From an optimization exercise on the open Yosys and OpenROAD flow, aimed at small area; shortcuts taken in it are not production practice. In this exercise RTL edits were held to simulation tests only and were not proved equivalent to the original. The series may have gaps, and a smaller design here may also do less where the tests do not look.

<file path="flow/design.v">
`timescale 1ns / 1ps
module muldiv(
    input           clk,
    input           rst,
    input           mul,       
    input           sgn,       
    input  [31:0]   a,
    input  [31:0]   b,
    output [31:0]   hi,
    output [31:0]   lo
    );
    reg ph_p, ph_n;
    always @(posedge clk or posedge rst)
        if (rst) ph_p <= 1'b0;
        else     ph_p <= ~ph_p;
    always @(negedge clk or posedge rst)
        if (rst) ph_n <= 1'b0;
        else     ph_n <= ph_p;
    wire ph1 = ph_p ^ ph_n;
    wire na = sgn & a[31];
    wire nb = sgn & b[31];
    wire [31:0] ua, ub;
    cneg32 neg_a(.x(a), .n(na), .ci(1'b0), .y(ua), .any());
    cneg32 neg_b(.x(b), .n(nb), .ci(1'b0), .y(ub), .any());
    wire [31:0] k = mul ? ua : ~ub;
    reg  [31:0] st_w;
    reg  [15:0] st_u0, st_u1;
    wire [31:0] row_in  [0:16];
    wire [15:0] u0, u1;
    assign row_in[0] = ph1 ? 32'b0 : st_w;
    genvar p, j;
    generate
        for (p = 0; p < 16; p = p + 1) begin : g_row
            wire ybit = ph1 ? ua[31 - p] : ua[15 - p];
            wire bbit = ph1 ? ub[31 - p] : ub[15 - p];
            wire g    = ~mul | bbit;
            wire [31:0] y = { row_in[p][30:0], ~mul & ybit };
            wire [32:0] c;
            wire [31:0] s;
            assign c[0] = ~mul;
            for (j = 0; j < 32; j = j + 1) begin : g_cell
                wire x = k[j] & g;
                assign s[j]   = y[j] ^ x ^ c[j];
                assign c[j+1] = (y[j] & x) | (c[j] & (y[j] ^ x));
            end
            wire sel = mul | c[32];
            assign row_in[p+1] = sel ? s : y;
            assign u0[p] = mul ? (row_in[p][31] ^ c[32]) : c[32];
            assign u1[p] = row_in[p][31] & c[32];
        end
    endgenerate
    always @(negedge clk or posedge rst)
        if (rst) begin
            st_w  <= 32'b0;
            st_u0 <= 16'b0;
            st_u1 <= 16'b0;
        end else begin
            st_w  <= row_in[16];
            st_u0 <= u0;
            st_u1 <= u1;
        end
    wire [31:0] U0 = { st_u0[0],  st_u0[1],  st_u0[2],  st_u0[3],  st_u0[4],  st_u0[5],
                       st_u0[6],  st_u0[7],  st_u0[8],  st_u0[9],  st_u0[10], st_u0[11],
                       st_u0[12], st_u0[13], st_u0[14], st_u0[15],
                       u0[0],  u0[1],  u0[2],  u0[3],  u0[4],  u0[5],  u0[6],  u0[7],
                       u0[8],  u0[9],  u0[10], u0[11], u0[12], u0[13], u0[14], u0[15] };
    wire [31:0] U1 = { st_u1[0],  st_u1[1],  st_u1[2],  st_u1[3],  st_u1[4],  st_u1[5],
                       st_u1[6],  st_u1[7],  st_u1[8],  st_u1[9],  st_u1[10], st_u1[11],
                       st_u1[12], st_u1[13], st_u1[14], st_u1[15],
                       u1[0],  u1[1],  u1[2],  u1[3],  u1[4],  u1[5],  u1[6],  u1[7],
                       u1[8],  u1[9],  u1[10], u1[11], u1[12], u1[13], u1[14], u1[15] };
    wire [31:0] w = row_in[16];
    wire [31:0] mh;
    wire [32:0] hc;
    assign hc[0] = 1'b0;
    generate
        for (j = 0; j < 32; j = j + 1) begin : g_hadd
            wire u1s = (j == 0) ? 1'b0 : U1[j-1];
            assign mh[j]   = U0[j] ^ u1s ^ hc[j];
            assign hc[j+1] = (U0[j] & u1s) | (hc[j] & (U0[j] ^ u1s));
        end
    endgenerate
    wire [31:0] hi_u = mul ? mh : w;
    wire [31:0] lo_u = mul ? w : U0;
    wire n_lo = sgn & (a[31] ^ b[31]);
    wire n_hi = mul ? n_lo : na;
    wire lo_any;
    cneg32 neg_lo(.x(lo_u), .n(n_lo), .ci(1'b0), .y(lo), .any(lo_any));
    cneg32 neg_hi(.x(hi_u), .n(n_hi), .ci(mul & lo_any), .y(hi), .any());
endmodule
module cneg32(
    input  [31:0] x,
    input         n,
    input         ci,
    output [31:0] y,
    output        any
    );
    wire [32:0] o;
    assign o[0] = ci;
    genvar j;
    generate
        for (j = 0; j < 32; j = j + 1) begin : g
            assign y[j]   = x[j] ^ (n & o[j]);
            assign o[j+1] = o[j] | x[j];
        end
    endgenerate
    assign any = o[32];
endmodule
`timescale 1ns / 1ps
module cpu(
    input           clk,
    input           rst,
    output [31:0]   pc,
    input  [31:0]   imem_data,
    output          dmem_en,
    output          dmem_we,
    output [3:0]    dmem_be,
    output [9:0]    dmem_addr,
    output [31:0]   dmem_wdata,
    input  [31:0]   dmem_rdata,
    output [31:0]   out_reg6,
    output [31:0]   out_reg7,
    output [31:0]   out_reg15,
    output [31:0]   out_reg16
);
    localparam F_ADD = 5'd0, F_SUB = 5'd1, F_AND = 5'd2, F_OR = 5'd3, F_XOR = 5'd4,
               F_NOR = 5'd5, F_LUI = 5'd6, F_SLT = 5'd7, F_SLTU = 5'd8, F_SLL = 5'd9,
               F_SRL = 5'd10, F_SRA = 5'd11, F_P = 5'd12, F_HI = 5'd13, F_LO = 5'd14,
               F_CLZ = 5'd15, F_MUL = 5'd16;
    localparam H_MUL = 2'd0, H_DIV = 2'd1, H_RS = 2'd2;
    localparam S_W = 2'd0, S_H = 2'd1, S_B = 2'd2;
    reg  [31:0] pc_r;
    reg  [31:0] id_instr;
    reg  [31:0] id_pc4;
    reg         f_stall, f_is_rs, f_is_rt;
    reg  [31:0] f_rs, f_rt;
    wire        n_stall, n_is_rs, n_is_rt;
    wire [31:0] n_rs, n_rt;
    reg  [31:0] e_a, e_b, e_p;
    reg  [4:0]  e_fn;
    reg         e_hw, e_lw, e_sgn;
    reg  [1:0]  e_hsrc;
    reg         e_men, e_mwe, e_msg;
    reg  [1:0]  e_msz;
    reg         e_wena, e_mfc0;
    reg  [4:0]  e_rdc;
    reg  [31:0] m_val;
    reg  [11:0] m_addr;
    reg         m_en, m_we, m_sg;
    reg  [1:0]  m_sz;
    reg         m_wena, m_mfc0;
    reg  [4:0]  m_rdc;
    reg  [31:0] w_val;
    reg         w_wena;
    reg  [4:0]  w_rdc;
    reg  [31:0] hi_r, lo_r;
    wire        stall = n_stall;
    wire [31:0] ins = id_instr;
    wire [5:0]  op  = ins[31:26];
    wire [5:0]  fn  = ins[5:0];
    wire [4:0]  rsc = ins[25:21];
    wire [4:0]  rtc = ins[20:16];
    wire [4:0]  rdf = ins[15:11];
    wire        opR = (op == 6'b000000);
    wire d_addi    = (op == 6'b001000);
    wire d_addiu   = (op == 6'b001001);
    wire d_andi    = (op == 6'b001100);
    wire d_ori     = (op == 6'b001101);
    wire d_sltiu   = (op == 6'b001011);
    wire d_lui     = (op == 6'b001111);
    wire d_xori    = (op == 6'b001110);
    wire d_slti    = (op == 6'b001010);
    wire d_beq     = (op == 6'b000100);
    wire d_bne     = (op == 6'b000101);
    wire d_j       = (op == 6'b000010);
    wire d_jal     = (op == 6'b000011);
    wire d_bgez    = (op == 6'b000001);
    wire d_lw      = (op == 6'b100011);
    wire d_lh      = (op == 6'b100001);
    wire d_lhu     = (op == 6'b100101);
    wire d_lb      = (op == 6'b100000);
    wire d_lbu     = (op == 6'b100100);
    wire d_sw      = (op == 6'b101011);
    wire d_sh      = (op == 6'b101001);
    wire d_sb      = (op == 6'b101000);
    wire d_addu    = opR & (fn == 6'b100001);
    wire d_and     = opR & (fn == 6'b100100);
    wire d_jr      = opR & (fn == 6'b001000);
    wire d_xor     = opR & (fn == 6'b100110);
    wire d_nor     = opR & (fn == 6'b100111);
    wire d_or      = opR & (fn == 6'b100101);
    wire d_sll     = opR & (fn == 6'b000000);
    wire d_sllv    = opR & (fn == 6'b000100);
    wire d_sltu    = opR & (fn == 6'b101011);
    wire d_sra     = opR & (fn == 6'b000011);
    wire d_srl     = opR & (fn == 6'b000010);
    wire d_subu    = opR & (fn == 6'b100011);
    wire d_add     = opR & (fn == 6'b100000);
    wire d_sub     = opR & (fn == 6'b100010);
    wire d_slt     = opR & (fn == 6'b101010);
    wire d_srlv    = opR & (fn == 6'b000110);
    wire d_srav    = opR & (fn == 6'b000111);
    wire d_divu    = opR & (fn == 6'b011011);
    wire d_jalr    = opR & (fn == 6'b001001);
    wire d_mfhi    = opR & (fn == 6'b010000);
    wire d_mflo    = opR & (fn == 6'b010010);
    wire d_mthi    = opR & (fn == 6'b010001);
    wire d_mtlo    = opR & (fn == 6'b010011);
    wire d_multu   = opR & (fn == 6'b011001);
    wire d_syscall = opR & (fn == 6'b001100);
    wire d_div     = opR & (fn == 6'b011010);
    wire d_teq     = opR & (fn == 6'b110100);
    wire d_break   = opR & (fn == 6'b001101);
    wire d_clz     = (op == 6'b011100) & (fn == 6'b100000);
    wire d_mul     = (op == 6'b011100) & (fn == 6'b000010);
    wire d_eret    = (op == 6'b010000) & (fn == 6'b011000);
    wire d_mfc0    = (ins[31:21] == 11'b01000000000) & (ins[10:3] == 8'b0);
    wire d_mtc0    = (ins[31:21] == 11'b01000000100) & (ins[10:3] == 8'b0);
    wire d_load  = d_lw | d_lh | d_lhu | d_lb | d_lbu;
    wire d_store = d_sw | d_sh | d_sb;
    wire rs_rena = d_addi | d_addiu | d_andi | d_ori | d_sltiu | d_xori | d_slti | d_addu |
                   d_and | d_beq | d_bne | d_jr | d_xor | d_nor | d_or | d_sllv | d_sltu |
                   d_subu | d_add | d_sub | d_slt | d_srlv | d_srav | d_clz | d_divu |
                   d_jalr | d_load | d_store | d_mul | d_multu | d_teq | d_div;
    wire rt_rena = d_addu | d_and | d_beq | d_bne | d_xor | d_nor | d_or | d_sll | d_sllv |
                   d_sltu | d_sra | d_srl | d_subu | d_add | d_sub | d_slt | d_srlv |
                   d_srav | d_divu | d_store | d_mtc0 | d_mul | d_multu | d_teq | d_div;
    wire grp_r   = d_add | d_addu | d_sub | d_subu | d_and | d_or | d_xor | d_nor | d_slt |
                   d_sltu | d_sll | d_srl | d_sra | d_sllv | d_srlv | d_srav | d_clz |
                   d_jalr | d_mfhi | d_mflo | d_mul;
    wire grp_i   = d_addi | d_addiu | d_andi | d_ori | d_xori | d_load | d_slti | d_sltiu |
                   d_lui | d_mfc0;
    wire rd_wena = grp_r | grp_i | d_jal;
    wire [4:0] rd_addr = grp_i ? rtc : (d_jal ? 5'd31 : rdf);
    wire b_imm    = d_addi | d_addiu | d_andi | d_ori | d_xori | d_slti | d_sltiu | d_load |
                    d_store | d_lui;
    wire imm_sign = d_addi | d_addiu | d_sltiu | d_slti;
    wire [31:0] imm = { {16{imm_sign & ins[15]}}, ins[15:0] };
    reg [4:0] d_fn;
    always @(*) begin
        if (d_sub | d_subu)              d_fn = F_SUB;
        else if (d_and | d_andi)         d_fn = F_AND;
        else if (d_or | d_ori)           d_fn = F_OR;
        else if (d_xor | d_xori)         d_fn = F_XOR;
        else if (d_nor)                  d_fn = F_NOR;
        else if (d_lui)                  d_fn = F_LUI;
        else if (d_slt | d_slti)         d_fn = F_SLT;
        else if (d_sltu | d_sltiu)       d_fn = F_SLTU;
        else if (d_sll | d_sllv)         d_fn = F_SLL;
        else if (d_srl | d_srlv)         d_fn = F_SRL;
        else if (d_sra | d_srav)         d_fn = F_SRA;
        else if (d_jal | d_jalr | d_mfc0 | d_store) d_fn = F_P;
        else if (d_mfhi)                 d_fn = F_HI;
        else if (d_mflo)                 d_fn = F_LO;
        else if (d_clz)                  d_fn = F_CLZ;
        else if (d_mul)                  d_fn = F_MUL;
        else                             d_fn = F_ADD;
    end
    wire [1023:0] gflat;
    wire [31:0]   gvalid;
    assign gflat[31:0] = 32'b0;
    assign gvalid[0]   = 1'b0;
    wire wb_we = w_wena & (w_rdc != 5'd0);
    genvar gi;
    generate
        for (gi = 1; gi < 32; gi = gi + 1) begin : g_gpr
            reg [31:0] q;
            wire we = wb_we & (w_rdc == gi);
            if (gi == 6 || gi == 7 || gi == 15 || gi == 16) begin : g_rst
                always @(posedge clk or posedge rst)
                    if (rst)     q <= 32'b0;
                    else if (we) q <= w_val;
                assign gvalid[gi] = 1'b1;
            end else begin : g_val
                reg v;
                always @(posedge clk)
                    if (we) q <= w_val;
                always @(posedge clk or posedge rst)
                    if (rst)     v <= 1'b0;
                    else if (we) v <= 1'b1;
                assign gvalid[gi] = v;
            end
            assign gflat[gi*32 +: 32] = q;
        end
    endgenerate
    assign out_reg6  = g_gpr[6].q;
    assign out_reg7  = g_gpr[7].q;
    assign out_reg15 = g_gpr[15].q;
    assign out_reg16 = g_gpr[16].q;
    wire [31:0] rf_rs_q = gflat[rsc*32 +: 32] & {32{gvalid[rsc]}};
    wire [31:0] rf_rt_q = gflat[rtc*32 +: 32] & {32{gvalid[rtc]}};
    wire        byp_rs  = w_wena & (w_rdc == rsc);
    wire        byp_rt  = w_wena & (w_rdc == rtc);
    wire [31:0] rf_rs = (rs_rena & (rsc != 5'd0)) ? (byp_rs ? w_val : rf_rs_q) : 32'b0;
    wire [31:0] rf_rt = (rt_rena & (rtc != 5'd0)) ? (byp_rt ? w_val : rf_rt_q) : 32'b0;
    wire [31:0] rs_v = n_is_rs ? n_rs : rf_rs;
    wire [31:0] rt_v = n_is_rt ? n_rt : rf_rt;
    wire [1023:0] cflat;
    wire [31:0]   cvalid;
    wire [31:0]   status;
    wire [31:0]   epc;
    wire exc = status[0] & ((d_syscall & status[1]) | (d_break & status[2]) | (d_teq & status[3]));
    wire [4:0] cause = d_break ? 5'b01001 : (d_syscall ? 5'b01000 : (d_teq ? 5'b01101 : 5'b0));
    wire [31:0] epc_in;
    dec30 epc_dec(.x(id_pc4[31:2]), .y(epc_in[31:2]));
    assign epc_in[1:0] = id_pc4[1:0];
    generate
        for (gi = 0; gi < 32; gi = gi + 1) begin : g_c0
            reg [31:0] q;
            wire wsel = d_mtc0 & (rdf == gi);
            if (gi == 12) begin : g_st
                always @(posedge clk or posedge rst)
                    if (rst)         q <= 32'b0;
                    else if (wsel)   q <= rt_v;
                    else if (d_mtc0) q <= q;
                    else if (exc)    q <= { q[26:0], 5'b0 };
                    else if (d_eret) q <= { 5'b0, q[31:5] };
                assign cvalid[gi] = 1'b1;
            end else if (gi == 13) begin : g_ca
                always @(posedge clk or posedge rst)
                    if (rst)                  q <= 32'b0;
                    else if (wsel)            q <= rt_v;
                    else if (~d_mtc0 & exc)   q <= { 25'd0, cause, 2'd0 };
                assign cvalid[gi] = 1'b1;
            end else if (gi == 14) begin : g_epc
                always @(posedge clk or posedge rst)
                    if (rst)                  q <= 32'b0;
                    else if (wsel)            q <= rt_v;
                    else if (~d_mtc0 & exc)   q <= epc_in;
                assign cvalid[gi] = 1'b1;
            end else begin : g_val
                reg v;
                always @(posedge clk)
                    if (wsel) q <= rt_v;
                always @(posedge clk or posedge rst)
                    if (rst)       v <= 1'b0;
                    else if (wsel) v <= 1'b1;
                assign cvalid[gi] = v;
            end
            assign cflat[gi*32 +: 32] = q;
        end
    endgenerate
    assign status = g_c0[12].q;
    assign epc    = g_c0[14].q;
    wire [31:0] c0_rd = cflat[rdf*32 +: 32] & {32{cvalid[rdf]}};
    wire eq = (rs_v == rt_v);
    wire branch = (d_beq & eq) | (d_bne & ~eq) | (d_bgez & ~rs_v[31]) | d_j | d_jr | d_jal |
                  d_jalr | (d_teq & eq) | (~d_teq & exc);
    wire btaken = (d_beq | d_bne | d_bgez) & branch;
    wire [31:0] pc4_if, baddr;
    inc30 pc_inc(.x(pc_r[31:2]), .y(pc4_if[31:2]));
    assign pc4_if[1:0] = pc_r[1:0];
    wire [1:0] baddr_hi_unused;
    add32 br_add(.a({ 2'b0, id_pc4[31:2] }), .b({ {16{ins[15]}}, ins[15:0] }), .ci(1'b0),
                 .s({ baddr_hi_unused, baddr[31:2] }), .co());
    assign baddr[1:0] = id_pc4[1:0];
    wire [31:0] jaddr  = { id_pc4[31:28], ins[25:0], 2'b00 };
    wire [31:0] npc = d_eret          ? epc :
                      btaken          ? baddr :
                      (d_j | d_jal)   ? jaddr :
                      (d_jr | d_jalr) ? rs_v :
                      exc             ? 32'h00400004 : pc4_if;
    assign pc = pc_r;
    always @(posedge clk or posedge rst)
        if (rst)         pc_r <= 32'h00400000;
        else if (~stall) pc_r <= npc;
    always @(posedge clk or posedge rst)
        if (rst)         id_instr <= 32'b0;
        else if (branch) id_instr <= 32'b0;
        else if (~stall) id_instr <= imem_data;
    always @(posedge clk)
        if (~stall) id_pc4 <= pc4_if;
    wire e_load = e_men & ~e_mwe;
    always @(posedge clk or posedge rst)
        if (rst) begin
            e_wena <= 1'b0; e_men <= 1'b0; e_hw <= 1'b0; e_lw <= 1'b0;
        end else if (stall) begin
            e_wena <= 1'b0; e_men <= 1'b0; e_hw <= 1'b0; e_lw <= 1'b0;
        end else begin
            e_wena <= rd_wena;
            e_men  <= d_load | d_store;
            e_hw   <= d_mul | d_multu | d_div | d_divu | d_mthi;
            e_lw   <= d_mul | d_multu | d_div | d_divu | d_mtlo;
        end
    always @(posedge clk) begin
        e_a    <= (d_sll | d_srl | d_sra) ? { 27'b0, ins[10:6] } : rs_v;
        e_b    <= b_imm ? imm : rt_v;
        e_p    <= (d_jal | d_jalr) ? id_pc4 : (d_mfc0 ? c0_rd : rt_v);
        e_fn   <= d_fn;
        e_sgn  <= d_mul | d_div;
        e_hsrc <= (d_div | d_divu) ? H_DIV : ((d_mthi | d_mtlo) ? H_RS : H_MUL);
        e_mwe  <= d_store;
        e_msz  <= (d_lh | d_lhu | d_sh) ? S_H : ((d_lb | d_lbu | d_sb) ? S_B : S_W);
        e_msg  <= d_lh | d_lb;
        e_rdc  <= rd_addr;
        e_mfc0 <= d_mfc0;
    end
    wire [31:0] A = e_a;
    wire [31:0] B = e_b;
    wire        sub = (e_fn == F_SUB) | (e_fn == F_SLT) | (e_fn == F_SLTU);
    wire [32:0] sum;
    add32 alu_add(.a(A), .b(B ^ {32{sub}}), .ci(sub), .s(sum[31:0]), .co(sum[32]));
    wire        lt_u = ~sum[32];
    wire        lt_s = (A[31] ^ B[31]) ? A[31] : sum[31];
    function [31:0] rev32(input [31:0] x);
        integer k;
        for (k = 0; k < 32; k = k + 1) rev32[k] = x[31 - k];
    endfunction
    wire        sh_left = (e_fn == F_SLL);
    wire        sh_fill = (e_fn == F_SRA) & B[31];
    wire        sh_big  = |A[31:5];
    wire [31:0] sh_in   = sh_left ? rev32(B) : B;
    wire [63:0] sh_ext  = { {32{sh_fill}}, sh_in } >> A[4:0];
    wire [31:0] sh_r    = sh_big ? {32{sh_fill}} : sh_ext[31:0];
    wire [31:0] sh_out  = sh_left ? rev32(sh_r) : sh_r;
    reg [5:0] clz;
    integer ci;
    always @(*) begin
        clz = 6'd32;
        for (ci = 0; ci < 32; ci = ci + 1)
            if (A[ci]) clz = 6'd31 - ci[5:0];
    end
    wire [31:0] md_hi, md_lo;
    muldiv muldiv_inst(
        .clk(clk), .rst(rst), .mul(e_hsrc == H_MUL), .sgn(e_sgn),
        .a(A), .b(B), .hi(md_hi), .lo(md_lo));
    reg [31:0] ex_val;
    always @(*) begin
        case (e_fn)
            F_ADD:   ex_val = sum[31:0];
            F_SUB:   ex_val = sum[31:0];
            F_AND:   ex_val = A & B;
            F_OR:    ex_val = A | B;
            F_XOR:   ex_val = A ^ B;
            F_NOR:   ex_val = ~(A | B);
            F_LUI:   ex_val = { B[15:0], 16'b0 };
            F_SLT:   ex_val = { 31'b0, lt_s };
            F_SLTU:  ex_val = { 31'b0, lt_u };
            F_SLL:   ex_val = sh_out;
            F_SRL:   ex_val = sh_out;
            F_SRA:   ex_val = sh_out;
            F_P:     ex_val = e_p;
            F_HI:    ex_val = hi_r;
            F_LO:    ex_val = lo_r;
            F_CLZ:   ex_val = { 26'b0, clz };
            F_MUL:   ex_val = md_lo;
            default: ex_val = sum[31:0];
        endcase
    end
    wire [31:0] ex_fwd = e_mfc0 ? 32'b0 : ex_val;
    always @(posedge clk or posedge rst)
        if (rst) begin
            hi_r <= 32'b0;
            lo_r <= 32'b0;
        end else begin
            if (e_hw) hi_r <= (e_hsrc == H_RS) ? A : md_hi;
            if (e_lw) lo_r <= (e_hsrc == H_RS) ? A : md_lo;
        end
    always @(posedge clk or posedge rst)
        if (rst) begin
            m_en   <= 1'b0;
            m_wena <= 1'b0;
        end else begin
            m_en   <= e_men;
            m_wena <= e_wena;
        end
    always @(posedge clk) begin
        m_val  <= ex_val;
        m_addr <= sum[11:0];
        m_we   <= e_mwe;
        m_sz   <= e_msz;
        m_sg   <= e_msg;
        m_rdc  <= e_rdc;
        m_mfc0 <= e_mfc0;
    end
    wire [1:0] alo = m_addr[1:0];
    assign dmem_en   = m_en;
    assign dmem_we   = m_we;
    assign dmem_addr = m_addr[11:2];
    assign dmem_be   = (m_sz == S_W) ? 4'b1111 :
                       (m_sz == S_H) ? ((alo == 2'b00) ? 4'b0011 : ((alo == 2'b10) ? 4'b1100 : 4'b0000)) :
                       (4'b0001 << alo);
    assign dmem_wdata = (m_sz == S_W) ? m_val :
                        (m_sz == S_H) ? { m_val[15:0], m_val[15:0] } : {4{m_val[7:0]}};
    reg [31:0] ld;
    always @(*) begin
        case (m_sz)
            S_H: begin
                case (alo)
                    2'b00:   ld = { {16{m_sg & dmem_rdata[15]}}, dmem_rdata[15:0] };
                    2'b10:   ld = { {16{m_sg & dmem_rdata[31]}}, dmem_rdata[31:16] };
                    default: ld = 32'b0;
                endcase
            end
            S_B: begin
                case (alo)
                    2'b00:   ld = { {24{m_sg & dmem_rdata[7]}},  dmem_rdata[7:0] };
                    2'b01:   ld = { {24{m_sg & dmem_rdata[15]}}, dmem_rdata[15:8] };
                    2'b10:   ld = { {24{m_sg & dmem_rdata[23]}}, dmem_rdata[23:16] };
                    default: ld = { {24{m_sg & dmem_rdata[31]}}, dmem_rdata[31:24] };
                endcase
            end
            default: ld = dmem_rdata;
        endcase
    end
    wire        m_load  = m_en & ~m_we;
    wire [31:0] wb_in   = m_load ? ld : m_val;
    wire [31:0] mem_fwd = m_mfc0 ? 32'b0 : wb_in;
    always @(posedge clk or posedge rst)
        if (rst) w_wena <= 1'b0;
        else     w_wena <= m_wena;
    always @(posedge clk) begin
        w_val <= wb_in;
        w_rdc <= m_rdc;
    end
    wire ex_hit_rs  = e_wena & rs_rena & (e_rdc == rsc);
    wire ex_hit_rt  = e_wena & rt_rena & (e_rdc == rtc);
    wire mem_hit_rs = m_wena & rs_rena & (m_rdc == rsc);
    wire mem_hit_rt = m_wena & rt_rena & (m_rdc == rtc);
    assign n_stall = ~f_stall & (ex_hit_rs | ex_hit_rt) & e_load;
    assign n_is_rs = f_stall ? f_is_rs : (ex_hit_rs | mem_hit_rs);
    assign n_is_rt = f_stall ? f_is_rt : (ex_hit_rt | mem_hit_rt);
    assign n_rs = f_stall ? (f_is_rs ? mem_fwd : f_rs) :
                  ex_hit_rs ? (e_load ? f_rs : ex_fwd) :
                  mem_hit_rs ? mem_fwd : f_rs;
    assign n_rt = f_stall ? ((~f_is_rs & f_is_rt) ? mem_fwd : f_rt) :
                  ex_hit_rt ? (e_load ? f_rt : ex_fwd) :
                  mem_hit_rt ? mem_fwd : f_rt;
    always @(posedge clk or posedge rst)
        if (rst) begin
            f_stall <= 1'b0;
            f_is_rs <= 1'b0;
            f_is_rt <= 1'b0;
            f_rs    <= 32'b0;
            f_rt    <= 32'b0;
        end else begin
            f_stall <= n_stall;
            f_is_rs <= n_is_rs;
            f_is_rt <= n_is_rt;
            f_rs    <= n_rs;
            f_rt    <= n_rt;
        end
endmodule
module add32(
    input  [31:0] a,
    input  [31:0] b,
    input         ci,
    output [31:0] s,
    output        co
    );
    wire [32:0] c;
    assign c[0] = ci;
    genvar j;
    generate
        for (j = 0; j < 32; j = j + 1) begin : g
            assign s[j]   = a[j] ^ b[j] ^ c[j];
            assign c[j+1] = (a[j] & b[j]) | (c[j] & (a[j] ^ b[j]));
        end
    endgenerate
    assign co = c[32];
endmodule
module inc30(
    input  [29:0] x,
    output [29:0] y
    );
    wire [30:0] c;
    assign c[0] = 1'b1;
    genvar j;
    generate
        for (j = 0; j < 30; j = j + 1) begin : g
            assign y[j]   = x[j] ^ c[j];
            assign c[j+1] = x[j] & c[j];
        end
    endgenerate
endmodule
module dec30(
    input  [29:0] x,
    output [29:0] y
    );
    wire [30:0] bw;
    assign bw[0] = 1'b1;
    genvar j;
    generate
        for (j = 0; j < 30; j = j + 1) begin : g
            assign y[j]    = x[j] ^ bw[j];
            assign bw[j+1] = ~x[j] & bw[j];
        end
    endgenerate
endmodule
</file>
<file path="flow/run.sh">
#!/bin/bash
# synth_recipe.tcl (not shown) runs the flow's synth.tcl, then flattens the netlist and writes it again
# the make line also repeats each setting of config.mk as NAME=value (left out here)
make -C /OpenROAD-flow-scripts/flow DESIGN_CONFIG=/design/flow/config.mk WORK_HOME=/design/flow/orfs CLKGATE_MAP_FILE= SYNTH_SCRIPT=/design/flow/synth_recipe.tcl finish
</file>
<file path="flow/config.mk">
export PLATFORM = sky130hd
export DESIGN_NAME = cpu
export DESIGN_NICKNAME = cpu
export VERILOG_FILES = /design/flow/design.v
export SDC_FILE = /design/flow/constraint.sdc
export NUM_CORES = 8
export LEC_CHECK = 0
export CAP_MARGIN = 20
export CORE_MARGIN = 2
export CORE_UTILIZATION = 30
export PLACE_DENSITY = 0.4
export SLEW_MARGIN = 20
</file>
<file path="flow/constraint.sdc">
create_clock -name core_clock -period 500.0 [get_ports {clk}]
set_input_delay 100.0000 -clock core_clock [delete_from_list [all_inputs] [get_ports {clk}]]
set_output_delay 100.0000 -clock core_clock [all_outputs]
set_load 0.01 [all_outputs]
</file>
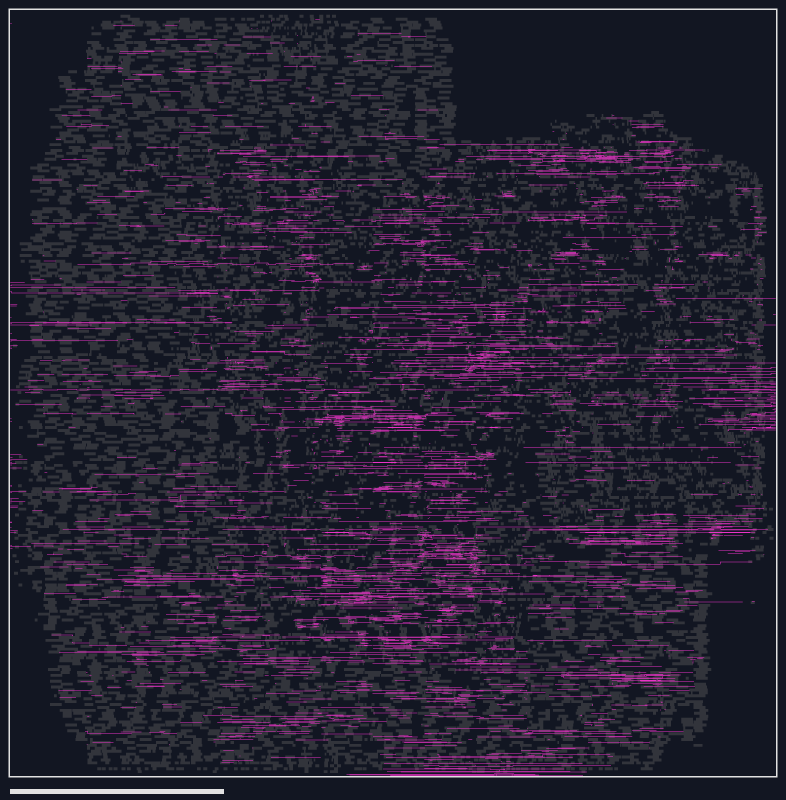
*Met3 routing, run 1*
Scale bar: 200 µm. Cells faint in the background.
wire length on this layer	53.8 mm
share of all routed wire	7.1%
met3 Resource Use GR: 0.0530
total number of vias: 114,000
drt total wl: 753 mm

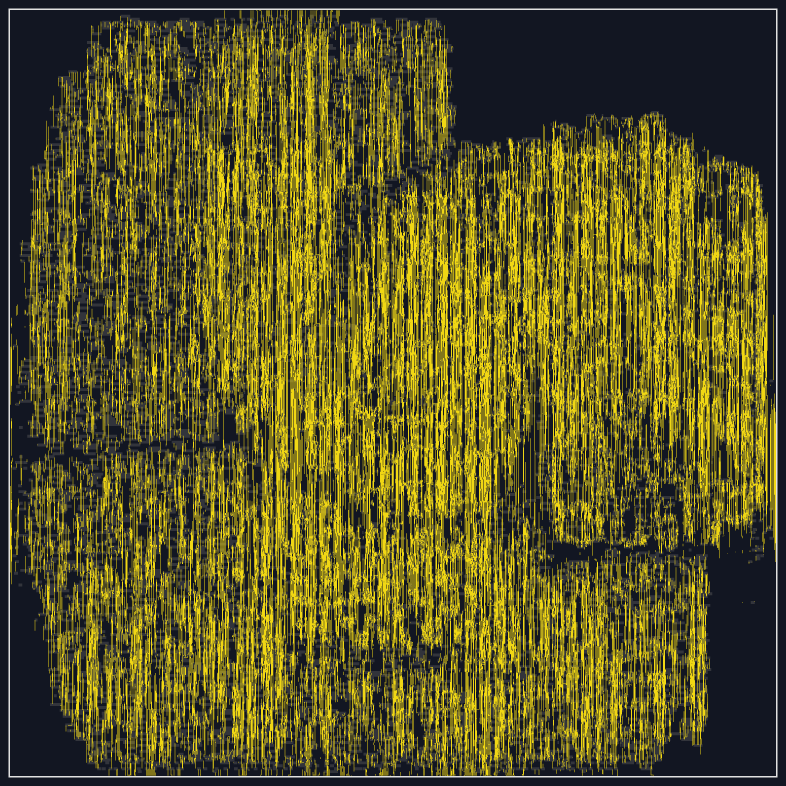
*The metal 2 layer, run 1*
Cells faint in the background.
longest straight run	211 µm
share of all routed wire	45%
wire length on this layer	341 mm

==> out/metrics.cfg, run 1 <==
[setup_path]
slowest_stage = fa_1
critPathMaxStageDelay_ns = 0.49
r2r_start = muldiv_inst.ph_n$_DFF_NP0_
crit_fanout = 31
cpMostUsedCell = fa_1
cp_top_family = adder cells
reg2reg_slack_ns = 8.12
r2r_cells = 620
critical_path_class = reg -> reg
startpoint = muldiv_inst.ph_n$_DFF_NP0_

[logic_synthesis]
synth_cell_types = 115
synth_top_area_frac = 0.362
netlist_instances = 12000
ys_seq_area_frac = 0.479
synth-async-reset-ratio = 0.212
synth_area_um2 = 151000
yosys_warnings = 2
synth-main-ff-cell = edfxtp_1
ys_seq_elements = 2576

[status]
status = complete, no violations

[cells_and_area]
nFillCells = 49000
final_nets = 13100
largest_reg_flops = 1024
drive_gt1_frac = 0.226
regMostFlops = g_c0.q
syn_to_final_growth_pct = 15.6

[floorplan]
die_x_um = 714
start_util = 0.302
ios = 274
fp.dieH_um = 714
core_area_um2 = 502000
die-area_um2 = 510000
rows = 260

[placement]
place_hpwl_mm = 544
place_congestion = 1.01
io_buffer_count = 273
place_inst = 18600

[route]
route.detailed.wl_per_inst_um = 39.1
postRouteAntennaNets = 0
drtIter0Drc = 13600
avgViaCountPerCell = 5.89
drc = 0

[timing]
setup_viol = 0
setup_tns_ns = 0
max_slew.worst_pin.slew_ns = 1.43
hold_violations = 0

[grt]
grt.total_usage = 0.289
grt_start_max_net_pins = 117
grt_pass1_vias = 114000

[clock_network]
worstSkewPairLatency_ns = 1.00
cts_htree_levels = 5
clkSlewWorstSetupHoldPaths_ns = 0.06
postCtsHoldBufs = 0
cts_tree = done

[min_path]
hold_start = e_msz[1]$_SDFF_PP0_
holdPathStages = 0

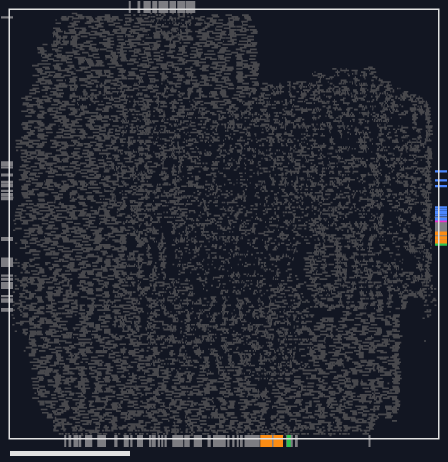
*Pin map, run 1*
Scale bar: 200 µm. Pins as bars across the die edge, other pins in grey.
colour	port	pins	direction	edge
orange	dmem_rdata	32	input	24 south, 8 east
green	dmem_be	4	output	3 south, 1 east
blue	dmem_addr	10	output	east
magenta	dmem_en	1	output	east
all pins by edge	151 south, 43 west, 42 east, 38 north

[run 1: placed cells by master, fill, tap and decap left out, types with 140 or more instances in the layout]
| master | count |
|---|---|
| edfxtp_1 | 1824 |
| nor2_1 | 1096 |
| nand2_1 | 1085 |
| mux4_2 | 911 |
| a21oi_1 | 603 |
| buf_4 | 571 |
| fa_1 | 548 |
| dfrtp_1 | 463 |
| o21ai_0 | 453 |
| inv_1 | 370 |
| mux2_2 | 366 |
| clkbuf_16 | 320 |
| clkdlybuf4s50_1 | 273 |
| dfxtp_1 | 187 |
| mux2i_1 | 183 |
| nand3_1 | 158 |
| xnor2_1 | 154 |
| nand2b_1 | 146 |
| ha_1 | 140 |
[run 1: metrics by stage]
stage	hold WS, ns	setup WS [ns]	instance area (µm²)	util
6_report	0.348	8.12	175000	0.349
5_1_grt	0.354	-0.0275	175000	0.348
4_1_cts	0.350	0.422	174000	0.347
3_5_place_dp	0.337	1.13	164000	0.327
3_3_place_gp	0.321	1.74	164000	0.327
2_1_floorplan	0.310	4.24	151000	-
[run 1: Yosys cell counts (68+ instances only)]
cell type  instances
nand3_1          158
fa_1             600
buf_1            131
o211ai_1          86
o22ai_1           94
a21oi_1          648
ha_1             141
nor2b_1           68
and2_1            88
dfrtp_1          482
or2_2            111
buf_2            145
o31ai_1           69
nand2b_1         148
nand2_1         1087
dfxtp_1          205
edfxtp_1        1824
mux2_2           366
a31oi_1           96
inv_1            373
a22o_1           120
a22oi_1          121
nor3_1           107
o21ai_0          461
xnor2_1          159
a221oi_1          89
mux2i_1          191
clkbuf_1         610
a211oi_1          84
nor2_1          1166
mux4_2           911
[run 1: layer usage]
layer  global-route usage  vias to the layer above  share of wire
met3               0.0530                     1241          0.071
met5                    0                        -        0.00019
met1                0.388                    61000           0.42
met4                0.139                       20          0.058
li1                     -                    46000              -
met2                0.451                     5257           0.45
[run 1: repair_timing]
action | CTS | global route
setup buffers | 0 | 22
resized for setup | 0 | 75
setup endpoints to repair | 0 | 118
[run 1: cell type report]
| class | instances | area share |
|---|---|---|
| Sequential cell | 2576 | 0.415 |
| Clock inverter | 134 | 0.00830 |
| Clock buffer | 441 | 0.0500 |
| Inverter | 385 | 0.00840 |
| Timing Repair Buffer | 853 | 0.0408 |
| Multi-Input combinational cell | 8138 | 0.428 |
| Tap cell | 6681 | 0.0478 |
| Antenna cell | 77 | 0.00110 |
[run 1: cells by family (layout without fill, tap and decap cells)]
logic type      Yosys count  in the layout  share of synthesized area
fa+ha+maj               741            741                     0.0910
simple gates           3239           3239                     0.0970
compound gates         2477           2477                      0.110
other cells               0             77                          0
buf+inv                1310           1813                     0.0348
flops                  2576           2576                      0.479
mux                    1469           1469                      0.175
xor+xnor                212            212                     0.0123
==> run 1 -> run 2 <==
--- a/flow/design.v
+++ b/flow/design.v
@@ -3,6 +3,8 @@
     input           clk,
     input           rst,
+    input           ph1,       
     input           mul,       
-    input           sgn,       
+    input           sga,       
+    input           sgb,       
     input  [31:0]   a,
     input  [31:0]   b,
@@ -10,18 +12,10 @@
     output [31:0]   lo
     );
-    reg ph_p, ph_n;
-    always @(posedge clk or posedge rst)
-        if (rst) ph_p <= 1'b0;
-        else     ph_p <= ~ph_p;
-    always @(negedge clk or posedge rst)
-        if (rst) ph_n <= 1'b0;
-        else     ph_n <= ph_p;
-    wire ph1 = ph_p ^ ph_n;
-    wire na = sgn & a[31];
-    wire nb = sgn & b[31];
+    wire na = sga & a[31];
+    wire nb = sgb & b[31];
     wire [31:0] ua, ub;
     cneg32 neg_a(.x(a), .n(na), .ci(1'b0), .y(ua), .any());
     cneg32 neg_b(.x(b), .n(nb), .ci(1'b0), .y(ub), .any());
-    wire [31:0] k = mul ? ua : ~ub;
+    wire [31:0] k = ub ^ {32{~mul}};
     reg  [31:0] st_w;
     reg  [15:0] st_u0, st_u1;
@@ -32,20 +26,21 @@
     generate
         for (p = 0; p < 16; p = p + 1) begin : g_row
-            wire ybit = ph1 ? ua[31 - p] : ua[15 - p];
-            wire bbit = ph1 ? ub[31 - p] : ub[15 - p];
-            wire g    = ~mul | bbit;
-            wire [31:0] y = { row_in[p][30:0], ~mul & ybit };
+            localparam POL = p % 2;
+            wire abit = ph1 ? ua[31 - p] : ua[15 - p];
+            wire [31:0] y = { row_in[p][30:0], (~mul & abit) ^ POL[0] };
             wire [32:0] c;
             wire [31:0] s;
-            assign c[0] = ~mul;
+            assign c[0] = ~mul ^ POL[0];
             for (j = 0; j < 32; j = j + 1) begin : g_cell
-                wire x = k[j] & g;
+                wire x = k[j] ^ POL[0];
                 assign s[j]   = y[j] ^ x ^ c[j];
                 assign c[j+1] = (y[j] & x) | (c[j] & (y[j] ^ x));
             end
-            wire sel = mul | c[32];
-            assign row_in[p+1] = sel ? s : y;
-            assign u0[p] = mul ? (row_in[p][31] ^ c[32]) : c[32];
-            assign u1[p] = row_in[p][31] & c[32];
+            wire co   = c[32] ^ POL[0];
+            wire top  = row_in[p][31] ^ POL[0];
+            wire sel  = mul ? abit : co;
+            assign row_in[p+1] = ~(sel ? s : y);
+            assign u0[p] = mul ? (top ^ (sel & co)) : co;
+            assign u1[p] = sel & top & co;
         end
     endgenerate
@@ -83,5 +78,5 @@
     wire [31:0] hi_u = mul ? mh : w;
     wire [31:0] lo_u = mul ? w : U0;
-    wire n_lo = sgn & (a[31] ^ b[31]);
+    wire n_lo = na ^ nb;
     wire n_hi = mul ? n_lo : na;
     wire lo_any;
@@ -125,7 +120,6 @@
 );
     localparam F_ADD = 5'd0, F_SUB = 5'd1, F_AND = 5'd2, F_OR = 5'd3, F_XOR = 5'd4,
-               F_NOR = 5'd5, F_LUI = 5'd6, F_SLT = 5'd7, F_SLTU = 5'd8, F_SLL = 5'd9,
-               F_SRL = 5'd10, F_SRA = 5'd11, F_P = 5'd12, F_HI = 5'd13, F_LO = 5'd14,
-               F_CLZ = 5'd15, F_MUL = 5'd16;
+               F_NOR = 5'd5, F_LUI = 5'd6, F_SLT = 5'd7, F_SLTU = 5'd8, F_MDHI = 5'd9,
+               F_P = 5'd12, F_HI = 5'd13, F_LO = 5'd14, F_CLZ = 5'd15, F_MUL = 5'd16;
     localparam H_MUL = 2'd0, H_DIV = 2'd1, H_RS = 2'd2;
     localparam S_W = 2'd0, S_H = 2'd1, S_B = 2'd2;
@@ -139,5 +133,5 @@
     reg  [31:0] e_a, e_b, e_p;
     reg  [4:0]  e_fn;
-    reg         e_hw, e_lw, e_sgn;
+    reg         e_hw, e_lw, e_sga, e_sgb;
     reg  [1:0]  e_hsrc;
     reg         e_men, e_mwe, e_msg;
@@ -156,4 +150,12 @@
     reg  [31:0] hi_r, lo_r;
     wire        stall = n_stall;
+    reg ph_p, ph_n;
+    always @(posedge clk or posedge rst)
+        if (rst) ph_p <= 1'b0;
+        else     ph_p <= ~ph_p;
+    always @(negedge clk or posedge rst)
+        if (rst) ph_n <= 1'b0;
+        else     ph_n <= ph_p;
+    wire ph1 = ph_p ^ ph_n;
     wire [31:0] ins = id_instr;
     wire [5:0]  op  = ins[31:26];
@@ -237,4 +239,23 @@
     wire imm_sign = d_addi | d_addiu | d_sltiu | d_slti;
     wire [31:0] imm = { {16{imm_sign & ins[15]}}, ins[15:0] };
+    wire d_sh_l   = d_sll | d_sllv;
+    wire d_sh_ra  = d_sra | d_srav;
+    wire d_sh_any = d_sll | d_srl | d_sra | d_sllv | d_srlv | d_srav;
+    wire d_sh_var = d_sllv | d_srlv | d_srav;
+    wire [4:0] sh_k   = d_sh_var ? rs_v[4:0] : ins[10:6];
+    wire       sh_big = d_sh_var & (|rs_v[31:5]);
+    wire [31:0] sh_oh = 32'b1 << sh_k;
+    wire [31:0] sh_ohr;
+    assign sh_ohr[0] = sh_oh[0];
+    genvar si;
+    generate
+        for (si = 1; si < 32; si = si + 1) begin : g_ohr
+            assign sh_ohr[si] = sh_oh[32 - si];
+        end
+    endgenerate
+    wire [31:0] sh_pow = d_sh_l  ? (sh_big ? 32'b0 : sh_oh) :
+                         d_sh_ra ? (sh_big ? 32'b1 : sh_ohr) :
+                                   (sh_big ? 32'b0 : sh_ohr);
+    wire sh_hi = d_sh_any & ~d_sh_l & ((sh_k != 5'd0) | sh_big);
     reg [4:0] d_fn;
     always @(*) begin
@@ -247,7 +268,6 @@
         else if (d_slt | d_slti)         d_fn = F_SLT;
         else if (d_sltu | d_sltiu)       d_fn = F_SLTU;
-        else if (d_sll | d_sllv)         d_fn = F_SLL;
-        else if (d_srl | d_srlv)         d_fn = F_SRL;
-        else if (d_sra | d_srav)         d_fn = F_SRA;
+        else if (sh_hi)                  d_fn = F_MDHI;
+        else if (d_sh_any)               d_fn = F_MUL;
         else if (d_jal | d_jalr | d_mfc0 | d_store) d_fn = F_P;
         else if (d_mfhi)                 d_fn = F_HI;
@@ -288,6 +308,11 @@
     assign out_reg15 = g_gpr[15].q;
     assign out_reg16 = g_gpr[16].q;
-    wire [31:0] rf_rs_q = gflat[rsc*32 +: 32] & {32{gvalid[rsc]}};
-    wire [31:0] rf_rt_q = gflat[rtc*32 +: 32] & {32{gvalid[rtc]}};
+    wire [4:0]  rf_ra = ph1 ? rsc : rtc;
+    wire [31:0] rf_q  = gflat[rf_ra*32 +: 32] & {32{gvalid[rf_ra]}};
+    reg  [31:0] rf_rs_q;
+    always @(negedge clk or posedge rst)
+        if (rst) rf_rs_q <= 32'b0;
+        else     rf_rs_q <= rf_q;
+    wire [31:0] rf_rt_q = rf_q;
     wire        byp_rs  = w_wena & (w_rdc == rsc);
     wire        byp_rt  = w_wena & (w_rdc == rtc);
@@ -384,9 +409,10 @@
         end
     always @(posedge clk) begin
-        e_a    <= (d_sll | d_srl | d_sra) ? { 27'b0, ins[10:6] } : rs_v;
-        e_b    <= b_imm ? imm : rt_v;
+        e_a    <= d_sh_any ? rt_v : rs_v;
+        e_b    <= d_sh_any ? sh_pow : (b_imm ? imm : rt_v);
         e_p    <= (d_jal | d_jalr) ? id_pc4 : (d_mfc0 ? c0_rd : rt_v);
         e_fn   <= d_fn;
-        e_sgn  <= d_mul | d_div;
+        e_sga  <= d_mul | d_div | d_sh_ra;
+        e_sgb  <= d_mul | d_div;
         e_hsrc <= (d_div | d_divu) ? H_DIV : ((d_mthi | d_mtlo) ? H_RS : H_MUL);
         e_mwe  <= d_store;
@@ -403,15 +429,4 @@
     wire        lt_u = ~sum[32];
     wire        lt_s = (A[31] ^ B[31]) ? A[31] : sum[31];
-    function [31:0] rev32(input [31:0] x);
-        integer k;
-        for (k = 0; k < 32; k = k + 1) rev32[k] = x[31 - k];
-    endfunction
-    wire        sh_left = (e_fn == F_SLL);
-    wire        sh_fill = (e_fn == F_SRA) & B[31];
-    wire        sh_big  = |A[31:5];
-    wire [31:0] sh_in   = sh_left ? rev32(B) : B;
-    wire [63:0] sh_ext  = { {32{sh_fill}}, sh_in } >> A[4:0];
-    wire [31:0] sh_r    = sh_big ? {32{sh_fill}} : sh_ext[31:0];
-    wire [31:0] sh_out  = sh_left ? rev32(sh_r) : sh_r;
     reg [5:0] clz;
     integer ci;
@@ -423,5 +438,5 @@
     wire [31:0] md_hi, md_lo;
     muldiv muldiv_inst(
-        .clk(clk), .rst(rst), .mul(e_hsrc == H_MUL), .sgn(e_sgn),
+        .clk(clk), .rst(rst), .ph1(ph1), .mul(e_hsrc == H_MUL), .sga(e_sga), .sgb(e_sgb),
         .a(A), .b(B), .hi(md_hi), .lo(md_lo));
     reg [31:0] ex_val;
@@ -437,10 +452,8 @@
             F_SLT:   ex_val = { 31'b0, lt_s };
             F_SLTU:  ex_val = { 31'b0, lt_u };
-            F_SLL:   ex_val = sh_out;
-            F_SRL:   ex_val = sh_out;
-            F_SRA:   ex_val = sh_out;
+            F_MDHI:  ex_val = md_hi;
             F_P:     ex_val = e_p;
-            F_HI:    ex_val = hi_r;
-            F_LO:    ex_val = lo_r;
+            F_HI:    ex_val = hi_r & {32{hi_v}};
+            F_LO:    ex_val = lo_r & {32{lo_v}};
             F_CLZ:   ex_val = { 26'b0, clz };
             F_MUL:   ex_val = md_lo;
@@ -449,11 +462,16 @@
     end
     wire [31:0] ex_fwd = e_mfc0 ? 32'b0 : ex_val;
+    reg hi_v, lo_v;
+    always @(posedge clk) begin
+        if (e_hw) hi_r <= (e_hsrc == H_RS) ? A : md_hi;
+        if (e_lw) lo_r <= (e_hsrc == H_RS) ? A : md_lo;
+    end
     always @(posedge clk or posedge rst)
         if (rst) begin
-            hi_r <= 32'b0;
-            lo_r <= 32'b0;
+            hi_v <= 1'b0;
+            lo_v <= 1'b0;
         end else begin
-            if (e_hw) hi_r <= (e_hsrc == H_RS) ? A : md_hi;
-            if (e_lw) lo_r <= (e_hsrc == H_RS) ? A : md_lo;
+            if (e_hw) hi_v <= 1'b1;
+            if (e_lw) lo_v <= 1'b1;
         end
     always @(posedge clk or posedge rst)
--- a/flow/config.mk
+++ b/flow/config.mk
@@ -6,4 +6,5 @@
 export NUM_CORES = 8
 export LEC_CHECK = 0
+export ABC_AREA = 1
 export CAP_MARGIN = 20
 export CORE_MARGIN = 2
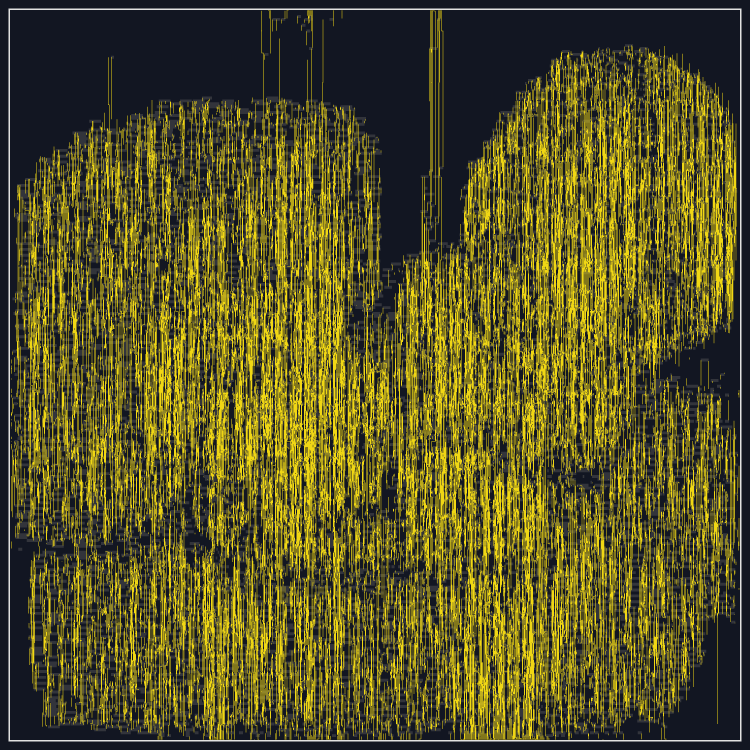
*The metal 2 layer, run 2*
Cells faint in the background.
main direction	vertical
longest straight run	201 µm
nets with wire on the layer	11,485
total number of vias: 111,000
met2 Use GR: 0.422
drt total wl: 639 mm

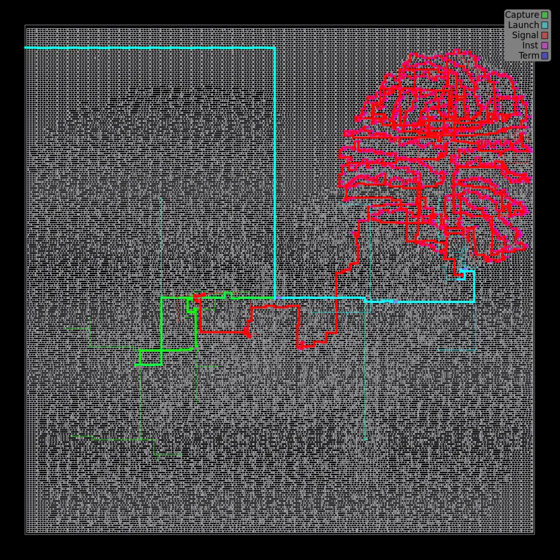
*Worst path highlighted, run 2*
final design utilization: 0.350
Worst Setup Slack, final: 10.46 ns
setup TNS: 0 ns
final non-filler cell total: 20,600

==> out/metrics.cfg, run 2 <==
[status]
violations = max-capacitance violations, max-slew violations
status = complete, but fails checks  ; was complete, no violations

[run]
drv_cap = 4  ; was 0

[floorplan]
rows = 248  ; was 260
start_util = 0.302  ; about the same
die_x_um = 682  ; was 714 µm
ios = 274  ; unchanged
die-area_um2 = 465000  ; was 510,000 µm²
core_area_um2 = 457000  ; was 502,000 µm²
fp.dieH_um = 682  ; was 714 µm

[setup_path]
startpoint = ph_n$_DFF_NP0_  ; was muldiv_inst.ph_n$_DFF_NP0_
reg2reg_slack_ns = 10.46  ; was 8.12 ns
cpMostUsedCell = fa_1  ; unchanged
r2r_cells = 730  ; was 620
slowest_stage = fa_1  ; unchanged
crit_buf_inv = 113  ; was 41
r2r_start = ph_n$_DFF_NP0_  ; was muldiv_inst.ph_n$_DFF_NP0_
critPathMaxStageDelay_ns = 0.48  ; was 0.49 ns
cp_top_family = adder cells  ; unchanged
critical_path_class = reg -> reg  ; unchanged
arrival_ns = 490.41  ; was 492.73 ns
end_kind = flip-flop  ; unchanged
crit_fanout = 24  ; was 31

[cells_and_area]
final_cell_area_um2 = 160000  ; was 175,000 µm²
final_common_cell = nand2_1  ; was edfxtp_1
regMostFlops = g_c0.q  ; unchanged
final_nets = 15000  ; was 13,100
final_cell_mix = nand2_1 (3,307), edfxtp_1 (1,888), nand3_1 (1,269)  ; was edfxtp_1 (1,824), nor2_1 (1,096), nand2_1 (1,085)
syn_to_final_growth_pct = 16.0  ; was 15.6%
drive_gt1_frac = 0.0997  ; was 0.226
largest_reg_flops = 1024  ; unchanged

[timing]
setup_viol = 0  ; unchanged
finalClockSkew_ns = 0.142  ; was 0.119 ns
hold_violations = 0  ; unchanged
max_slew.worst_pin.slew_ns = 3.46  ; was 1.43 ns
drv_slew = 9  ; was 0

[route]
avgViaCountPerCell = 5.38  ; was 5.89
route.detailed.wl_per_inst_um = 31.1  ; was 39.1 µm
drtIter0Drc = 11900  ; was 13,600
postRouteAntennaNets = 0  ; unchanged
drc = 0  ; unchanged

[logic_synthesis]
synthTopCellsByArea = edfxtp_1 (41%), nand2_1 (9.1%), fa_1 (8.3%)  ; was edfxtp_1 (36%), mux4_2 (14%), dfrtp_1 (8.0%)
synth_top_area_frac = 0.411  ; was 0.362
yosysMostFrequentCell = nand2_1  ; was edfxtp_1
netlist_instances = 14000  ; was 12,000
synth_cell_types = 84  ; was 115
synth-main-ff-cell = edfxtp_1  ; unchanged
synthTopCellsByCount = nand2_1 (3,335), edfxtp_1 (1,888), nand3_1 (1,276), inv_1 (1,043), o21ai_0 (796)  ; was edfxtp_1 (1,824), nor2_1 (1,166), nand2_1 (1,087), mux4_2 (911), a21oi_1 (648)
synth_area_um2 = 138000  ; was 151,000 µm²
syn-num-nets = 14800  ; was 12,800
yosys_warnings = 2  ; unchanged
synth-async-reset-ratio = 0.198  ; was 0.212
ys_seq_area_frac = 0.535  ; was 0.479
ys_seq_elements = 2611  ; was 2,576

[placement]
place_congestion = 0.974  ; was 1.01
place_inst = 19900  ; was 18,600
placed_cell_area_um2 = 149000  ; was 164,000 µm²
dp_slack_ns = 0.730  ; was 1.13 ns
io_buffer_count = 273  ; unchanged
place_hpwl_mm = 435  ; was 544 mm

[grt]
grt.total_usage = 0.266  ; was 0.289
grt_pass1_vias = 107000  ; was 114,000
grt_start_max_net_pins = 152  ; was 117
overflow = 0  ; unchanged

[clock_network]
clkSlewWorstSetupHoldPaths_ns = 0.06  ; about the same
cts_htree_levels = 5  ; unchanged
worstSkewPairLatency_ns = 0.99  ; was 1.00 ns
numCtsBuffers = 319  ; was 314
cts_tree = done  ; unchanged
cts_root_buf = clkbuf_16  ; unchanged

[min_path]
hold_start = e_rdc[4]$_DFF_P_  ; was e_msz[1]$_SDFF_PP0_
holdPathStages = 0  ; unchanged

run 2: changes by cell type in the layout (fill, tap and decap cells not counted), sizes merged, moves of 140 or more:
cell,delta
nand2,+2282
nand3,+1126
mux4,-911
inv,+711
a22oi,+435
nor2,-403
mux2,-366
o21ai,+361
mux2i,-190
buf,-179
nand2b,-148
xnor2,-140
run 2: layout make-up:
class	count	area, µm²
Clock buffer	451	8930
Multi-Input combinational cell	9467	57900
Clock inverter	125	1390
Fill cell	46700	297000
Tap cell	6125	7660
Timing Repair Buffer	677	6070
Sequential cell	2611	73800
Antenna cell	21	52.6
Inverter	1108	4220
run 2: stage by stage:
| stage | setup TNS (ns) | utilization | hold WS, ns |
|---|---|---|---|
| after floorplan | 0 | - | 0.310 |
| after global placement | 0 | 0.325 | 0.342 |
| after detailed placement | 0 | 0.325 | 0.343 |
| after CTS | 0 | 0.348 | 0.349 |
| after global routing | -0.777 | 0.350 | 0.362 |
| final | 0 | 0.350 | 0.351 |
run 2: cell families after synthesis:
group	count (synthesis)	synth area share
AO/OA/AOI/OAI	2653	0.121
XOR/XNOR	164	0.0104
adder cells (fa/ha/maj)	709	0.0954
buffers and inverters	1917	0.0541
flip-flops	2611	0.535
multiplexers	2	0.000145
AND/OR/NAND/NOR	5930	0.184
run 2: metal layers:
layer  vias up  part of all wire  track usage
met2      4113              0.46        0.422
met3       896             0.058       0.0300
met5         -           0.00011            0
li1      48800                 -            -
met1     56900              0.44        0.377
met4        10             0.041       0.0931
run 2: what timing repair did:
item	4_1_cts	5_1_grt
resized for setup	0	162
endpoints found under the setup margin	0	1324
setup buffers	0	31
hold buffers	0	0
==> run 2 -> run 3 <==
--- a/flow/design.v
+++ b/flow/design.v
@@ -18,4 +18,12 @@
     cneg32 neg_b(.x(b), .n(nb), .ci(1'b0), .y(ub), .any());
     wire [31:0] k = ub ^ {32{~mul}};
+    wire [31:0] zb;
+    assign zb[31] = 1'b1;
+    genvar zi;
+    generate
+        for (zi = 30; zi >= 0; zi = zi - 1) begin : g_zb
+            assign zb[zi] = zb[zi+1] & ~ub[zi+1];
+        end
+    endgenerate
     reg  [31:0] st_w;
     reg  [15:0] st_u0, st_u1;
@@ -39,8 +47,9 @@
             wire co   = c[32] ^ POL[0];
             wire top  = row_in[p][31] ^ POL[0];
-            wire sel  = mul ? abit : co;
+            wire q    = ph1 ? (zb[p] & (c[p+1] ^ POL[0])) : (zb[p+16] & (c[p+17] ^ POL[0]));
+            wire sel  = mul ? abit : q;
             assign row_in[p+1] = ~(sel ? s : y);
-            assign u0[p] = mul ? (top ^ (sel & co)) : co;
-            assign u1[p] = sel & top & co;
+            assign u0[p] = mul ? (top ^ (abit & co)) : q;
+            assign u1[p] = abit & top & co;
         end
     endgenerate
--- a/flow/config.mk
+++ b/flow/config.mk
@@ -10,4 +10,6 @@
 export CORE_MARGIN = 2
 export CORE_UTILIZATION = 30
+export CTS_BUF_LIST = sky130_fd_sc_hd__clkbuf_8
+export CTS_CLUSTER_SIZE = 20
 export PLACE_DENSITY = 0.4
 export SLEW_MARGIN = 20
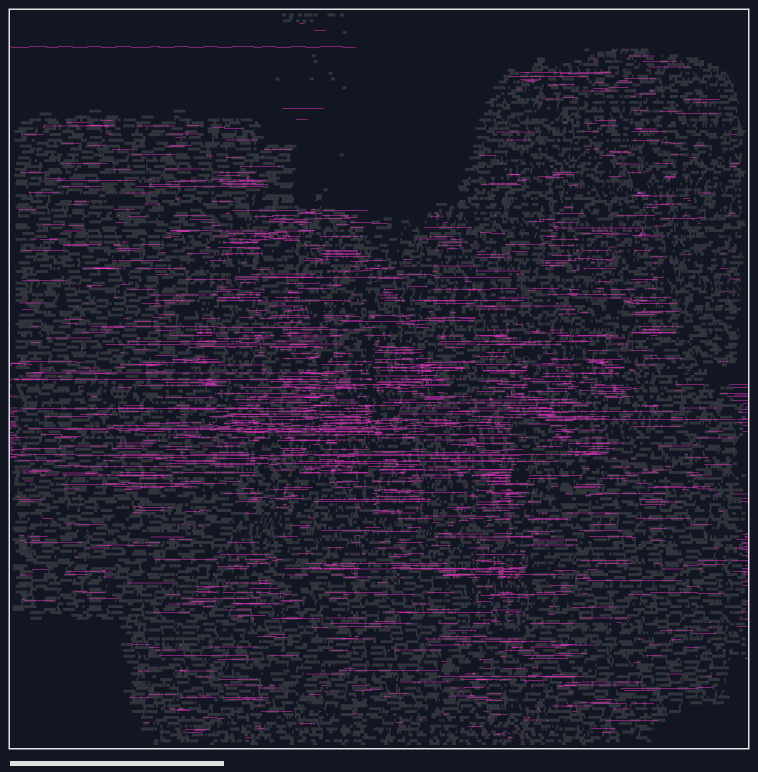
*Met3 routing, run 3*
Scale bar: 200 µm. Cells faint in the background.
main direction	horizontal
share of all routed wire	6.1%
longest straight run	299 µm
total number of vias: 110,000
drt total wl: 636 mm

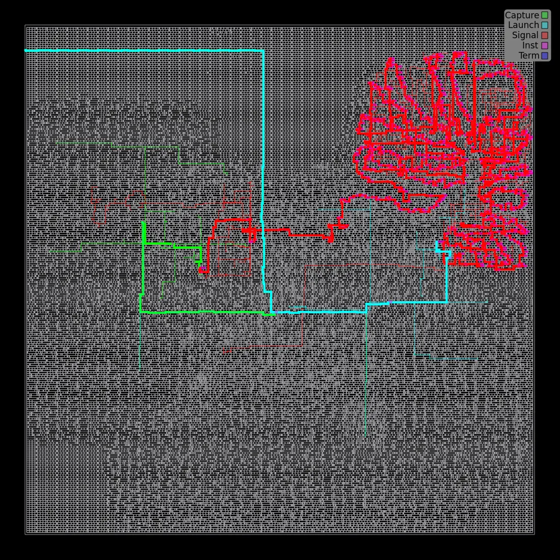
*Worst path highlighted, run 3*
Worst Setup Slack, final: 55.46 ns
final design utilization: 0.342
final non-filler cell total: 20,700

==> out/metrics.cfg, run 3 <==
[clock_network]
worstSkewPairLatency_ns = 1.24  ; was 0.99 ns
cts_tree = done  ; unchanged
cts_htree_levels = 5  ; unchanged

[timing]
hold_ws_ns = 0.349  ; was 0.351 ns
setup_tns_ns = 0  ; unchanged
finalClockSkew_ns = 0.240  ; was 0.142 ns
drv_slew = 0  ; was 9
max_slew.worst_pin.slew_ns = 1.28  ; was 3.46 ns
setup_viol = 0  ; unchanged

[floorplan]
die_x_um = 689  ; was 682 µm
rows = 251  ; was 248
fp.dieH_um = 689  ; was 682 µm
start_util = 0.301  ; was 0.302
core_area_um2 = 467000  ; was 457,000 µm²

[setup_path]
cp_top_family = adder cells  ; unchanged
r2r_start = ph_n$_DFF_NP0_  ; unchanged
critical_path_class = reg -> reg  ; unchanged
r2r_cells = 630  ; was 730
cpMostUsedCell = fa_1  ; unchanged
critPathMaxStageDelay_ns = 0.67  ; was 0.48 ns
arrival_ns = 445.62  ; was 490.41 ns

[grt]
grt_pass1_vias = 107000  ; about the same
overflow = 0  ; unchanged
grt.total_usage = 0.261  ; was 0.266
grt_start_max_net_pins = 151  ; was 152

[route]
route.detailed.wl_per_inst_um = 30.7  ; was 31.1 µm
drc = 0  ; unchanged
drtIter0Drc = 11100  ; was 11,900
postRouteAntennaNets = 0  ; unchanged

[cells_and_area]
final_common_cell = nand2_1  ; unchanged
nFillCells = 47700  ; was 46,700
drive_gt1_frac = 0.126  ; was 0.0997
final_cell_mix = nand2_1 (3,149), edfxtp_1 (1,888), inv_1 (1,148)  ; was nand2_1 (3,307), edfxtp_1 (1,888), nand3_1 (1,269)
regMostFlops = g_c0.q  ; unchanged
final_nets = 14900  ; was 15,000
final_cell_area_um2 = 160000  ; about the same

[min_path]
hold_start = e_msz[1]$_SDFF_PP0_  ; was e_rdc[4]$_DFF_P_
holdPathStages = 0  ; unchanged

[status]
status = complete, no violations  ; was complete, but fails checks

[logic_synthesis]
yosys_warnings = 2  ; unchanged
ys_seq_area_frac = 0.524  ; was 0.535
synth-main-ff-cell = edfxtp_1  ; unchanged
synth_top_area_frac = 0.403  ; was 0.411
syn-num-nets = 14600  ; was 14,800
yosysMostFrequentCell = nand2_1  ; unchanged
synthTopCellsByArea = edfxtp_1 (40%), nand2_1 (8.5%), fa_1 (8.1%)  ; was edfxtp_1 (41%), nand2_1 (9.1%), fa_1 (8.3%)
synth_cell_types = 97  ; was 84
ys_seq_elements = 2611  ; unchanged

[placement]
place_hpwl_mm = 440  ; was 435 mm
place_congestion = 0.962  ; was 0.974
placed_cell_area_um2 = 151000  ; was 149,000 µm²
io_buffer_count = 273  ; unchanged

[run]
drv_cap = 0  ; was 4

-- run 3: cell families after synthesis --
kind of cell | synth area share
compound gates | 0.127
xor+xnor | 0.0105
fa+ha+maj | 0.0936
flops | 0.524
mux | 0.00365
buf+inv | 0.0570
simple gates | 0.184
-- run 3: metrics by stage --
step | util | instances
6_report | 0.342 | 20700
5_1_grt | 0.342 | 20700
4_1_cts | 0.342 | 20700
3_5_place_dp | 0.323 | 19800
3_3_place_gp | 0.323 | 19800
2_1_floorplan | - | 13800
-- run 3: routing by layer --
layer | vias to the layer above | track usage | share of wire
li1 | 48600 | - | -
met1 | 56600 | 0.366 | 0.44
met2 | 4123 | 0.414 | 0.46
met3 | 922 | 0.0363 | 0.061
met4 | 16 | 0.0902 | 0.038
met5 | - | 0 | 0.00017
-- run 3: cell type report --
| class | instances | area [µm²] | share of cell area |
|---|---|---|---|
| timing repair buffer | 650 | 5670 | 0.0355 |
| sequential | 2611 | 73800 | 0.462 |
| inverter | 1005 | 3830 | 0.0240 |
| clock buffer | 507 | 6980 | 0.0437 |
| tap | 6198 | 7750 | 0.0486 |
| antenna | 25 | 62.6 | 0.000392 |
| multi-input combinational | 9358 | 59800 | 0.374 |
| clock inverter | 347 | 1860 | 0.0117 |
==> run 3 -> run 4 <==
--- a/flow/config.mk
+++ b/flow/config.mk
@@ -10,6 +10,4 @@
 export CORE_MARGIN = 2
 export CORE_UTILIZATION = 30
-export CTS_BUF_LIST = sky130_fd_sc_hd__clkbuf_8
-export CTS_CLUSTER_SIZE = 20
 export PLACE_DENSITY = 0.4
 export SLEW_MARGIN = 20
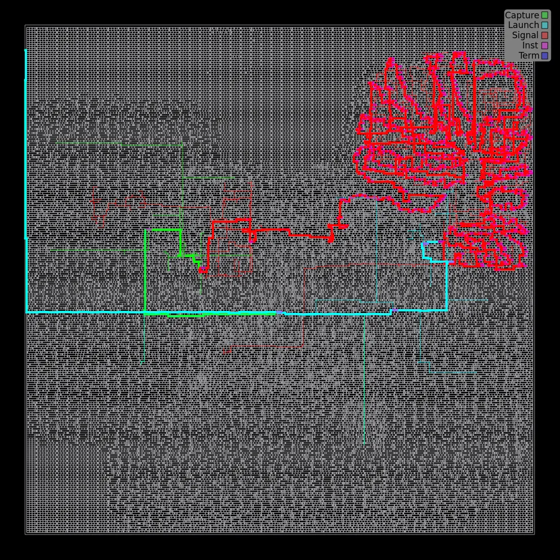
*Worst path highlighted, run 4*
final design utilization: 0.344
Worst Setup Slack, final: 55.19 ns

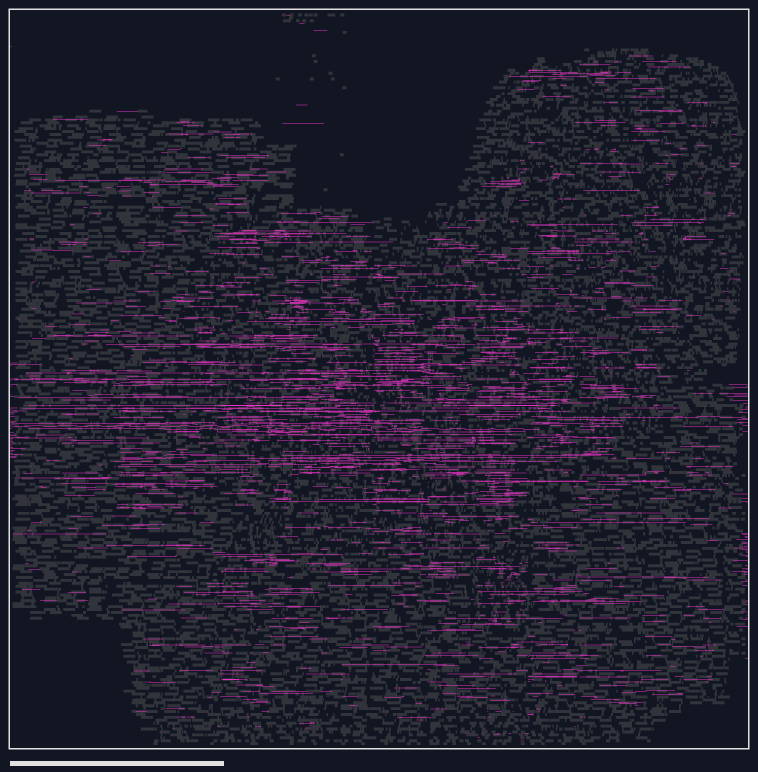
*Met3 routing, run 4*
Scale bar: 200 µm. Cells faint in the background.
share of all routed wire	6.1%
longest straight run	299 µm
main direction	horizontal
nets with wire on the layer	1,205
drt total wl: 634 mm
total number of vias: 110,000
met3 Resource Use GR: 0.0349

==> out/metrics.cfg, run 4 <==
[setup_path]
critical_path_class = reg -> reg  ; unchanged
reg2reg_slack_ns = 55.19  ; was 55.46 ns
critPathMaxStageDelay_ns = 0.67  ; about the same
arrival_ns = 445.66  ; was 445.62 ns
end_kind = flip-flop  ; unchanged
crit_fanout = 50  ; unchanged
cpMostUsedCell = fa_1  ; unchanged
slowest_stage = clkinv_1  ; unchanged
crit_buf_inv = 97  ; unchanged
cp_top_family = adder cells  ; unchanged

[logic_synthesis]
ys_seq_area_frac = 0.524  ; unchanged
synth_top_area_frac = 0.403  ; unchanged
synth-async-reset-ratio = 0.198  ; unchanged
synthTopCellsByCount = nand2_1 (3,172), edfxtp_1 (1,888), nand3_1 (993), inv_1 (942), o21ai_0 (785)  ; unchanged
yosys_warnings = 2  ; unchanged
synth_cell_types = 97  ; unchanged
synth-main-ff-cell = edfxtp_1  ; unchanged
syn-num-nets = 14600  ; unchanged
synthTopCellsByArea = edfxtp_1 (40%), nand2_1 (8.5%), fa_1 (8.1%)  ; unchanged
synth_area_um2 = 141000  ; unchanged
netlist_instances = 13800  ; unchanged

[clock_network]
cts_tree = done  ; unchanged
cts_htree_levels = 5  ; unchanged
cts_root_buf = clkbuf_16  ; was clkbuf_8
worstSkewPairLatency_ns = 1.00  ; was 1.24 ns
postCtsHoldBufs = 0  ; unchanged
numCtsBuffers = 309  ; was 455
post_cts_resize_count = 0  ; unchanged
post-cts-setup-buffers = 0  ; unchanged
clkSlewWorstSetupHoldPaths_ns = 0.06  ; was 0.07 ns

[timing]
max_slew.worst_pin.slew_ns = 1.32  ; was 1.28 ns
hold_violations = 0  ; unchanged
drv_slew = 0  ; unchanged
setup_tns_ns = 0  ; unchanged
finalClockSkew_ns = 0.127  ; was 0.240 ns
setup_viol = 0  ; unchanged

[floorplan]
die-area_um2 = 474000  ; unchanged
die_x_um = 689  ; unchanged
start_util = 0.301  ; unchanged
core_area_um2 = 467000  ; unchanged
ios = 274  ; unchanged

[placement]
placed_cell_area_um2 = 151000  ; unchanged
io_buffer_count = 273  ; unchanged
place_congestion = 0.962  ; unchanged

[cells_and_area]
final_cell_mix = nand2_1 (3,149), edfxtp_1 (1,888), nand3_1 (990)  ; was nand2_1 (3,149), edfxtp_1 (1,888), inv_1 (1,148)
regMostFlops = g_c0.q  ; unchanged
syn_to_final_growth_pct = 14.3  ; was 13.6%
largest_reg_flops = 1024  ; unchanged
final_nets = 14700  ; was 14,900

[grt]
grt_pass1_vias = 106000  ; was 107,000
grt_start_max_net_pins = 151  ; unchanged
grt.total_usage = 0.261  ; about the same
overflow = 0  ; unchanged

[route]
route.detailed.wl_per_inst_um = 31.1  ; was 30.7 µm
drc = 0  ; unchanged
drtIter0Drc = 11800  ; was 11,100

[min_path]
hold_start = e_rdc[3]$_DFF_P_  ; was e_msz[1]$_SDFF_PP0_
holdPathStages = 0  ; unchanged

[status]
status = complete, no violations  ; unchanged

[run]
drv_cap = 0  ; unchanged

[run 4: cell counts after synthesis]
Identical to the previous run, type by type.
[run 4: final cells by class]
cell class	instances	area, µm²
Sequential cell	2611	73800
Multi-Input combinational cell	9358	59800
Inverter	1005	3830
Clock buffer	427	8670
Antenna cell	23	57.6
Timing Repair Buffer	649	5650
Tap cell	6198	7750
Clock inverter	133	1250
Fill cell	47500	306000
[run 4: kinds of logic after synthesis]
kind of cell	after synthesis	share of synthesized area
buf+inv	1818	0.0570
mux	44	0.00365
compound gates	2772	0.127
flops	2611	0.524
xor+xnor	165	0.0105
fa+ha+maj	709	0.0936
simple gates	5668	0.184
[run 4: through the flow]
stage,utilization,cells,hold WS (ns),worst slack [ns]
4_1_cts,0.344,20400,0.349,54.22
6_report,0.344,20400,0.352,55.19
5_1_grt,0.344,20400,0.356,44.87
3_5_place_dp,0.323,19800,0.333,54.15
2_1_floorplan,-,13800,0.310,70.95
3_3_place_gp,0.323,19800,0.322,55.70
[run 4: routing by layer]
metal / global-route usage / up-vias / routed length (µm)
met5: 0.00388 / - / 368
li1: - / 48200 / -
met2: 0.413 / 4041 / 289000
met4: 0.0918 / 19 / 25500
met3: 0.0349 / 854 / 38800
met1: 0.366 / 56400 / 281000
==> run 4 -> run 5 <==
--- a/flow/design.v
+++ b/flow/design.v
@@ -449,4 +449,13 @@
         .clk(clk), .rst(rst), .ph1(ph1), .mul(e_hsrc == H_MUL), .sga(e_sga), .sgb(e_sgb),
         .a(A), .b(B), .hi(md_hi), .lo(md_lo));
+    wire [3:0] lg_tt = (e_fn == F_AND) ? 4'b1000 :
+                       (e_fn == F_OR)  ? 4'b1110 :
+                       (e_fn == F_XOR) ? 4'b0110 : 4'b0001;
+    wire [31:0] lg;
+    generate
+        for (si = 0; si < 32; si = si + 1) begin : g_lg
+            assign lg[si] = lg_tt[{ A[si], B[si] }];
+        end
+    endgenerate
     reg [31:0] ex_val;
     always @(*) begin
@@ -454,8 +463,8 @@
             F_ADD:   ex_val = sum[31:0];
             F_SUB:   ex_val = sum[31:0];
-            F_AND:   ex_val = A & B;
-            F_OR:    ex_val = A | B;
-            F_XOR:   ex_val = A ^ B;
-            F_NOR:   ex_val = ~(A | B);
+            F_AND:   ex_val = lg;
+            F_OR:    ex_val = lg;
+            F_XOR:   ex_val = lg;
+            F_NOR:   ex_val = lg;
             F_LUI:   ex_val = { B[15:0], 16'b0 };
             F_SLT:   ex_val = { 31'b0, lt_s };
==> flow/flow/run.sh (new file) <==
#!/bin/bash
# Standard layout with two knobs changed: ports are buffered with the
# smallest buffer, and clock tree synthesis uses mid-size clock buffers
# without dummy loads.
set -euo pipefail
bash standard.sh \
  "BUFFER_PORTS_ARGS=-buffer_cell sky130_fd_sc_hd__buf_1" \
  "CTS_ARGS=-sink_clustering_enable -repair_clock_nets -dont_use_dummy_load -buf_list sky130_fd_sc_hd__clkbuf_8 -sink_clustering_size 20" \
  finish > flow_make.log 2>&1
==> flow/standard.sh (new file) <==
#!/bin/bash
# synth_recipe.tcl (not shown) runs the flow's synth.tcl, then flattens the netlist and writes it again
# the make line also repeats each setting of config.mk as NAME=value (left out here)
make -C /OpenROAD-flow-scripts/flow DESIGN_CONFIG=/design/flow/config.mk WORK_HOME=/design/flow/orfs CLKGATE_MAP_FILE= SYNTH_SCRIPT=/design/flow/synth_recipe.tcl "${@:-finish}"
--- a/flow/config.mk
+++ b/flow/config.mk
@@ -7,7 +7,7 @@
 export LEC_CHECK = 0
 export ABC_AREA = 1
-export CAP_MARGIN = 20
+export CAP_MARGIN = 40
 export CORE_MARGIN = 2
 export CORE_UTILIZATION = 30
 export PLACE_DENSITY = 0.4
-export SLEW_MARGIN = 20
+export SLEW_MARGIN = 40
removed: flow/run.sh
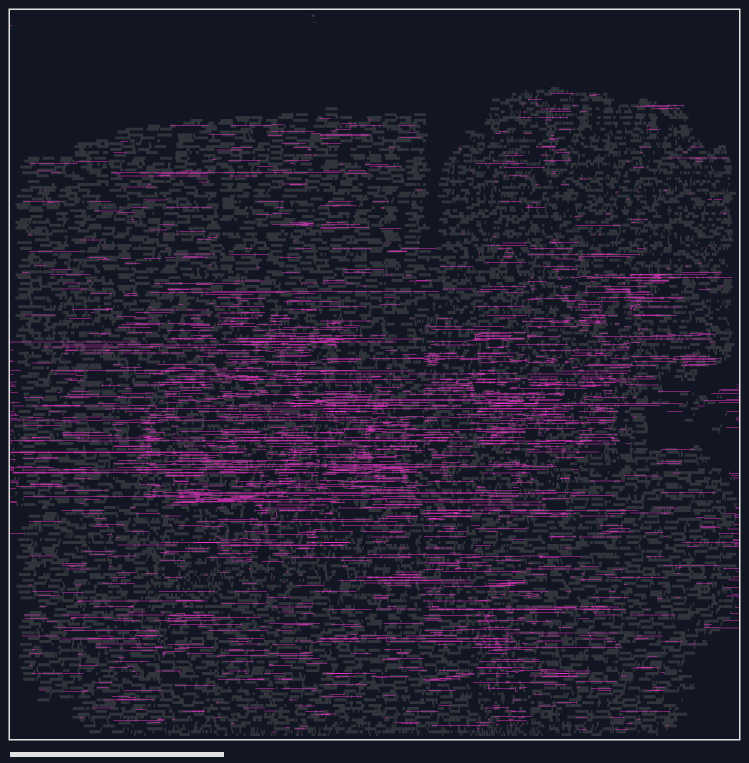
*Met3 routing, run 5*
Scale bar: 200 µm. Cells faint in the background.
main direction	horizontal
wire length on this layer	46.1 mm
longest straight run	328 µm
drt total wl: 641 mm
met3 Resource Use GR: 0.0476
total number of vias: 110,000

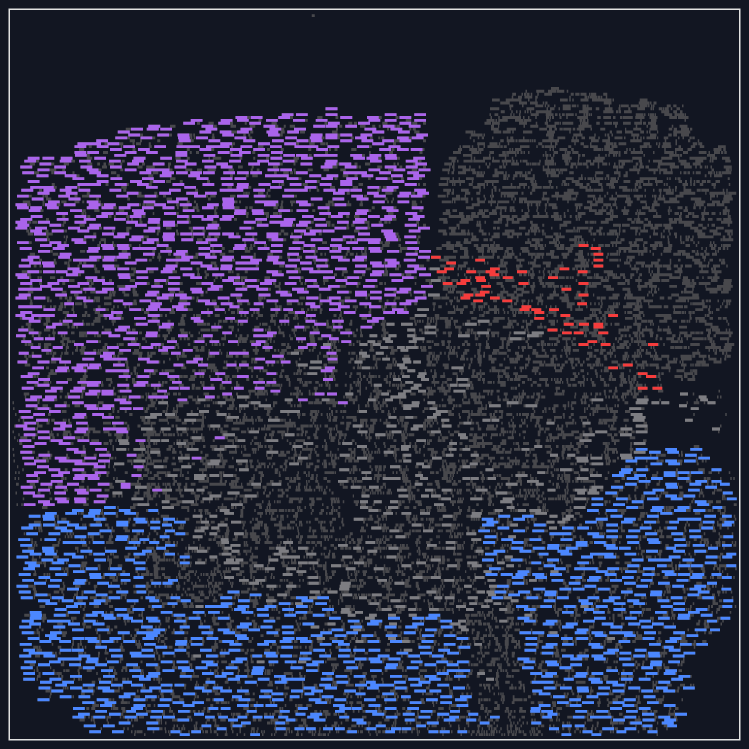
*Sequential cells coloured by instance or generate block, run 5*
colour	scope	placed flops
red	muldiv_inst	63
purple	g_c0	1,053
blue	g_gpr	1,019
not coloured	476
Die ar.: 464,000 µm²
final non-filler cell total: 20,200
final design utilization: 0.337

==> out/metrics.cfg, run 5 <==
[grt]
grt_pass1_vias = 106000  ; about the same
use_met1 = 0.380  ; was 0.366
grt_use_met2 = 0.415  ; was 0.413
grt_start_max_net_pins = 129  ; was 151

[setup_path]
critical_path_class = reg -> reg  ; unchanged
end_kind = flip-flop  ; unchanged
cp_top_family = adder cells  ; unchanged
reg2reg_slack_ns = 58.79  ; was 55.19 ns
slowest_stage = nand2_2  ; was clkinv_1
startpoint = ph_n$_DFF_NP0_  ; unchanged
crit_fanout = 50  ; unchanged
crit_buf_inv = 89  ; was 97

[floorplan]
die_x_um = 681  ; was 689 µm
ios = 274  ; unchanged
start_util = 0.301  ; about the same

[timing]
finalClockSkew_ns = 0.299  ; was 0.127 ns
setup_viol = 0  ; unchanged
setup_tns_ns = 0  ; unchanged
drv_slew = 0  ; unchanged
worst_slack_ns = 58.79  ; was 55.19 ns
hold_violations = 0  ; unchanged

[clock_network]
cts_root_buf = clkbuf_8  ; was clkbuf_16
worstSkewPairLatency_ns = 1.19  ; was 1.00 ns
post-cts-setup-buffers = 0  ; unchanged
numCtsBuffers = 461  ; was 309

[cells_and_area]
largest_reg_flops = 1024  ; unchanged
final_cell_mix = nand2_1 (3,343), edfxtp_1 (1,888), nand3_1 (1,080)  ; was nand2_1 (3,149), edfxtp_1 (1,888), nand3_1 (990)
drive_gt1_frac = 0.106  ; was 0.120
regMostFlops = g_c0.q  ; unchanged
final_common_cell = nand2_1  ; unchanged
nFillCells = 46700  ; was 47,500
regArea_um2 = 73800  ; about the same

[logic_synthesis]
netlist_instances = 13800  ; about the same
synth_cell_types = 80  ; was 97
ys_seq_area_frac = 0.536  ; was 0.524
yosysMostFrequentCell = nand2_1  ; unchanged
synth-async-reset-ratio = 0.198  ; unchanged
syn-num-nets = 14500  ; was 14,600
ys_seq_elements = 2611  ; unchanged
synth_top_area_frac = 0.412  ; was 0.403
yosys_warnings = 2  ; unchanged

[route]
postRouteAntennaNets = 0  ; unchanged
drtIter0Drc = 11800  ; about the same
avgViaCountPerCell = 5.42  ; was 5.37

[status]
status = complete, no violations  ; unchanged

[placement]
place_congestion = 0.968  ; was 0.962

[min_path]
holdPathStages = 0  ; unchanged

[run]
drv_cap = 0  ; unchanged

run 5: changes by cell type in the layout (fill, tap and decap cells not counted), moves of 74 or more:
cell,previous run,this run
clkbuf_8,39,461
clkbuf_16,314,0
buf_1,0,273
clkdlybuf4s50_1,273,0
nand2_1,3149,3343
nand3_2,134,35
nand3_1,990,1080
clkbuf_1,74,0
run 5: area by class of cell:
type	count	share of cell area
well taps	6125	0.0498
flip-flops and latches	2611	0.480
repair buffers	680	0.0288
multi-input cells	9319	0.375
clock buffers	461	0.0412
inverters	1023	0.0253
diodes	23	0.000374
run 5: per-stage QoR:
step	area, µm²	cells	util	hold slack, ns
after global placement	147000	19700	0.322	0.337
after floorplan	138000	13800	-	0.310
after detailed placement	147000	19800	0.323	0.350
final	154000	20200	0.337	0.355
after global routing	154000	20200	0.337	0.363
after CTS	154000	20200	0.337	0.354
run 5: cells by family after synthesis:
| family | Yosys count | synth area share |
|---|---|---|
| XOR/XNOR | 167 | 0.0107 |
| multiplexers | 47 | 0.00379 |
| buffers and inverters | 1840 | 0.0536 |
| adder cells (fa/ha/maj) | 645 | 0.0898 |
| AO/OA/AOI/OAI | 2705 | 0.123 |
| AND/OR/NAND/NOR | 5755 | 0.182 |
| flip-flops | 2611 | 0.536 |
run 5: metal layers:
| layer | vias to the layer above | routed length [µm] |
|---|---|---|
| met5 | - | 215 |
| met2 | 4513 | 285000 |
| li1 | 48100 | - |
| met4 | 30 | 27000 |
| met1 | 56000 | 283000 |
| met3 | 1002 | 46100 |
==> run 5 -> run 6 <==
--- a/flow/config.mk
+++ b/flow/config.mk
@@ -9,5 +9,5 @@
 export CAP_MARGIN = 40
 export CORE_MARGIN = 2
-export CORE_UTILIZATION = 30
-export PLACE_DENSITY = 0.4
+export CORE_UTILIZATION = 55
+export PLACE_DENSITY = 0.65
 export SLEW_MARGIN = 40
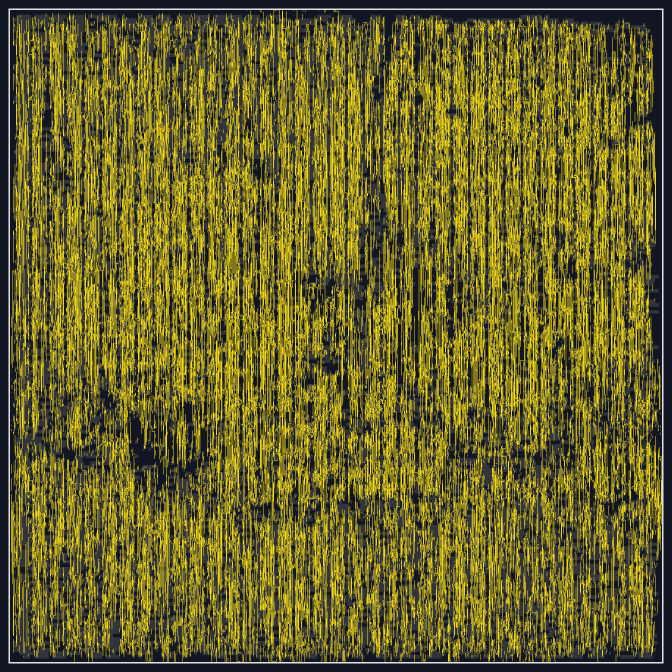
*The metal 2 layer, run 6*
Cells faint in the background.
share of all routed wire	43%
wire length on this layer	236 mm
main direction	vertical
total number of vias: 114,000
met2 Use GR: 0.614
drt total wl: 551 mm

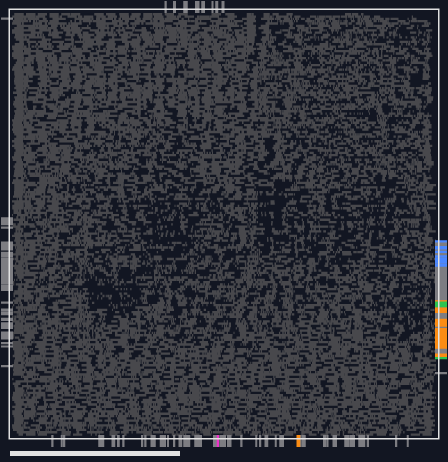
*Pin map, run 6*
Scale bar: 200 µm. Pins as bars across the die edge, other pins in grey.
colour	port	pins	direction	edge
orange	dmem_rdata	32	input	29 east, 3 south
blue	dmem_addr	10	output	east
green	dmem_be	4	output	east
magenta	dmem_en	1	output	south
Die Span X: 504 µm
port bufs: 273
chip height: 504 µm

==> out/metrics.cfg, run 6 <==
[setup_path]
r2r_cells = 630  ; was 622
slowest_stage = nand3_4  ; was nand2_2
crit_buf_inv = 93  ; was 89
end_kind = flip-flop  ; unchanged
startpoint = ph_n$_DFF_NP0_  ; unchanged
r2r_start = ph_n$_DFF_NP0_  ; unchanged
cpMostUsedCell = fa_1  ; unchanged

[cells_and_area]
drive_gt1_frac = 0.0996  ; was 0.106
final_cell_mix = nand2_1 (3,352), edfxtp_1 (1,888), nand3_1 (1,082)  ; was nand2_1 (3,343), edfxtp_1 (1,888), nand3_1 (1,080)
final_util = 0.601  ; was 0.337
syn_to_final_growth_pct = 8.58  ; was 11.8%

[run]
drv_cap = 0  ; unchanged

[grt]
grt.total_usage = 0.425  ; was 0.270
overflow = 0  ; unchanged
grt_pass1_vias = 108000  ; was 106,000

[floorplan]
rows = 183  ; was 248

[route]
postRouteAntennaNets = 0  ; unchanged
drtIter0Drc = 17700  ; was 11,800
route.detailed.wl_per_inst_um = 31.8  ; was 31.7 µm
drc = 0  ; unchanged

[logic_synthesis]
synth_area_um2 = 138000  ; unchanged
synth-adder-area-share = 0.0898  ; unchanged
synth-main-ff-cell = edfxtp_1  ; unchanged
ys_seq_area_frac = 0.536  ; unchanged
synthTopCellsByArea = edfxtp_1 (41%), nand2_1 (9.2%), fa_1 (8.3%)  ; unchanged
synth_mux_area_frac = 0.00379  ; unchanged
synth-xor-area-share = 0.0107  ; unchanged
synth_top_family_by_area = simple AND/OR/NAND/NOR gates  ; unchanged
synth_compound_area_frac = 0.123  ; unchanged
synth-async-reset-ratio = 0.198  ; unchanged

[timing]
setup_viol = 0  ; unchanged
finalClockSkew_ns = 0.283  ; was 0.299 ns
drv_slew = 0  ; unchanged

[min_path]
hold_start = e_wena$_DFF_PP0_  ; was e_msz[1]$_SDFF_PP0_

[clock_network]
cts_tree = done  ; unchanged
post_cts_resize_count = 0  ; unchanged
postCtsHoldBufs = 0  ; unchanged
cts_root_buf = clkbuf_8  ; unchanged
numCtsBuffers = 437  ; was 461
post-cts-setup-buffers = 0  ; unchanged
cts_htree_levels = 5  ; unchanged

[status]
status = complete, no violations  ; unchanged

[run 6: stage by stage]
step	hold WS (ns)	cells	cell area, µm²
floorplan	0.310	13800	138000
global placement	0.366	16900	143000
detailed placement	0.365	16900	143000
CTS	0.378	17300	149000
global route	0.394	17300	149000
finish	0.381	17400	149000
[run 6: cell type report]
type	count	area, µm²
Antenna cell	20	50.0
Clock buffer	437	6010
Fill cell	21000	99300
Inverter	1023	3890
Multi-Input combinational cell	9319	57600
Sequential cell	2611	73800
Tap cell	3330	4170
Timing Repair Buffer	613	3860
[run 6: kinds of logic (layout without fill, tap and decap cells)]
group                    Yosys count  count (layout)
multiplexers                      47              47
AO/OA/AOI/OAI                   2705            2705
adder cells (fa/ha/maj)          645             645
flip-flops                      2611            2611
buffers and inverters           1840            2073
other                              0              20
AND/OR/NAND/NOR                 5755            5755
XOR/XNOR                         167             167
[run 6: routing by layer]
metal / GRT usage / vias to the layer above / wire, µm
met2: 0.614 / 8222 / 236000
li1: - / 47900 / -
met5: 0 / - / 103
met3: 0.127 / 1508 / 74200
met1: 0.586 / 56200 / 208000
met4: 0.212 / 16 / 32800
==> run 6 -> run 7 <==
==> flow/flow/run.sh (replaced) <==
#!/bin/bash
# Standard layout with two knobs changed: ports are buffered with the
# smallest buffer, and clock tree synthesis clusters more flip-flops per
# leaf buffer and inserts no dummy loads.
set -euo pipefail
bash standard.sh \
  "BUFFER_PORTS_ARGS=-buffer_cell sky130_fd_sc_hd__buf_1" \
  "CTS_ARGS=-sink_clustering_enable -repair_clock_nets -dont_use_dummy_load -buf_list sky130_fd_sc_hd__clkbuf_16 -sink_clustering_size 25 -sink_clustering_max_diameter 90" \
  finish > flow_make.log 2>&1
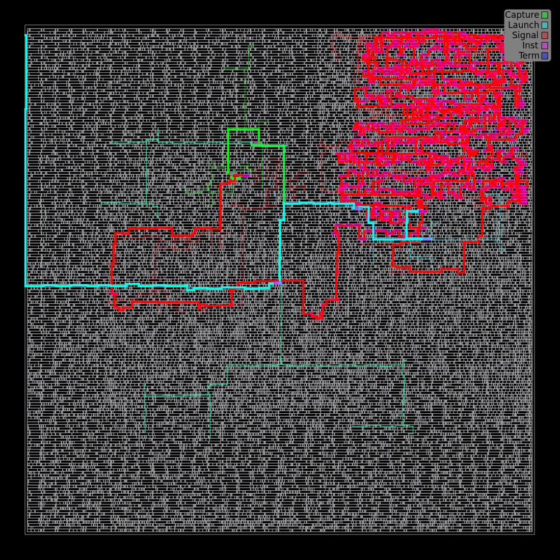
*Worst path highlighted, run 7*
final non-filler cell total: 17,100
final design utilization: 0.591
Worst Setup Slack, final: 55.59 ns

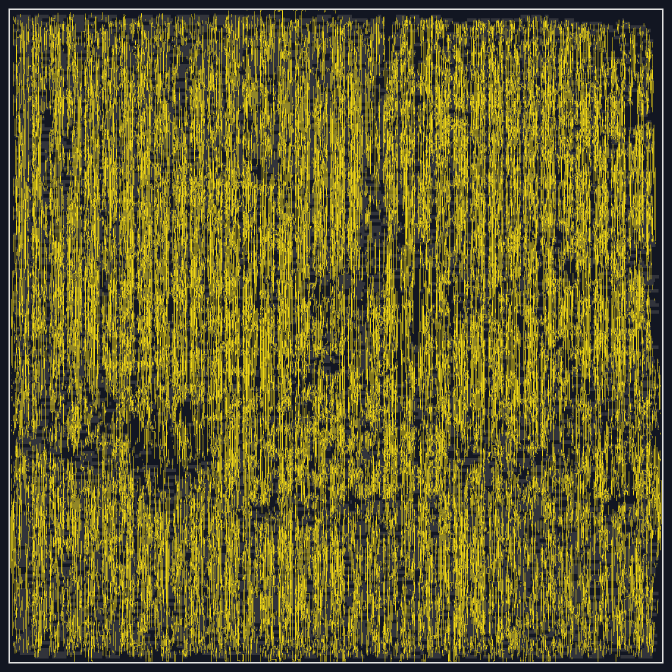
*The metal 2 layer, run 7*
Cells faint in the background.
nets with wire on the layer	11,527
share of all routed wire	43%
wire length on this layer	235 mm
total number of vias: 112,000
met2 Use GR: 0.613
drt total wl: 547 mm

==> out/metrics.cfg, run 7 <==
[logic_synthesis]
synth_area_um2 = 138000  ; unchanged
syn-num-nets = 14500  ; unchanged
synth_top_area_frac = 0.412  ; unchanged
synthTopCellsByArea = edfxtp_1 (41%), nand2_1 (9.2%), fa_1 (8.3%)  ; unchanged
synthTopCellsByCount = nand2_1 (3,368), edfxtp_1 (1,888), nand3_1 (1,083), inv_1 (958), o21ai_0 (774)  ; unchanged
synth-async-reset-ratio = 0.198  ; unchanged
yosys_warnings = 2  ; unchanged
synth.avg_cell_area_um2 = 9.99  ; unchanged
ys_seq_area_frac = 0.536  ; unchanged
ys_seq_elements = 2611  ; unchanged
synth_cell_types = 80  ; unchanged
netlist_instances = 13800  ; unchanged
yosysMostFrequentCell = nand2_1  ; unchanged
synth-main-ff-cell = edfxtp_1  ; unchanged

[grt]
grt_pass1_wl_mm = 773  ; was 780 mm
overflow = 0  ; unchanged
grt.total_usage = 0.422  ; was 0.425
antenna_found_initial = 37  ; was 45
grt_pass1_vias = 106000  ; was 108,000
grt_start_max_net_pins = 179  ; unchanged

[cells_and_area]
final_common_cell = nand2_1  ; unchanged
syn_to_final_growth_pct = 6.82  ; was 8.58%
largest_reg_flops = 1024  ; unchanged
drive_gt1_frac = 0.0802  ; was 0.0996
nFillCells = 21100  ; was 21,000
final_cell_mix = nand2_1 (3,352), edfxtp_1 (1,888), nand3_1 (1,082)  ; unchanged
final_nets = 14400  ; was 14,700
regMostFlops = g_c0.q  ; unchanged
final_cell_area_um2 = 147000  ; was 149,000 µm²

[setup_path]
crit_fanout = 49  ; unchanged
cpMostUsedCell = fa_1  ; unchanged
startpoint_type = flip-flop  ; unchanged
critical_path_class = reg -> reg  ; unchanged
end_kind = flip-flop  ; unchanged
reg2reg_slack_ns = 55.59  ; was 55.57 ns
cp_top_family = adder cells  ; unchanged
r2r_start = ph_n$_DFF_NP0_  ; unchanged
startpoint = ph_n$_DFF_NP0_  ; unchanged
critPathMaxStageDelay_ns = 0.75  ; was 0.76 ns
r2r_cells = 630  ; unchanged
arrival_ns = 445.11  ; was 445.35 ns
slowest_stage = nand3_4  ; unchanged
crit_buf_inv = 93  ; unchanged
cp-endpoint = pc_r[0]$_DFFE_PP0P_  ; unchanged

[timing]
finalClockSkew_ns = 0.177  ; was 0.283 ns
hold_violations = 0  ; unchanged
max_slew.worst_pin.slew_ns = 1.09  ; was 1.08 ns
hold_ws_ns = 0.389  ; was 0.381 ns
setup_tns_ns = 0  ; unchanged
setup_viol = 0  ; unchanged
drv_slew = 0  ; unchanged
slew_headroom = 0.274  ; was 0.283

[route]
route.detailed.wl_per_inst_um = 32.1  ; was 31.8 µm
drc = 0  ; unchanged
postRouteAntennaNets = 0  ; unchanged
avgViaCountPerCell = 6.57  ; was 6.56
drtIter0Drc = 18200  ; was 17,700

[min_path]
holdPathStages = 0  ; unchanged
hold_start = e_mfc0$_DFF_P_  ; was e_wena$_DFF_PP0_

[clock_network]
worstSkewPairLatency_ns = 0.88  ; was 1.21 ns
postCtsHoldBufs = 0  ; unchanged
ctsLongestPathBuffers = 3  ; was 4
numCtsBuffers = 141  ; was 437
cts_tree = done  ; unchanged
clkSlewWorstSetupHoldPaths_ns = 0.10  ; was 0.06 ns
post_cts_resize_count = 0  ; unchanged
cts_htree_levels = 4  ; was 5
cts_root_buf = clkbuf_16  ; was clkbuf_8
post-cts-setup-buffers = 0  ; unchanged

[floorplan]
ios = 274  ; unchanged
die_x_um = 504  ; unchanged
core_area_um2 = 249000  ; unchanged
fp.dieH_um = 504  ; unchanged
die-area_um2 = 254000  ; unchanged
rows = 183  ; unchanged
start_util = 0.553  ; unchanged

[placement]
place_hpwl_mm = 377  ; unchanged
io_buffer_count = 273  ; unchanged
dp_slack_ns = 55.61  ; unchanged
place_congestion = 1.06  ; unchanged
place_inst = 16900  ; unchanged
placed_cell_area_um2 = 143000  ; unchanged

[status]
status = complete, no violations  ; unchanged

[run]
drv_cap = 0  ; unchanged

run 7: cell count changes in the layout (fill, tap and decap cells not counted), moves of 2 or more:
cell / previous run / this run
clkbuf_8: 437 / 0
buf_6: 15 / 13
buf_12: 9 / 12
clkbuf_16: 0 / 141
run 7: per-stage QoR:
step                 util
floorplan               -
global placement    0.574
detailed placement  0.575
CTS                 0.589
global route        0.591
finish              0.591
run 7: metal layers:
layer	global-route usage	vias to the layer above	share of wire
met5	0	-	0.00032
met2	0.613	7686	0.43
met1	0.584	55700	0.38
li1	-	47400	-
met3	0.119	1359	0.13
met4	0.204	18	0.059
run 7: cell type report:
cell class / count / area (µm²) / area share
multi-input cells: 9319 / 57600 / 0.392
diodes: 21 / 52.6 / 0.000358
repair buffers: 616 / 3930 / 0.0268
clock buffers: 141 / 3530 / 0.0240
well taps: 3330 / 4170 / 0.0284
flip-flops and latches: 2611 / 73800 / 0.502
inverters: 1023 / 3890 / 0.0264
run 7: kinds of logic after synthesis:
family / count (synthesis) / share of synthesized area
AO/OA/AOI/OAI: 2705 / 0.123
XOR/XNOR: 167 / 0.0107
adder cells (fa/ha/maj): 645 / 0.0898
buffers and inverters: 1840 / 0.0536
flip-flops: 2611 / 0.536
multiplexers: 47 / 0.00379
AND/OR/NAND/NOR: 5755 / 0.182
==> run 7 -> run 8 <==
==> flow/flow/run.sh (replaced) <==
#!/bin/bash
# Standard layout with two knobs changed: ports are buffered with the
# smallest buffer, and clock tree synthesis clusters more flip-flops per
# leaf buffer and inserts no dummy loads.
set -euo pipefail
bash standard.sh \
  "BUFFER_PORTS_ARGS=-buffer_cell sky130_fd_sc_hd__buf_1" \
  "CTS_ARGS=-sink_clustering_enable -repair_clock_nets -dont_use_dummy_load -buf_list sky130_fd_sc_hd__clkbuf_8 -sink_clustering_size 12 -sink_clustering_max_diameter 100" \
  finish > flow_make.log 2>&1
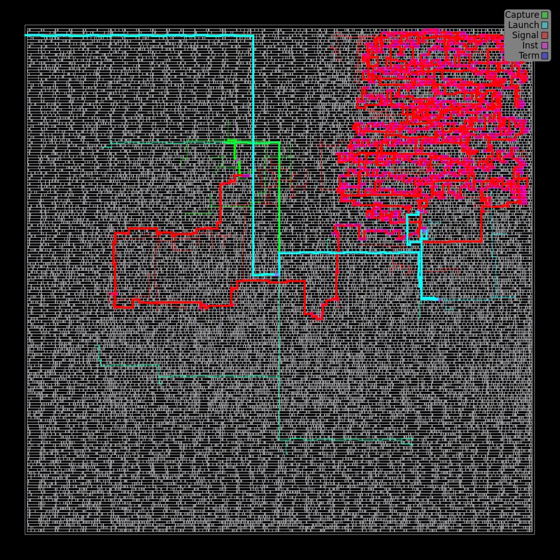
*Worst path highlighted, run 8*
Worst Setup Slack, final: 55.82 ns
final non-filler cell total: 17,200
final design utilization: 0.590

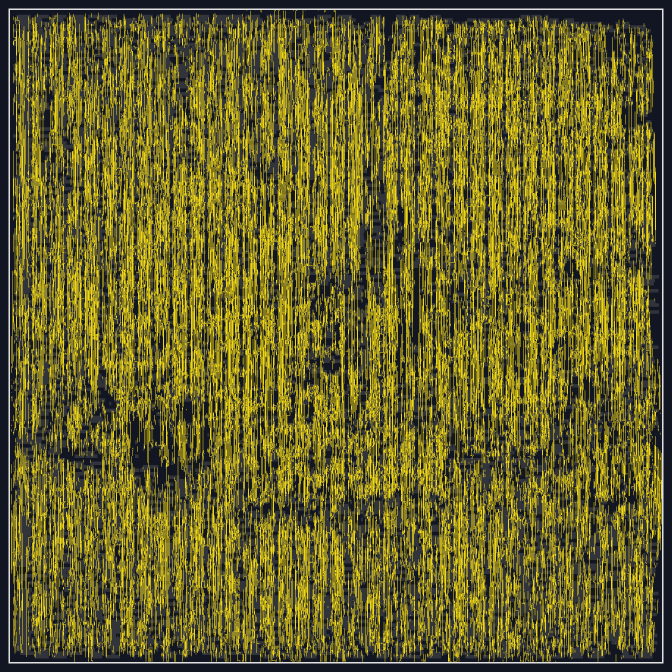
*The metal 2 layer, run 8*
Cells faint in the background.
longest straight run	167 µm
nets with wire on the layer	11,603
main direction	vertical
wire length on this layer	234 mm
share of all routed wire	43%
drt total wl: 549 mm
total number of vias: 113,000

==> out/metrics.cfg, run 8 <==
[clock_network]
postCtsHoldBufs = 0  ; unchanged
ctsLongestPathBuffers = 3  ; unchanged
post-cts-setup-buffers = 0  ; unchanged
numCtsBuffers = 237  ; was 141
clkSlewWorstSetupHoldPaths_ns = 0.08  ; was 0.10 ns
cts_htree_levels = 4  ; unchanged
cts_tree = done  ; unchanged
worstSkewPairLatency_ns = 1.13  ; was 0.88 ns
cts_root_buf = clkbuf_8  ; was clkbuf_16

[logic_synthesis]
yosys.area_share.simple = 0.182  ; unchanged
synth_mux_area_frac = 0.00379  ; unchanged
synthTopCellsByCount = nand2_1 (3,368), edfxtp_1 (1,888), nand3_1 (1,083), inv_1 (958), o21ai_0 (774)  ; unchanged
yosysMostFrequentCell = nand2_1  ; unchanged
synthTopCellsByArea = edfxtp_1 (41%), nand2_1 (9.2%), fa_1 (8.3%)  ; unchanged
ys_seq_elements = 2611  ; unchanged
synth-xor-area-share = 0.0107  ; unchanged
synth-adder-area-share = 0.0898  ; unchanged
synth-async-reset-ratio = 0.198  ; unchanged
synth_area_um2 = 138000  ; unchanged
synth-main-ff-cell = edfxtp_1  ; unchanged
syn-num-nets = 14500  ; unchanged
ys_seq_area_frac = 0.536  ; unchanged

[setup_path]
startpoint = ph_n$_DFF_NP0_  ; unchanged
slowest_stage = nand3_4  ; unchanged
cpMostUsedCell = fa_1  ; unchanged
end_kind = flip-flop  ; unchanged
crit_fanout = 49  ; unchanged
crit_buf_inv = 93  ; unchanged
cp-endpoint = pc_r[0]$_DFFE_PP0P_  ; unchanged
cp_top_family = adder cells  ; unchanged
r2r_cells = 630  ; unchanged
reg2reg_slack_ns = 55.82  ; was 55.59 ns

[floorplan]
fp.dieH_um = 504  ; unchanged
ios = 274  ; unchanged
die_x_um = 504  ; unchanged
start_util = 0.553  ; unchanged
rows = 183  ; unchanged
core_area_um2 = 249000  ; unchanged

[cells_and_area]
final_nets = 14500  ; was 14,400
drive_gt1_frac = 0.0865  ; was 0.0802
syn_to_final_growth_pct = 6.60  ; was 6.82%
regArea_um2 = 73800  ; unchanged
largest_reg_flops = 1024  ; unchanged
multi_input_area_um2 = 57600  ; about the same
final_cell_area_um2 = 147000  ; about the same

[timing]
setup_viol = 0  ; unchanged
drv_slew = 0  ; unchanged
finalClockSkew_ns = 0.335  ; was 0.177 ns
slew_headroom = 0.296  ; was 0.274
setup_tns_ns = 0  ; unchanged
hold_ws_ns = 0.391  ; was 0.389 ns

[status]
status = complete, no violations  ; unchanged

[placement]
dp_slack_ns = 55.61  ; unchanged
place_congestion = 1.06  ; unchanged
place_inst = 16900  ; unchanged

[route]
avgViaCountPerCell = 6.57  ; about the same
route.detailed.wl_per_inst_um = 32.0  ; was 32.1 µm
drc = 0  ; unchanged

[grt]
grt_pass1_wl_mm = 776  ; was 773 mm
grt_start_max_net_pins = 179  ; unchanged
antenna_found_initial = 39  ; was 37
grt_pass1_vias = 106000  ; about the same
overflow = 0  ; unchanged

[min_path]
holdPathStages = 0  ; unchanged

[run]
drv_cap = 0  ; unchanged

==> run 8: layout make-up <==
| type | count | area share |
|---|---|---|
| clock buffer | 237 | 0.0222 |
| antenna | 21 | 0.000358 |
| sequential | 2611 | 0.503 |
| timing repair buffer | 614 | 0.0266 |
| tap | 3330 | 0.0284 |
| inverter | 1023 | 0.0265 |
| multi-input combinational | 9319 | 0.393 |
==> run 8: per-layer routing <==
layer  part of all wire  track usage
met1               0.38        0.584
met2               0.43        0.611
met3               0.14        0.124
met4              0.060        0.209
met5            0.00037      0.00469
==> run 8: cell families (layout without fill, tap and decap cells) <==
group	after synthesis	count (layout)
adder cells (fa/ha/maj)	645	645
other	0	21
AND/OR/NAND/NOR	5755	5755
AO/OA/AOI/OAI	2705	2705
XOR/XNOR	167	167
flip-flops	2611	2611
buffers and inverters	1840	1874
multiplexers	47	47
==> run 8 -> run 9 <==
==> flow/flow/run.sh (replaced) <==
#!/bin/bash
# 1. the standard synthesis, unchanged.
# 2. Area-oriented re-mapping of its combinational gates (flow/remap.tcl);
#    registers, adder cells and tie cells are untouched.
# 3. the standard layout of that netlist, with ports buffered by the
#    smallest buffer and a clock tree with larger leaf clusters and no
#    dummy loads.
# Each tool's output goes to a log file of its own in this folder.
set -euo pipefail
W=$PWD
bash standard.sh synth > log_1_synth.log 2>&1
R=orfs/results/$FLOW_PLATFORM/cpu/base
cp $R/1_2_yosys.v standard_synth.v
mv orfs orfs_synth
YOSYS=$(command -v yosys || echo $FLOW_HOME/../tools/install/yosys/bin/yosys)
REMAP_LIB=$FLOW_HOME/platforms/$FLOW_PLATFORM/lib/sky130_fd_sc_hd__tt_025C_1v80.lib \
REMAP_IN=$W/standard_synth.v REMAP_OUT=$W/remapped.v REMAP_TOP=$FLOW_TOP \
REMAP_SCRIPT=$W/flow/remap.abc REMAP_DIR=$W \
  $YOSYS -c flow/remap.tcl > log_2_remap.log 2>&1
bash standard.sh \
  "SYNTH_NETLIST_FILES=$W/remapped.v" \
  "BUFFER_PORTS_ARGS=-buffer_cell sky130_fd_sc_hd__buf_1" \
  "CTS_ARGS=-sink_clustering_enable -repair_clock_nets -dont_use_dummy_load -buf_list sky130_fd_sc_hd__clkbuf_8 -sink_clustering_size 12 -sink_clustering_max_diameter 100" \
  finish > log_3_layout.log 2>&1
==> flow/flow/remap.abc (new file) <==
strash
dch -f
amap -F 4 -A 10 -m
topo
==> flow/flow/remap.tcl (new file) <==
# Re-map the combinational logic of the standard synthesis with an
# area-oriented ABC script.  Flip-flops, adder cells and tie cells are kept
# as they are (same instances, names and cell types); only the gates between
# them are unmapped to plain logic and mapped again.
yosys -import
set lib $::env(REMAP_LIB)
set dir $::env(REMAP_DIR)
set keep {sky130_fd_sc_hd__df* sky130_fd_sc_hd__edf* sky130_fd_sc_hd__sdf* sky130_fd_sc_hd__sedf*
          sky130_fd_sc_hd__dlx* sky130_fd_sc_hd__dlr* sky130_fd_sc_hd__dlclkp* sky130_fd_sc_hd__sdlclkp*
          sky130_fd_sc_hd__fa_* sky130_fd_sc_hd__fah* sky130_fd_sc_hd__ha_* sky130_fd_sc_hd__conb_*}
set dont_use {}
foreach p {sky130_fd_sc_hd__probe_p_8 sky130_fd_sc_hd__probec_p_8 sky130_fd_sc_hd__lpflow_*
           sky130_fd_sc_hd__clk* sky130_fd_sc_hd__dly* sky130_fd_sc_hd__buf_*} {
  lappend dont_use -dont_use $p
}

# every cell as its function; the kept ones as black boxes
read_liberty -ignore_miss_func $lib
foreach p $keep { setattr -mod -set blackbox 1 $p }
read_verilog $::env(REMAP_IN)
hierarchy -top $::env(REMAP_TOP)
tee -o $dir/remap_before.txt stat -liberty $lib
flatten
opt -purge
abc -liberty $lib {*}$dont_use -script $::env(REMAP_SCRIPT) -D 500000
opt_clean -purge
setundef -zero
hilomap -singleton -hicell sky130_fd_sc_hd__conb_1 HI -locell sky130_fd_sc_hd__conb_1 LO
insbuf -buf sky130_fd_sc_hd__buf_1 A X
splitnets
opt_clean -purge
# cell definitions for the checks below (flatten dropped the unused ones)
read_liberty -lib -overwrite $lib
tee -o $dir/remap_after.txt stat -liberty $lib
check -assert
write_verilog -noattr -nohex -nodec $::env(REMAP_OUT)
--- a/flow/config.mk
+++ b/flow/config.mk
@@ -7,7 +7,8 @@
 export LEC_CHECK = 0
 export ABC_AREA = 1
-export CAP_MARGIN = 40
+export CAP_MARGIN = 25
 export CORE_MARGIN = 2
 export CORE_UTILIZATION = 55
+export GPL_TIMING_DRIVEN = 0
 export PLACE_DENSITY = 0.65
-export SLEW_MARGIN = 40
+export SLEW_MARGIN = 25
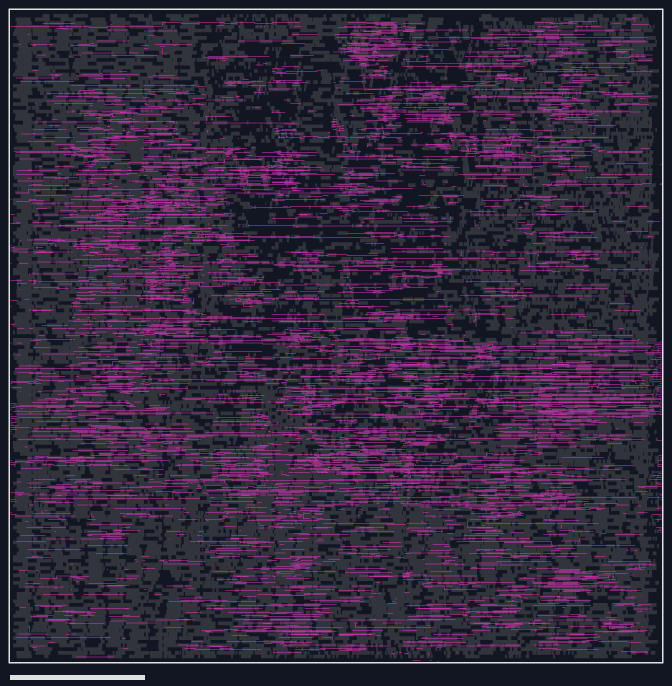
*Met3 routing, run 9*
Scale bar: 100 µm. Cells faint in the background.
share of all routed wire	12%
wire length on this layer	57.9 mm
nets with wire on the layer	1,770
longest straight run	198 µm
drt total wl: 495 mm
met3 Resource Use GR: 0.0940
total number of vias: 100,000

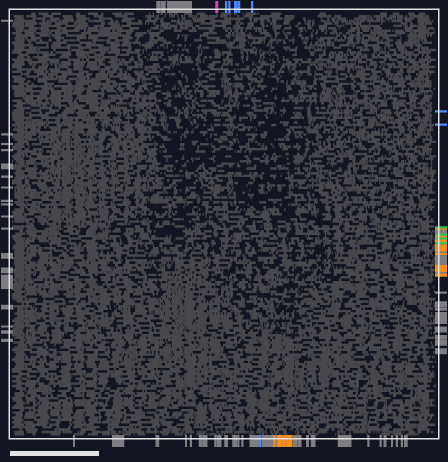
*Pin map, run 9*
Scale bar: 100 µm. Pins as bars across the die edge, other pins in grey.
colour	port	pins	direction	edge
green	dmem_be	4	output	east
blue	dmem_addr	10	output	7 north, 2 east, 1 south
magenta	dmem_en	1	output	north
orange	dmem_rdata	32	input	19 east, 13 south
all pins by edge	120 south, 73 east, 41 west, 40 north
chip height: 482 µm
Die Span X: 482 µm

==> out/metrics.cfg, run 9 <==
[status]
status = complete, no violations  ; unchanged

[grt]
grt_pass1_wl_mm = 705  ; was 776 mm
antenna_found_initial = 36  ; was 39
overflow = 0  ; unchanged
grt_pass1_vias = 95700  ; was 106,000
grt_start_max_net_pins = 95  ; was 179
grt.total_usage = 0.424  ; was 0.423

[run]
drv_cap = 0  ; unchanged

[route]
postRouteAntennaNets = 0  ; unchanged
route.detailed.wl_per_inst_um = 35.7  ; was 32.0 µm
drc = 0  ; unchanged
avgViaCountPerCell = 7.22  ; was 6.57
drtIter0Drc = 15200  ; was 17,600

[cells_and_area]
regMostFlops = g_c0.q  ; unchanged
final_util = 0.634  ; was 0.590
syn_to_final_growth_pct = 14.7  ; was 6.60%
largest_reg_flops = 1024  ; unchanged
final_common_cell = edfxtp_1  ; was nand2_1
final_cell_mix = edfxtp_1 (1,888), inv_1 (872), o22ai_1 (758)  ; was nand2_1 (3,352), edfxtp_1 (1,888), nand3_1 (1,082)
final_nets = 11600  ; was 14,500
drive_gt1_frac = 0.0898  ; was 0.0865

[min_path]
holdPathStages = 0  ; unchanged
hold_start = e_rdc[3]$_DFF_P_  ; was e_wena$_DFF_PP0_

[clock_network]
cts_htree_levels = 4  ; unchanged
post-cts-setup-buffers = 0  ; unchanged
ctsLongestPathBuffers = 3  ; unchanged
numCtsBuffers = 238  ; was 237
postCtsHoldBufs = 0  ; unchanged
worstSkewPairLatency_ns = 1.12  ; was 1.13 ns
cts_root_buf = clkbuf_8  ; unchanged
post_cts_resize_count = 0  ; unchanged

[setup_path]
critPathMaxStageDelay_ns = 1.03  ; was 0.76 ns
cpMostUsedCell = fa_1  ; unchanged
r2r_cells = 622  ; was 630
critical_path_class = reg -> reg  ; unchanged
crit_buf_inv = 75  ; was 93
crit_fanout = 66  ; was 49
r2r_start = ph_n$_DFF_NP0_  ; unchanged
arrival_ns = 464.69  ; was 445.08 ns
startpoint_type = flip-flop  ; unchanged
slowest_stage = clkinv_1  ; was nand3_4
reg2reg_slack_ns = 36.22  ; was 55.82 ns

[floorplan]
ios = 274  ; unchanged
start_util = 0.553  ; about the same
rows = 175  ; was 183
core_area_um2 = 227000  ; was 249,000 µm²
die-area_um2 = 232000  ; was 254,000 µm²

[logic_synthesis]
syn-num-nets = 10700  ; was 14,500
yosys_warnings = 0  ; was 2

[timing]
finalClockSkew_ns = 0.269  ; was 0.335 ns
hold_ws_ns = 0.383  ; was 0.391 ns
setup_viol = 0  ; unchanged
drv_slew = 0  ; unchanged
max_slew.worst_pin.slew_ns = 1.31  ; was 1.05 ns

[placement]
place_hpwl_mm = 356  ; was 377 mm
place_inst = 13600  ; was 16,900
place_congestion = 0.994  ; was 1.06

## run 9: cell types whose count changed in the layout (fill, tap and decap cells not counted), sizes merged, moves of 189 or more
cell / change
a21oi: -252
o221ai: +189
a22o: +200
nand2: -2865
o22ai: +745
nand3: -1035
o22a: +276
buf: +239
## run 9: through the flow
| step | instance area [µm²] | setup TNS, ns | setup WS, ns |
|---|---|---|---|
| global route | 144000 | 0 | 28.30 |
| detailed placement | 140000 | 0 | 37.46 |
| global placement | 130000 | -536.44 | -9.54 |
| floorplan | 125000 | 0 | 50.21 |
| CTS | 144000 | 0 | 37.01 |
| finish | 144000 | 0 | 36.22 |
## run 9: cell type report
class	count	area, µm²
Tap cell	3009	3760
Multi-Input combinational cell	6233	49100
Clock buffer	238	3280
Fill cell	17100	83200
Sequential cell	2611	73800
Timing Repair Buffer	684	9620
Buffer	168	631
Inverter	931	3570
Antenna cell	15	37.5
## run 9: metal layers
layer | track usage | routed length [µm] | part of all wire | vias up
li1 | - | - | - | 41100
met1 | 0.570 | 181000 | 0.37 | 50500
met2 | 0.634 | 219000 | 0.44 | 7151
met3 | 0.0940 | 57900 | 0.12 | 1417
met4 | 0.257 | 36600 | 0.074 | 18
met5 | 0 | 99 | 0.00020 | -
==> run 9 -> run 10 <==
--- a/flow/config.mk
+++ b/flow/config.mk
@@ -7,8 +7,7 @@
 export LEC_CHECK = 0
 export ABC_AREA = 1
-export CAP_MARGIN = 25
+export CAP_MARGIN = 40
 export CORE_MARGIN = 2
 export CORE_UTILIZATION = 55
-export GPL_TIMING_DRIVEN = 0
 export PLACE_DENSITY = 0.65
-export SLEW_MARGIN = 25
+export SLEW_MARGIN = 40
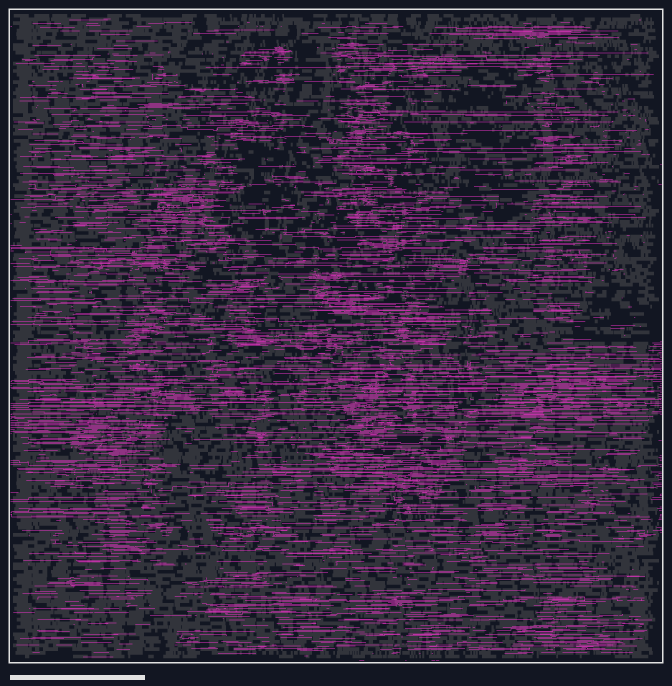
*Met3 routing, run 10*
Scale bar: 100 µm. Cells faint in the background.
main direction	horizontal
nets with wire on the layer	1,735
longest straight run	209 µm

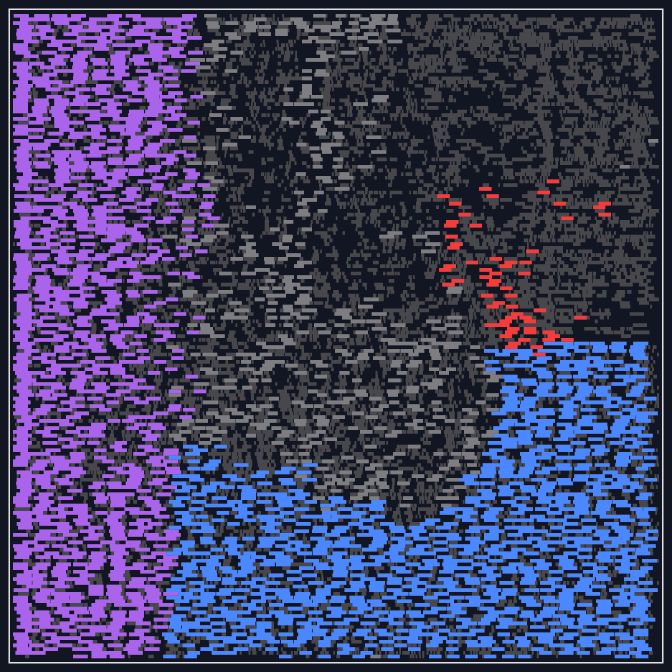
*Sequential cells coloured by instance or generate block, run 10*
colour	scope	placed flops
red	muldiv_inst	63
purple	g_c0	1,053
blue	g_gpr	1,019
not coloured	476
Die ar.: 232,000 µm²
final non-filler cell total: 13,700
final design utilization: 0.607

==> out/metrics.cfg, run 10 <==
[run]
drv_cap = 0  ; unchanged

[cells_and_area]
largest_reg_flops = 1024  ; unchanged
regMostFlops = g_c0.q  ; unchanged
final_cell_mix = edfxtp_1 (1,888), inv_1 (903), o22ai_1 (756)  ; was edfxtp_1 (1,888), inv_1 (872), o22ai_1 (758)
drive_gt1_frac = 0.0819  ; was 0.0898
syn_to_final_growth_pct = 9.77  ; was 14.7%

[clock_network]
cts_tree = done  ; unchanged
ctsLongestPathBuffers = 3  ; unchanged
numCtsBuffers = 238  ; unchanged
worstSkewPairLatency_ns = 1.12  ; about the same
cts_root_buf = clkbuf_8  ; unchanged
post-cts-setup-buffers = 0  ; unchanged
postCtsHoldBufs = 0  ; unchanged
cts_htree_levels = 4  ; unchanged

[floorplan]
fp.dieH_um = 482  ; unchanged
ios = 274  ; unchanged
die_x_um = 482  ; unchanged
core_area_um2 = 227000  ; unchanged

[setup_path]
cp_top_family = adder cells  ; unchanged
critical_path_class = reg -> reg  ; unchanged
r2r_start = ph_n$_DFF_NP0_  ; unchanged
startpoint_type = flip-flop  ; unchanged
slowest_stage = o21ai_0  ; was clkinv_1
end_kind = flip-flop  ; unchanged
cp-endpoint = id_instr[15]$_DFFE_PP0P_  ; was id_instr[24]$_DFFE_PP0P_
r2r_cells = 632  ; was 622
crit_buf_inv = 78  ; was 75
crit_fanout = 45  ; was 66
cpMostUsedCell = fa_1  ; unchanged

[logic_synthesis]
synth_area_um2 = 125000  ; unchanged
netlist_instances = 9943  ; unchanged
synth.avg_cell_area_um2 = 12.6  ; unchanged
syn-num-nets = 10700  ; unchanged
yosys_warnings = 0  ; unchanged

[timing]
slew_headroom = 0.296  ; was 0.130
drv_slew = 0  ; unchanged
hold_violations = 0  ; unchanged
max_slew.worst_pin.slew_ns = 1.04  ; was 1.31 ns
finalClockSkew_ns = 0.285  ; was 0.269 ns
setup_tns_ns = 0  ; unchanged

[min_path]
holdPathStages = 0  ; unchanged
hold_start = e_msz[0]$_SDFF_PP1_  ; was e_rdc[3]$_DFF_P_

[placement]
io_buffer_count = 273  ; unchanged
place_hpwl_mm = 351  ; was 356 mm
placed_cell_area_um2 = 134000  ; was 140,000 µm²
place_inst = 13500  ; was 13,600

[status]
status = complete, no violations  ; unchanged

[route]
avgViaCountPerCell = 7.35  ; was 7.22
num_vias = 101000  ; was 100,000
drtIter0Drc = 16900  ; was 15,200
postRouteAntennaNets = 0  ; unchanged

[grt]
grt_pass1_vias = 96400  ; was 95,700
grt.total_usage = 0.445  ; was 0.424
grt_start_max_net_pins = 144  ; was 95
grt_pass1_wl_mm = 731  ; was 705 mm
antenna_found_initial = 40  ; was 36
overflow = 0  ; unchanged

-- run 10: cell count changes in the layout (fill, tap and decap cells not counted), moves of 15 or more --
cell | before | now
buf_1 | 441 | 273
buf_12 | 96 | 18
buf_16 | 208 | 7
buf_2 | 26 | 5
buf_4 | 42 | 377
buf_6 | 22 | 4
buf_8 | 17 | 1
dfxtp_1 | 174 | 189
dfxtp_2 | 32 | 17
inv_1 | 872 | 903
inv_2 | 38 | 20
nand2_1 | 527 | 550
nand2_2 | 27 | 6
-- run 10: layer usage --
layer / vias up / track usage / share of wire
li1: 40700 / - / -
met2: 7959 / 0.665 / 0.44
met1: 50500 / 0.571 / 0.35
met3: 1751 / 0.129 / 0.13
met5: - / 0 / 0.00048
met4: 28 / 0.278 / 0.077
-- run 10: layout make-up --
type / instances / area [µm²]
Multi-Input combinational cell: 6233 / 48800
Inverter: 931 / 3520
Timing Repair Buffer: 687 / 4510
Fill cell: 18100 / 89300
Tap cell: 3009 / 3760
Sequential cell: 2611 / 73800
Antenna cell: 22 / 55.1
Clock buffer: 238 / 3280
-- run 10: metrics by stage --
stage	hold slack (ns)	worst slack, ns
after global placement	0.314	53.32
after floorplan	0.310	50.21
after detailed placement	0.324	51.40
after global routing	0.356	40.77
after CTS	0.342	51.25
final	0.341	50.99

## Gallery

Sequential cells coloured by instance or generate block.
picture 1
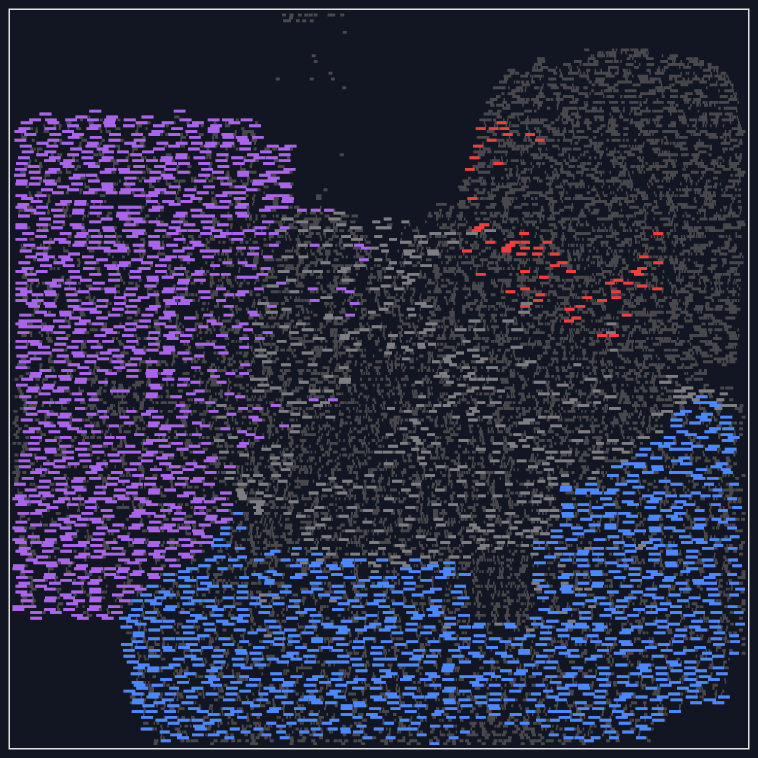
picture 2
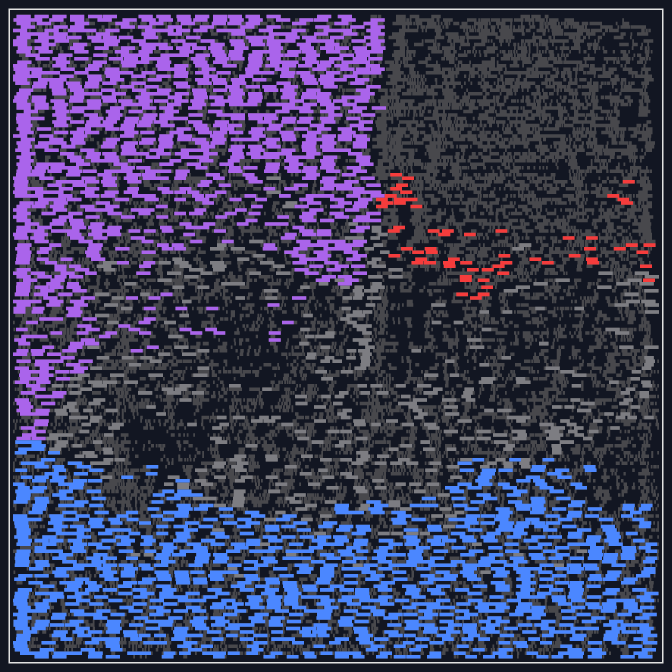
picture 3
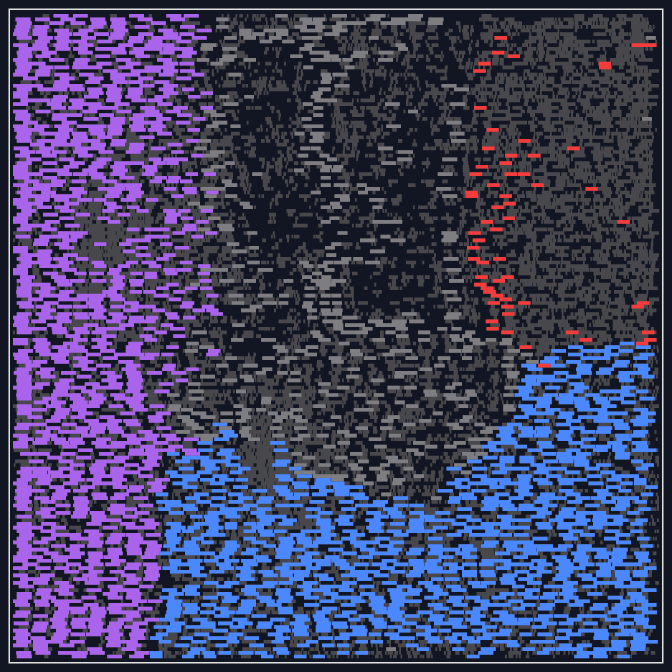
picture 4
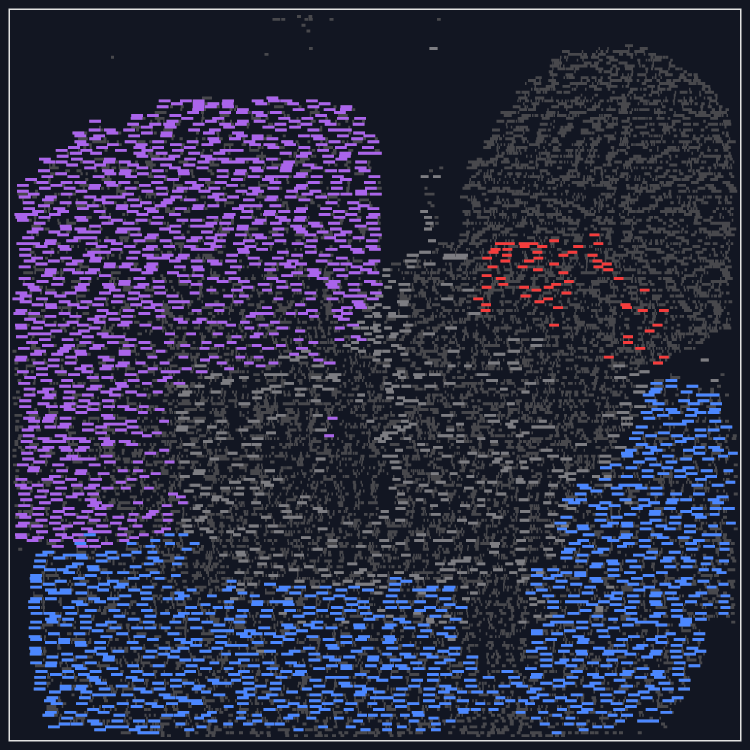
picture 5
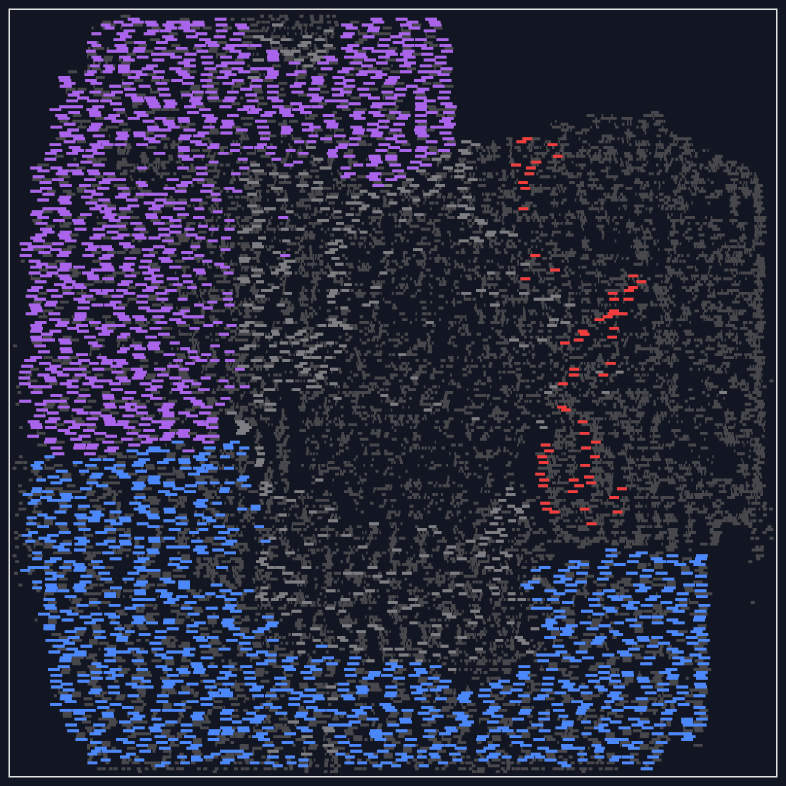
Picture 2 is run 8.
Picture 3 is run 9.
Picture 1 is run 3.
Picture 4 is run 2.
Picture 5 is run 1.

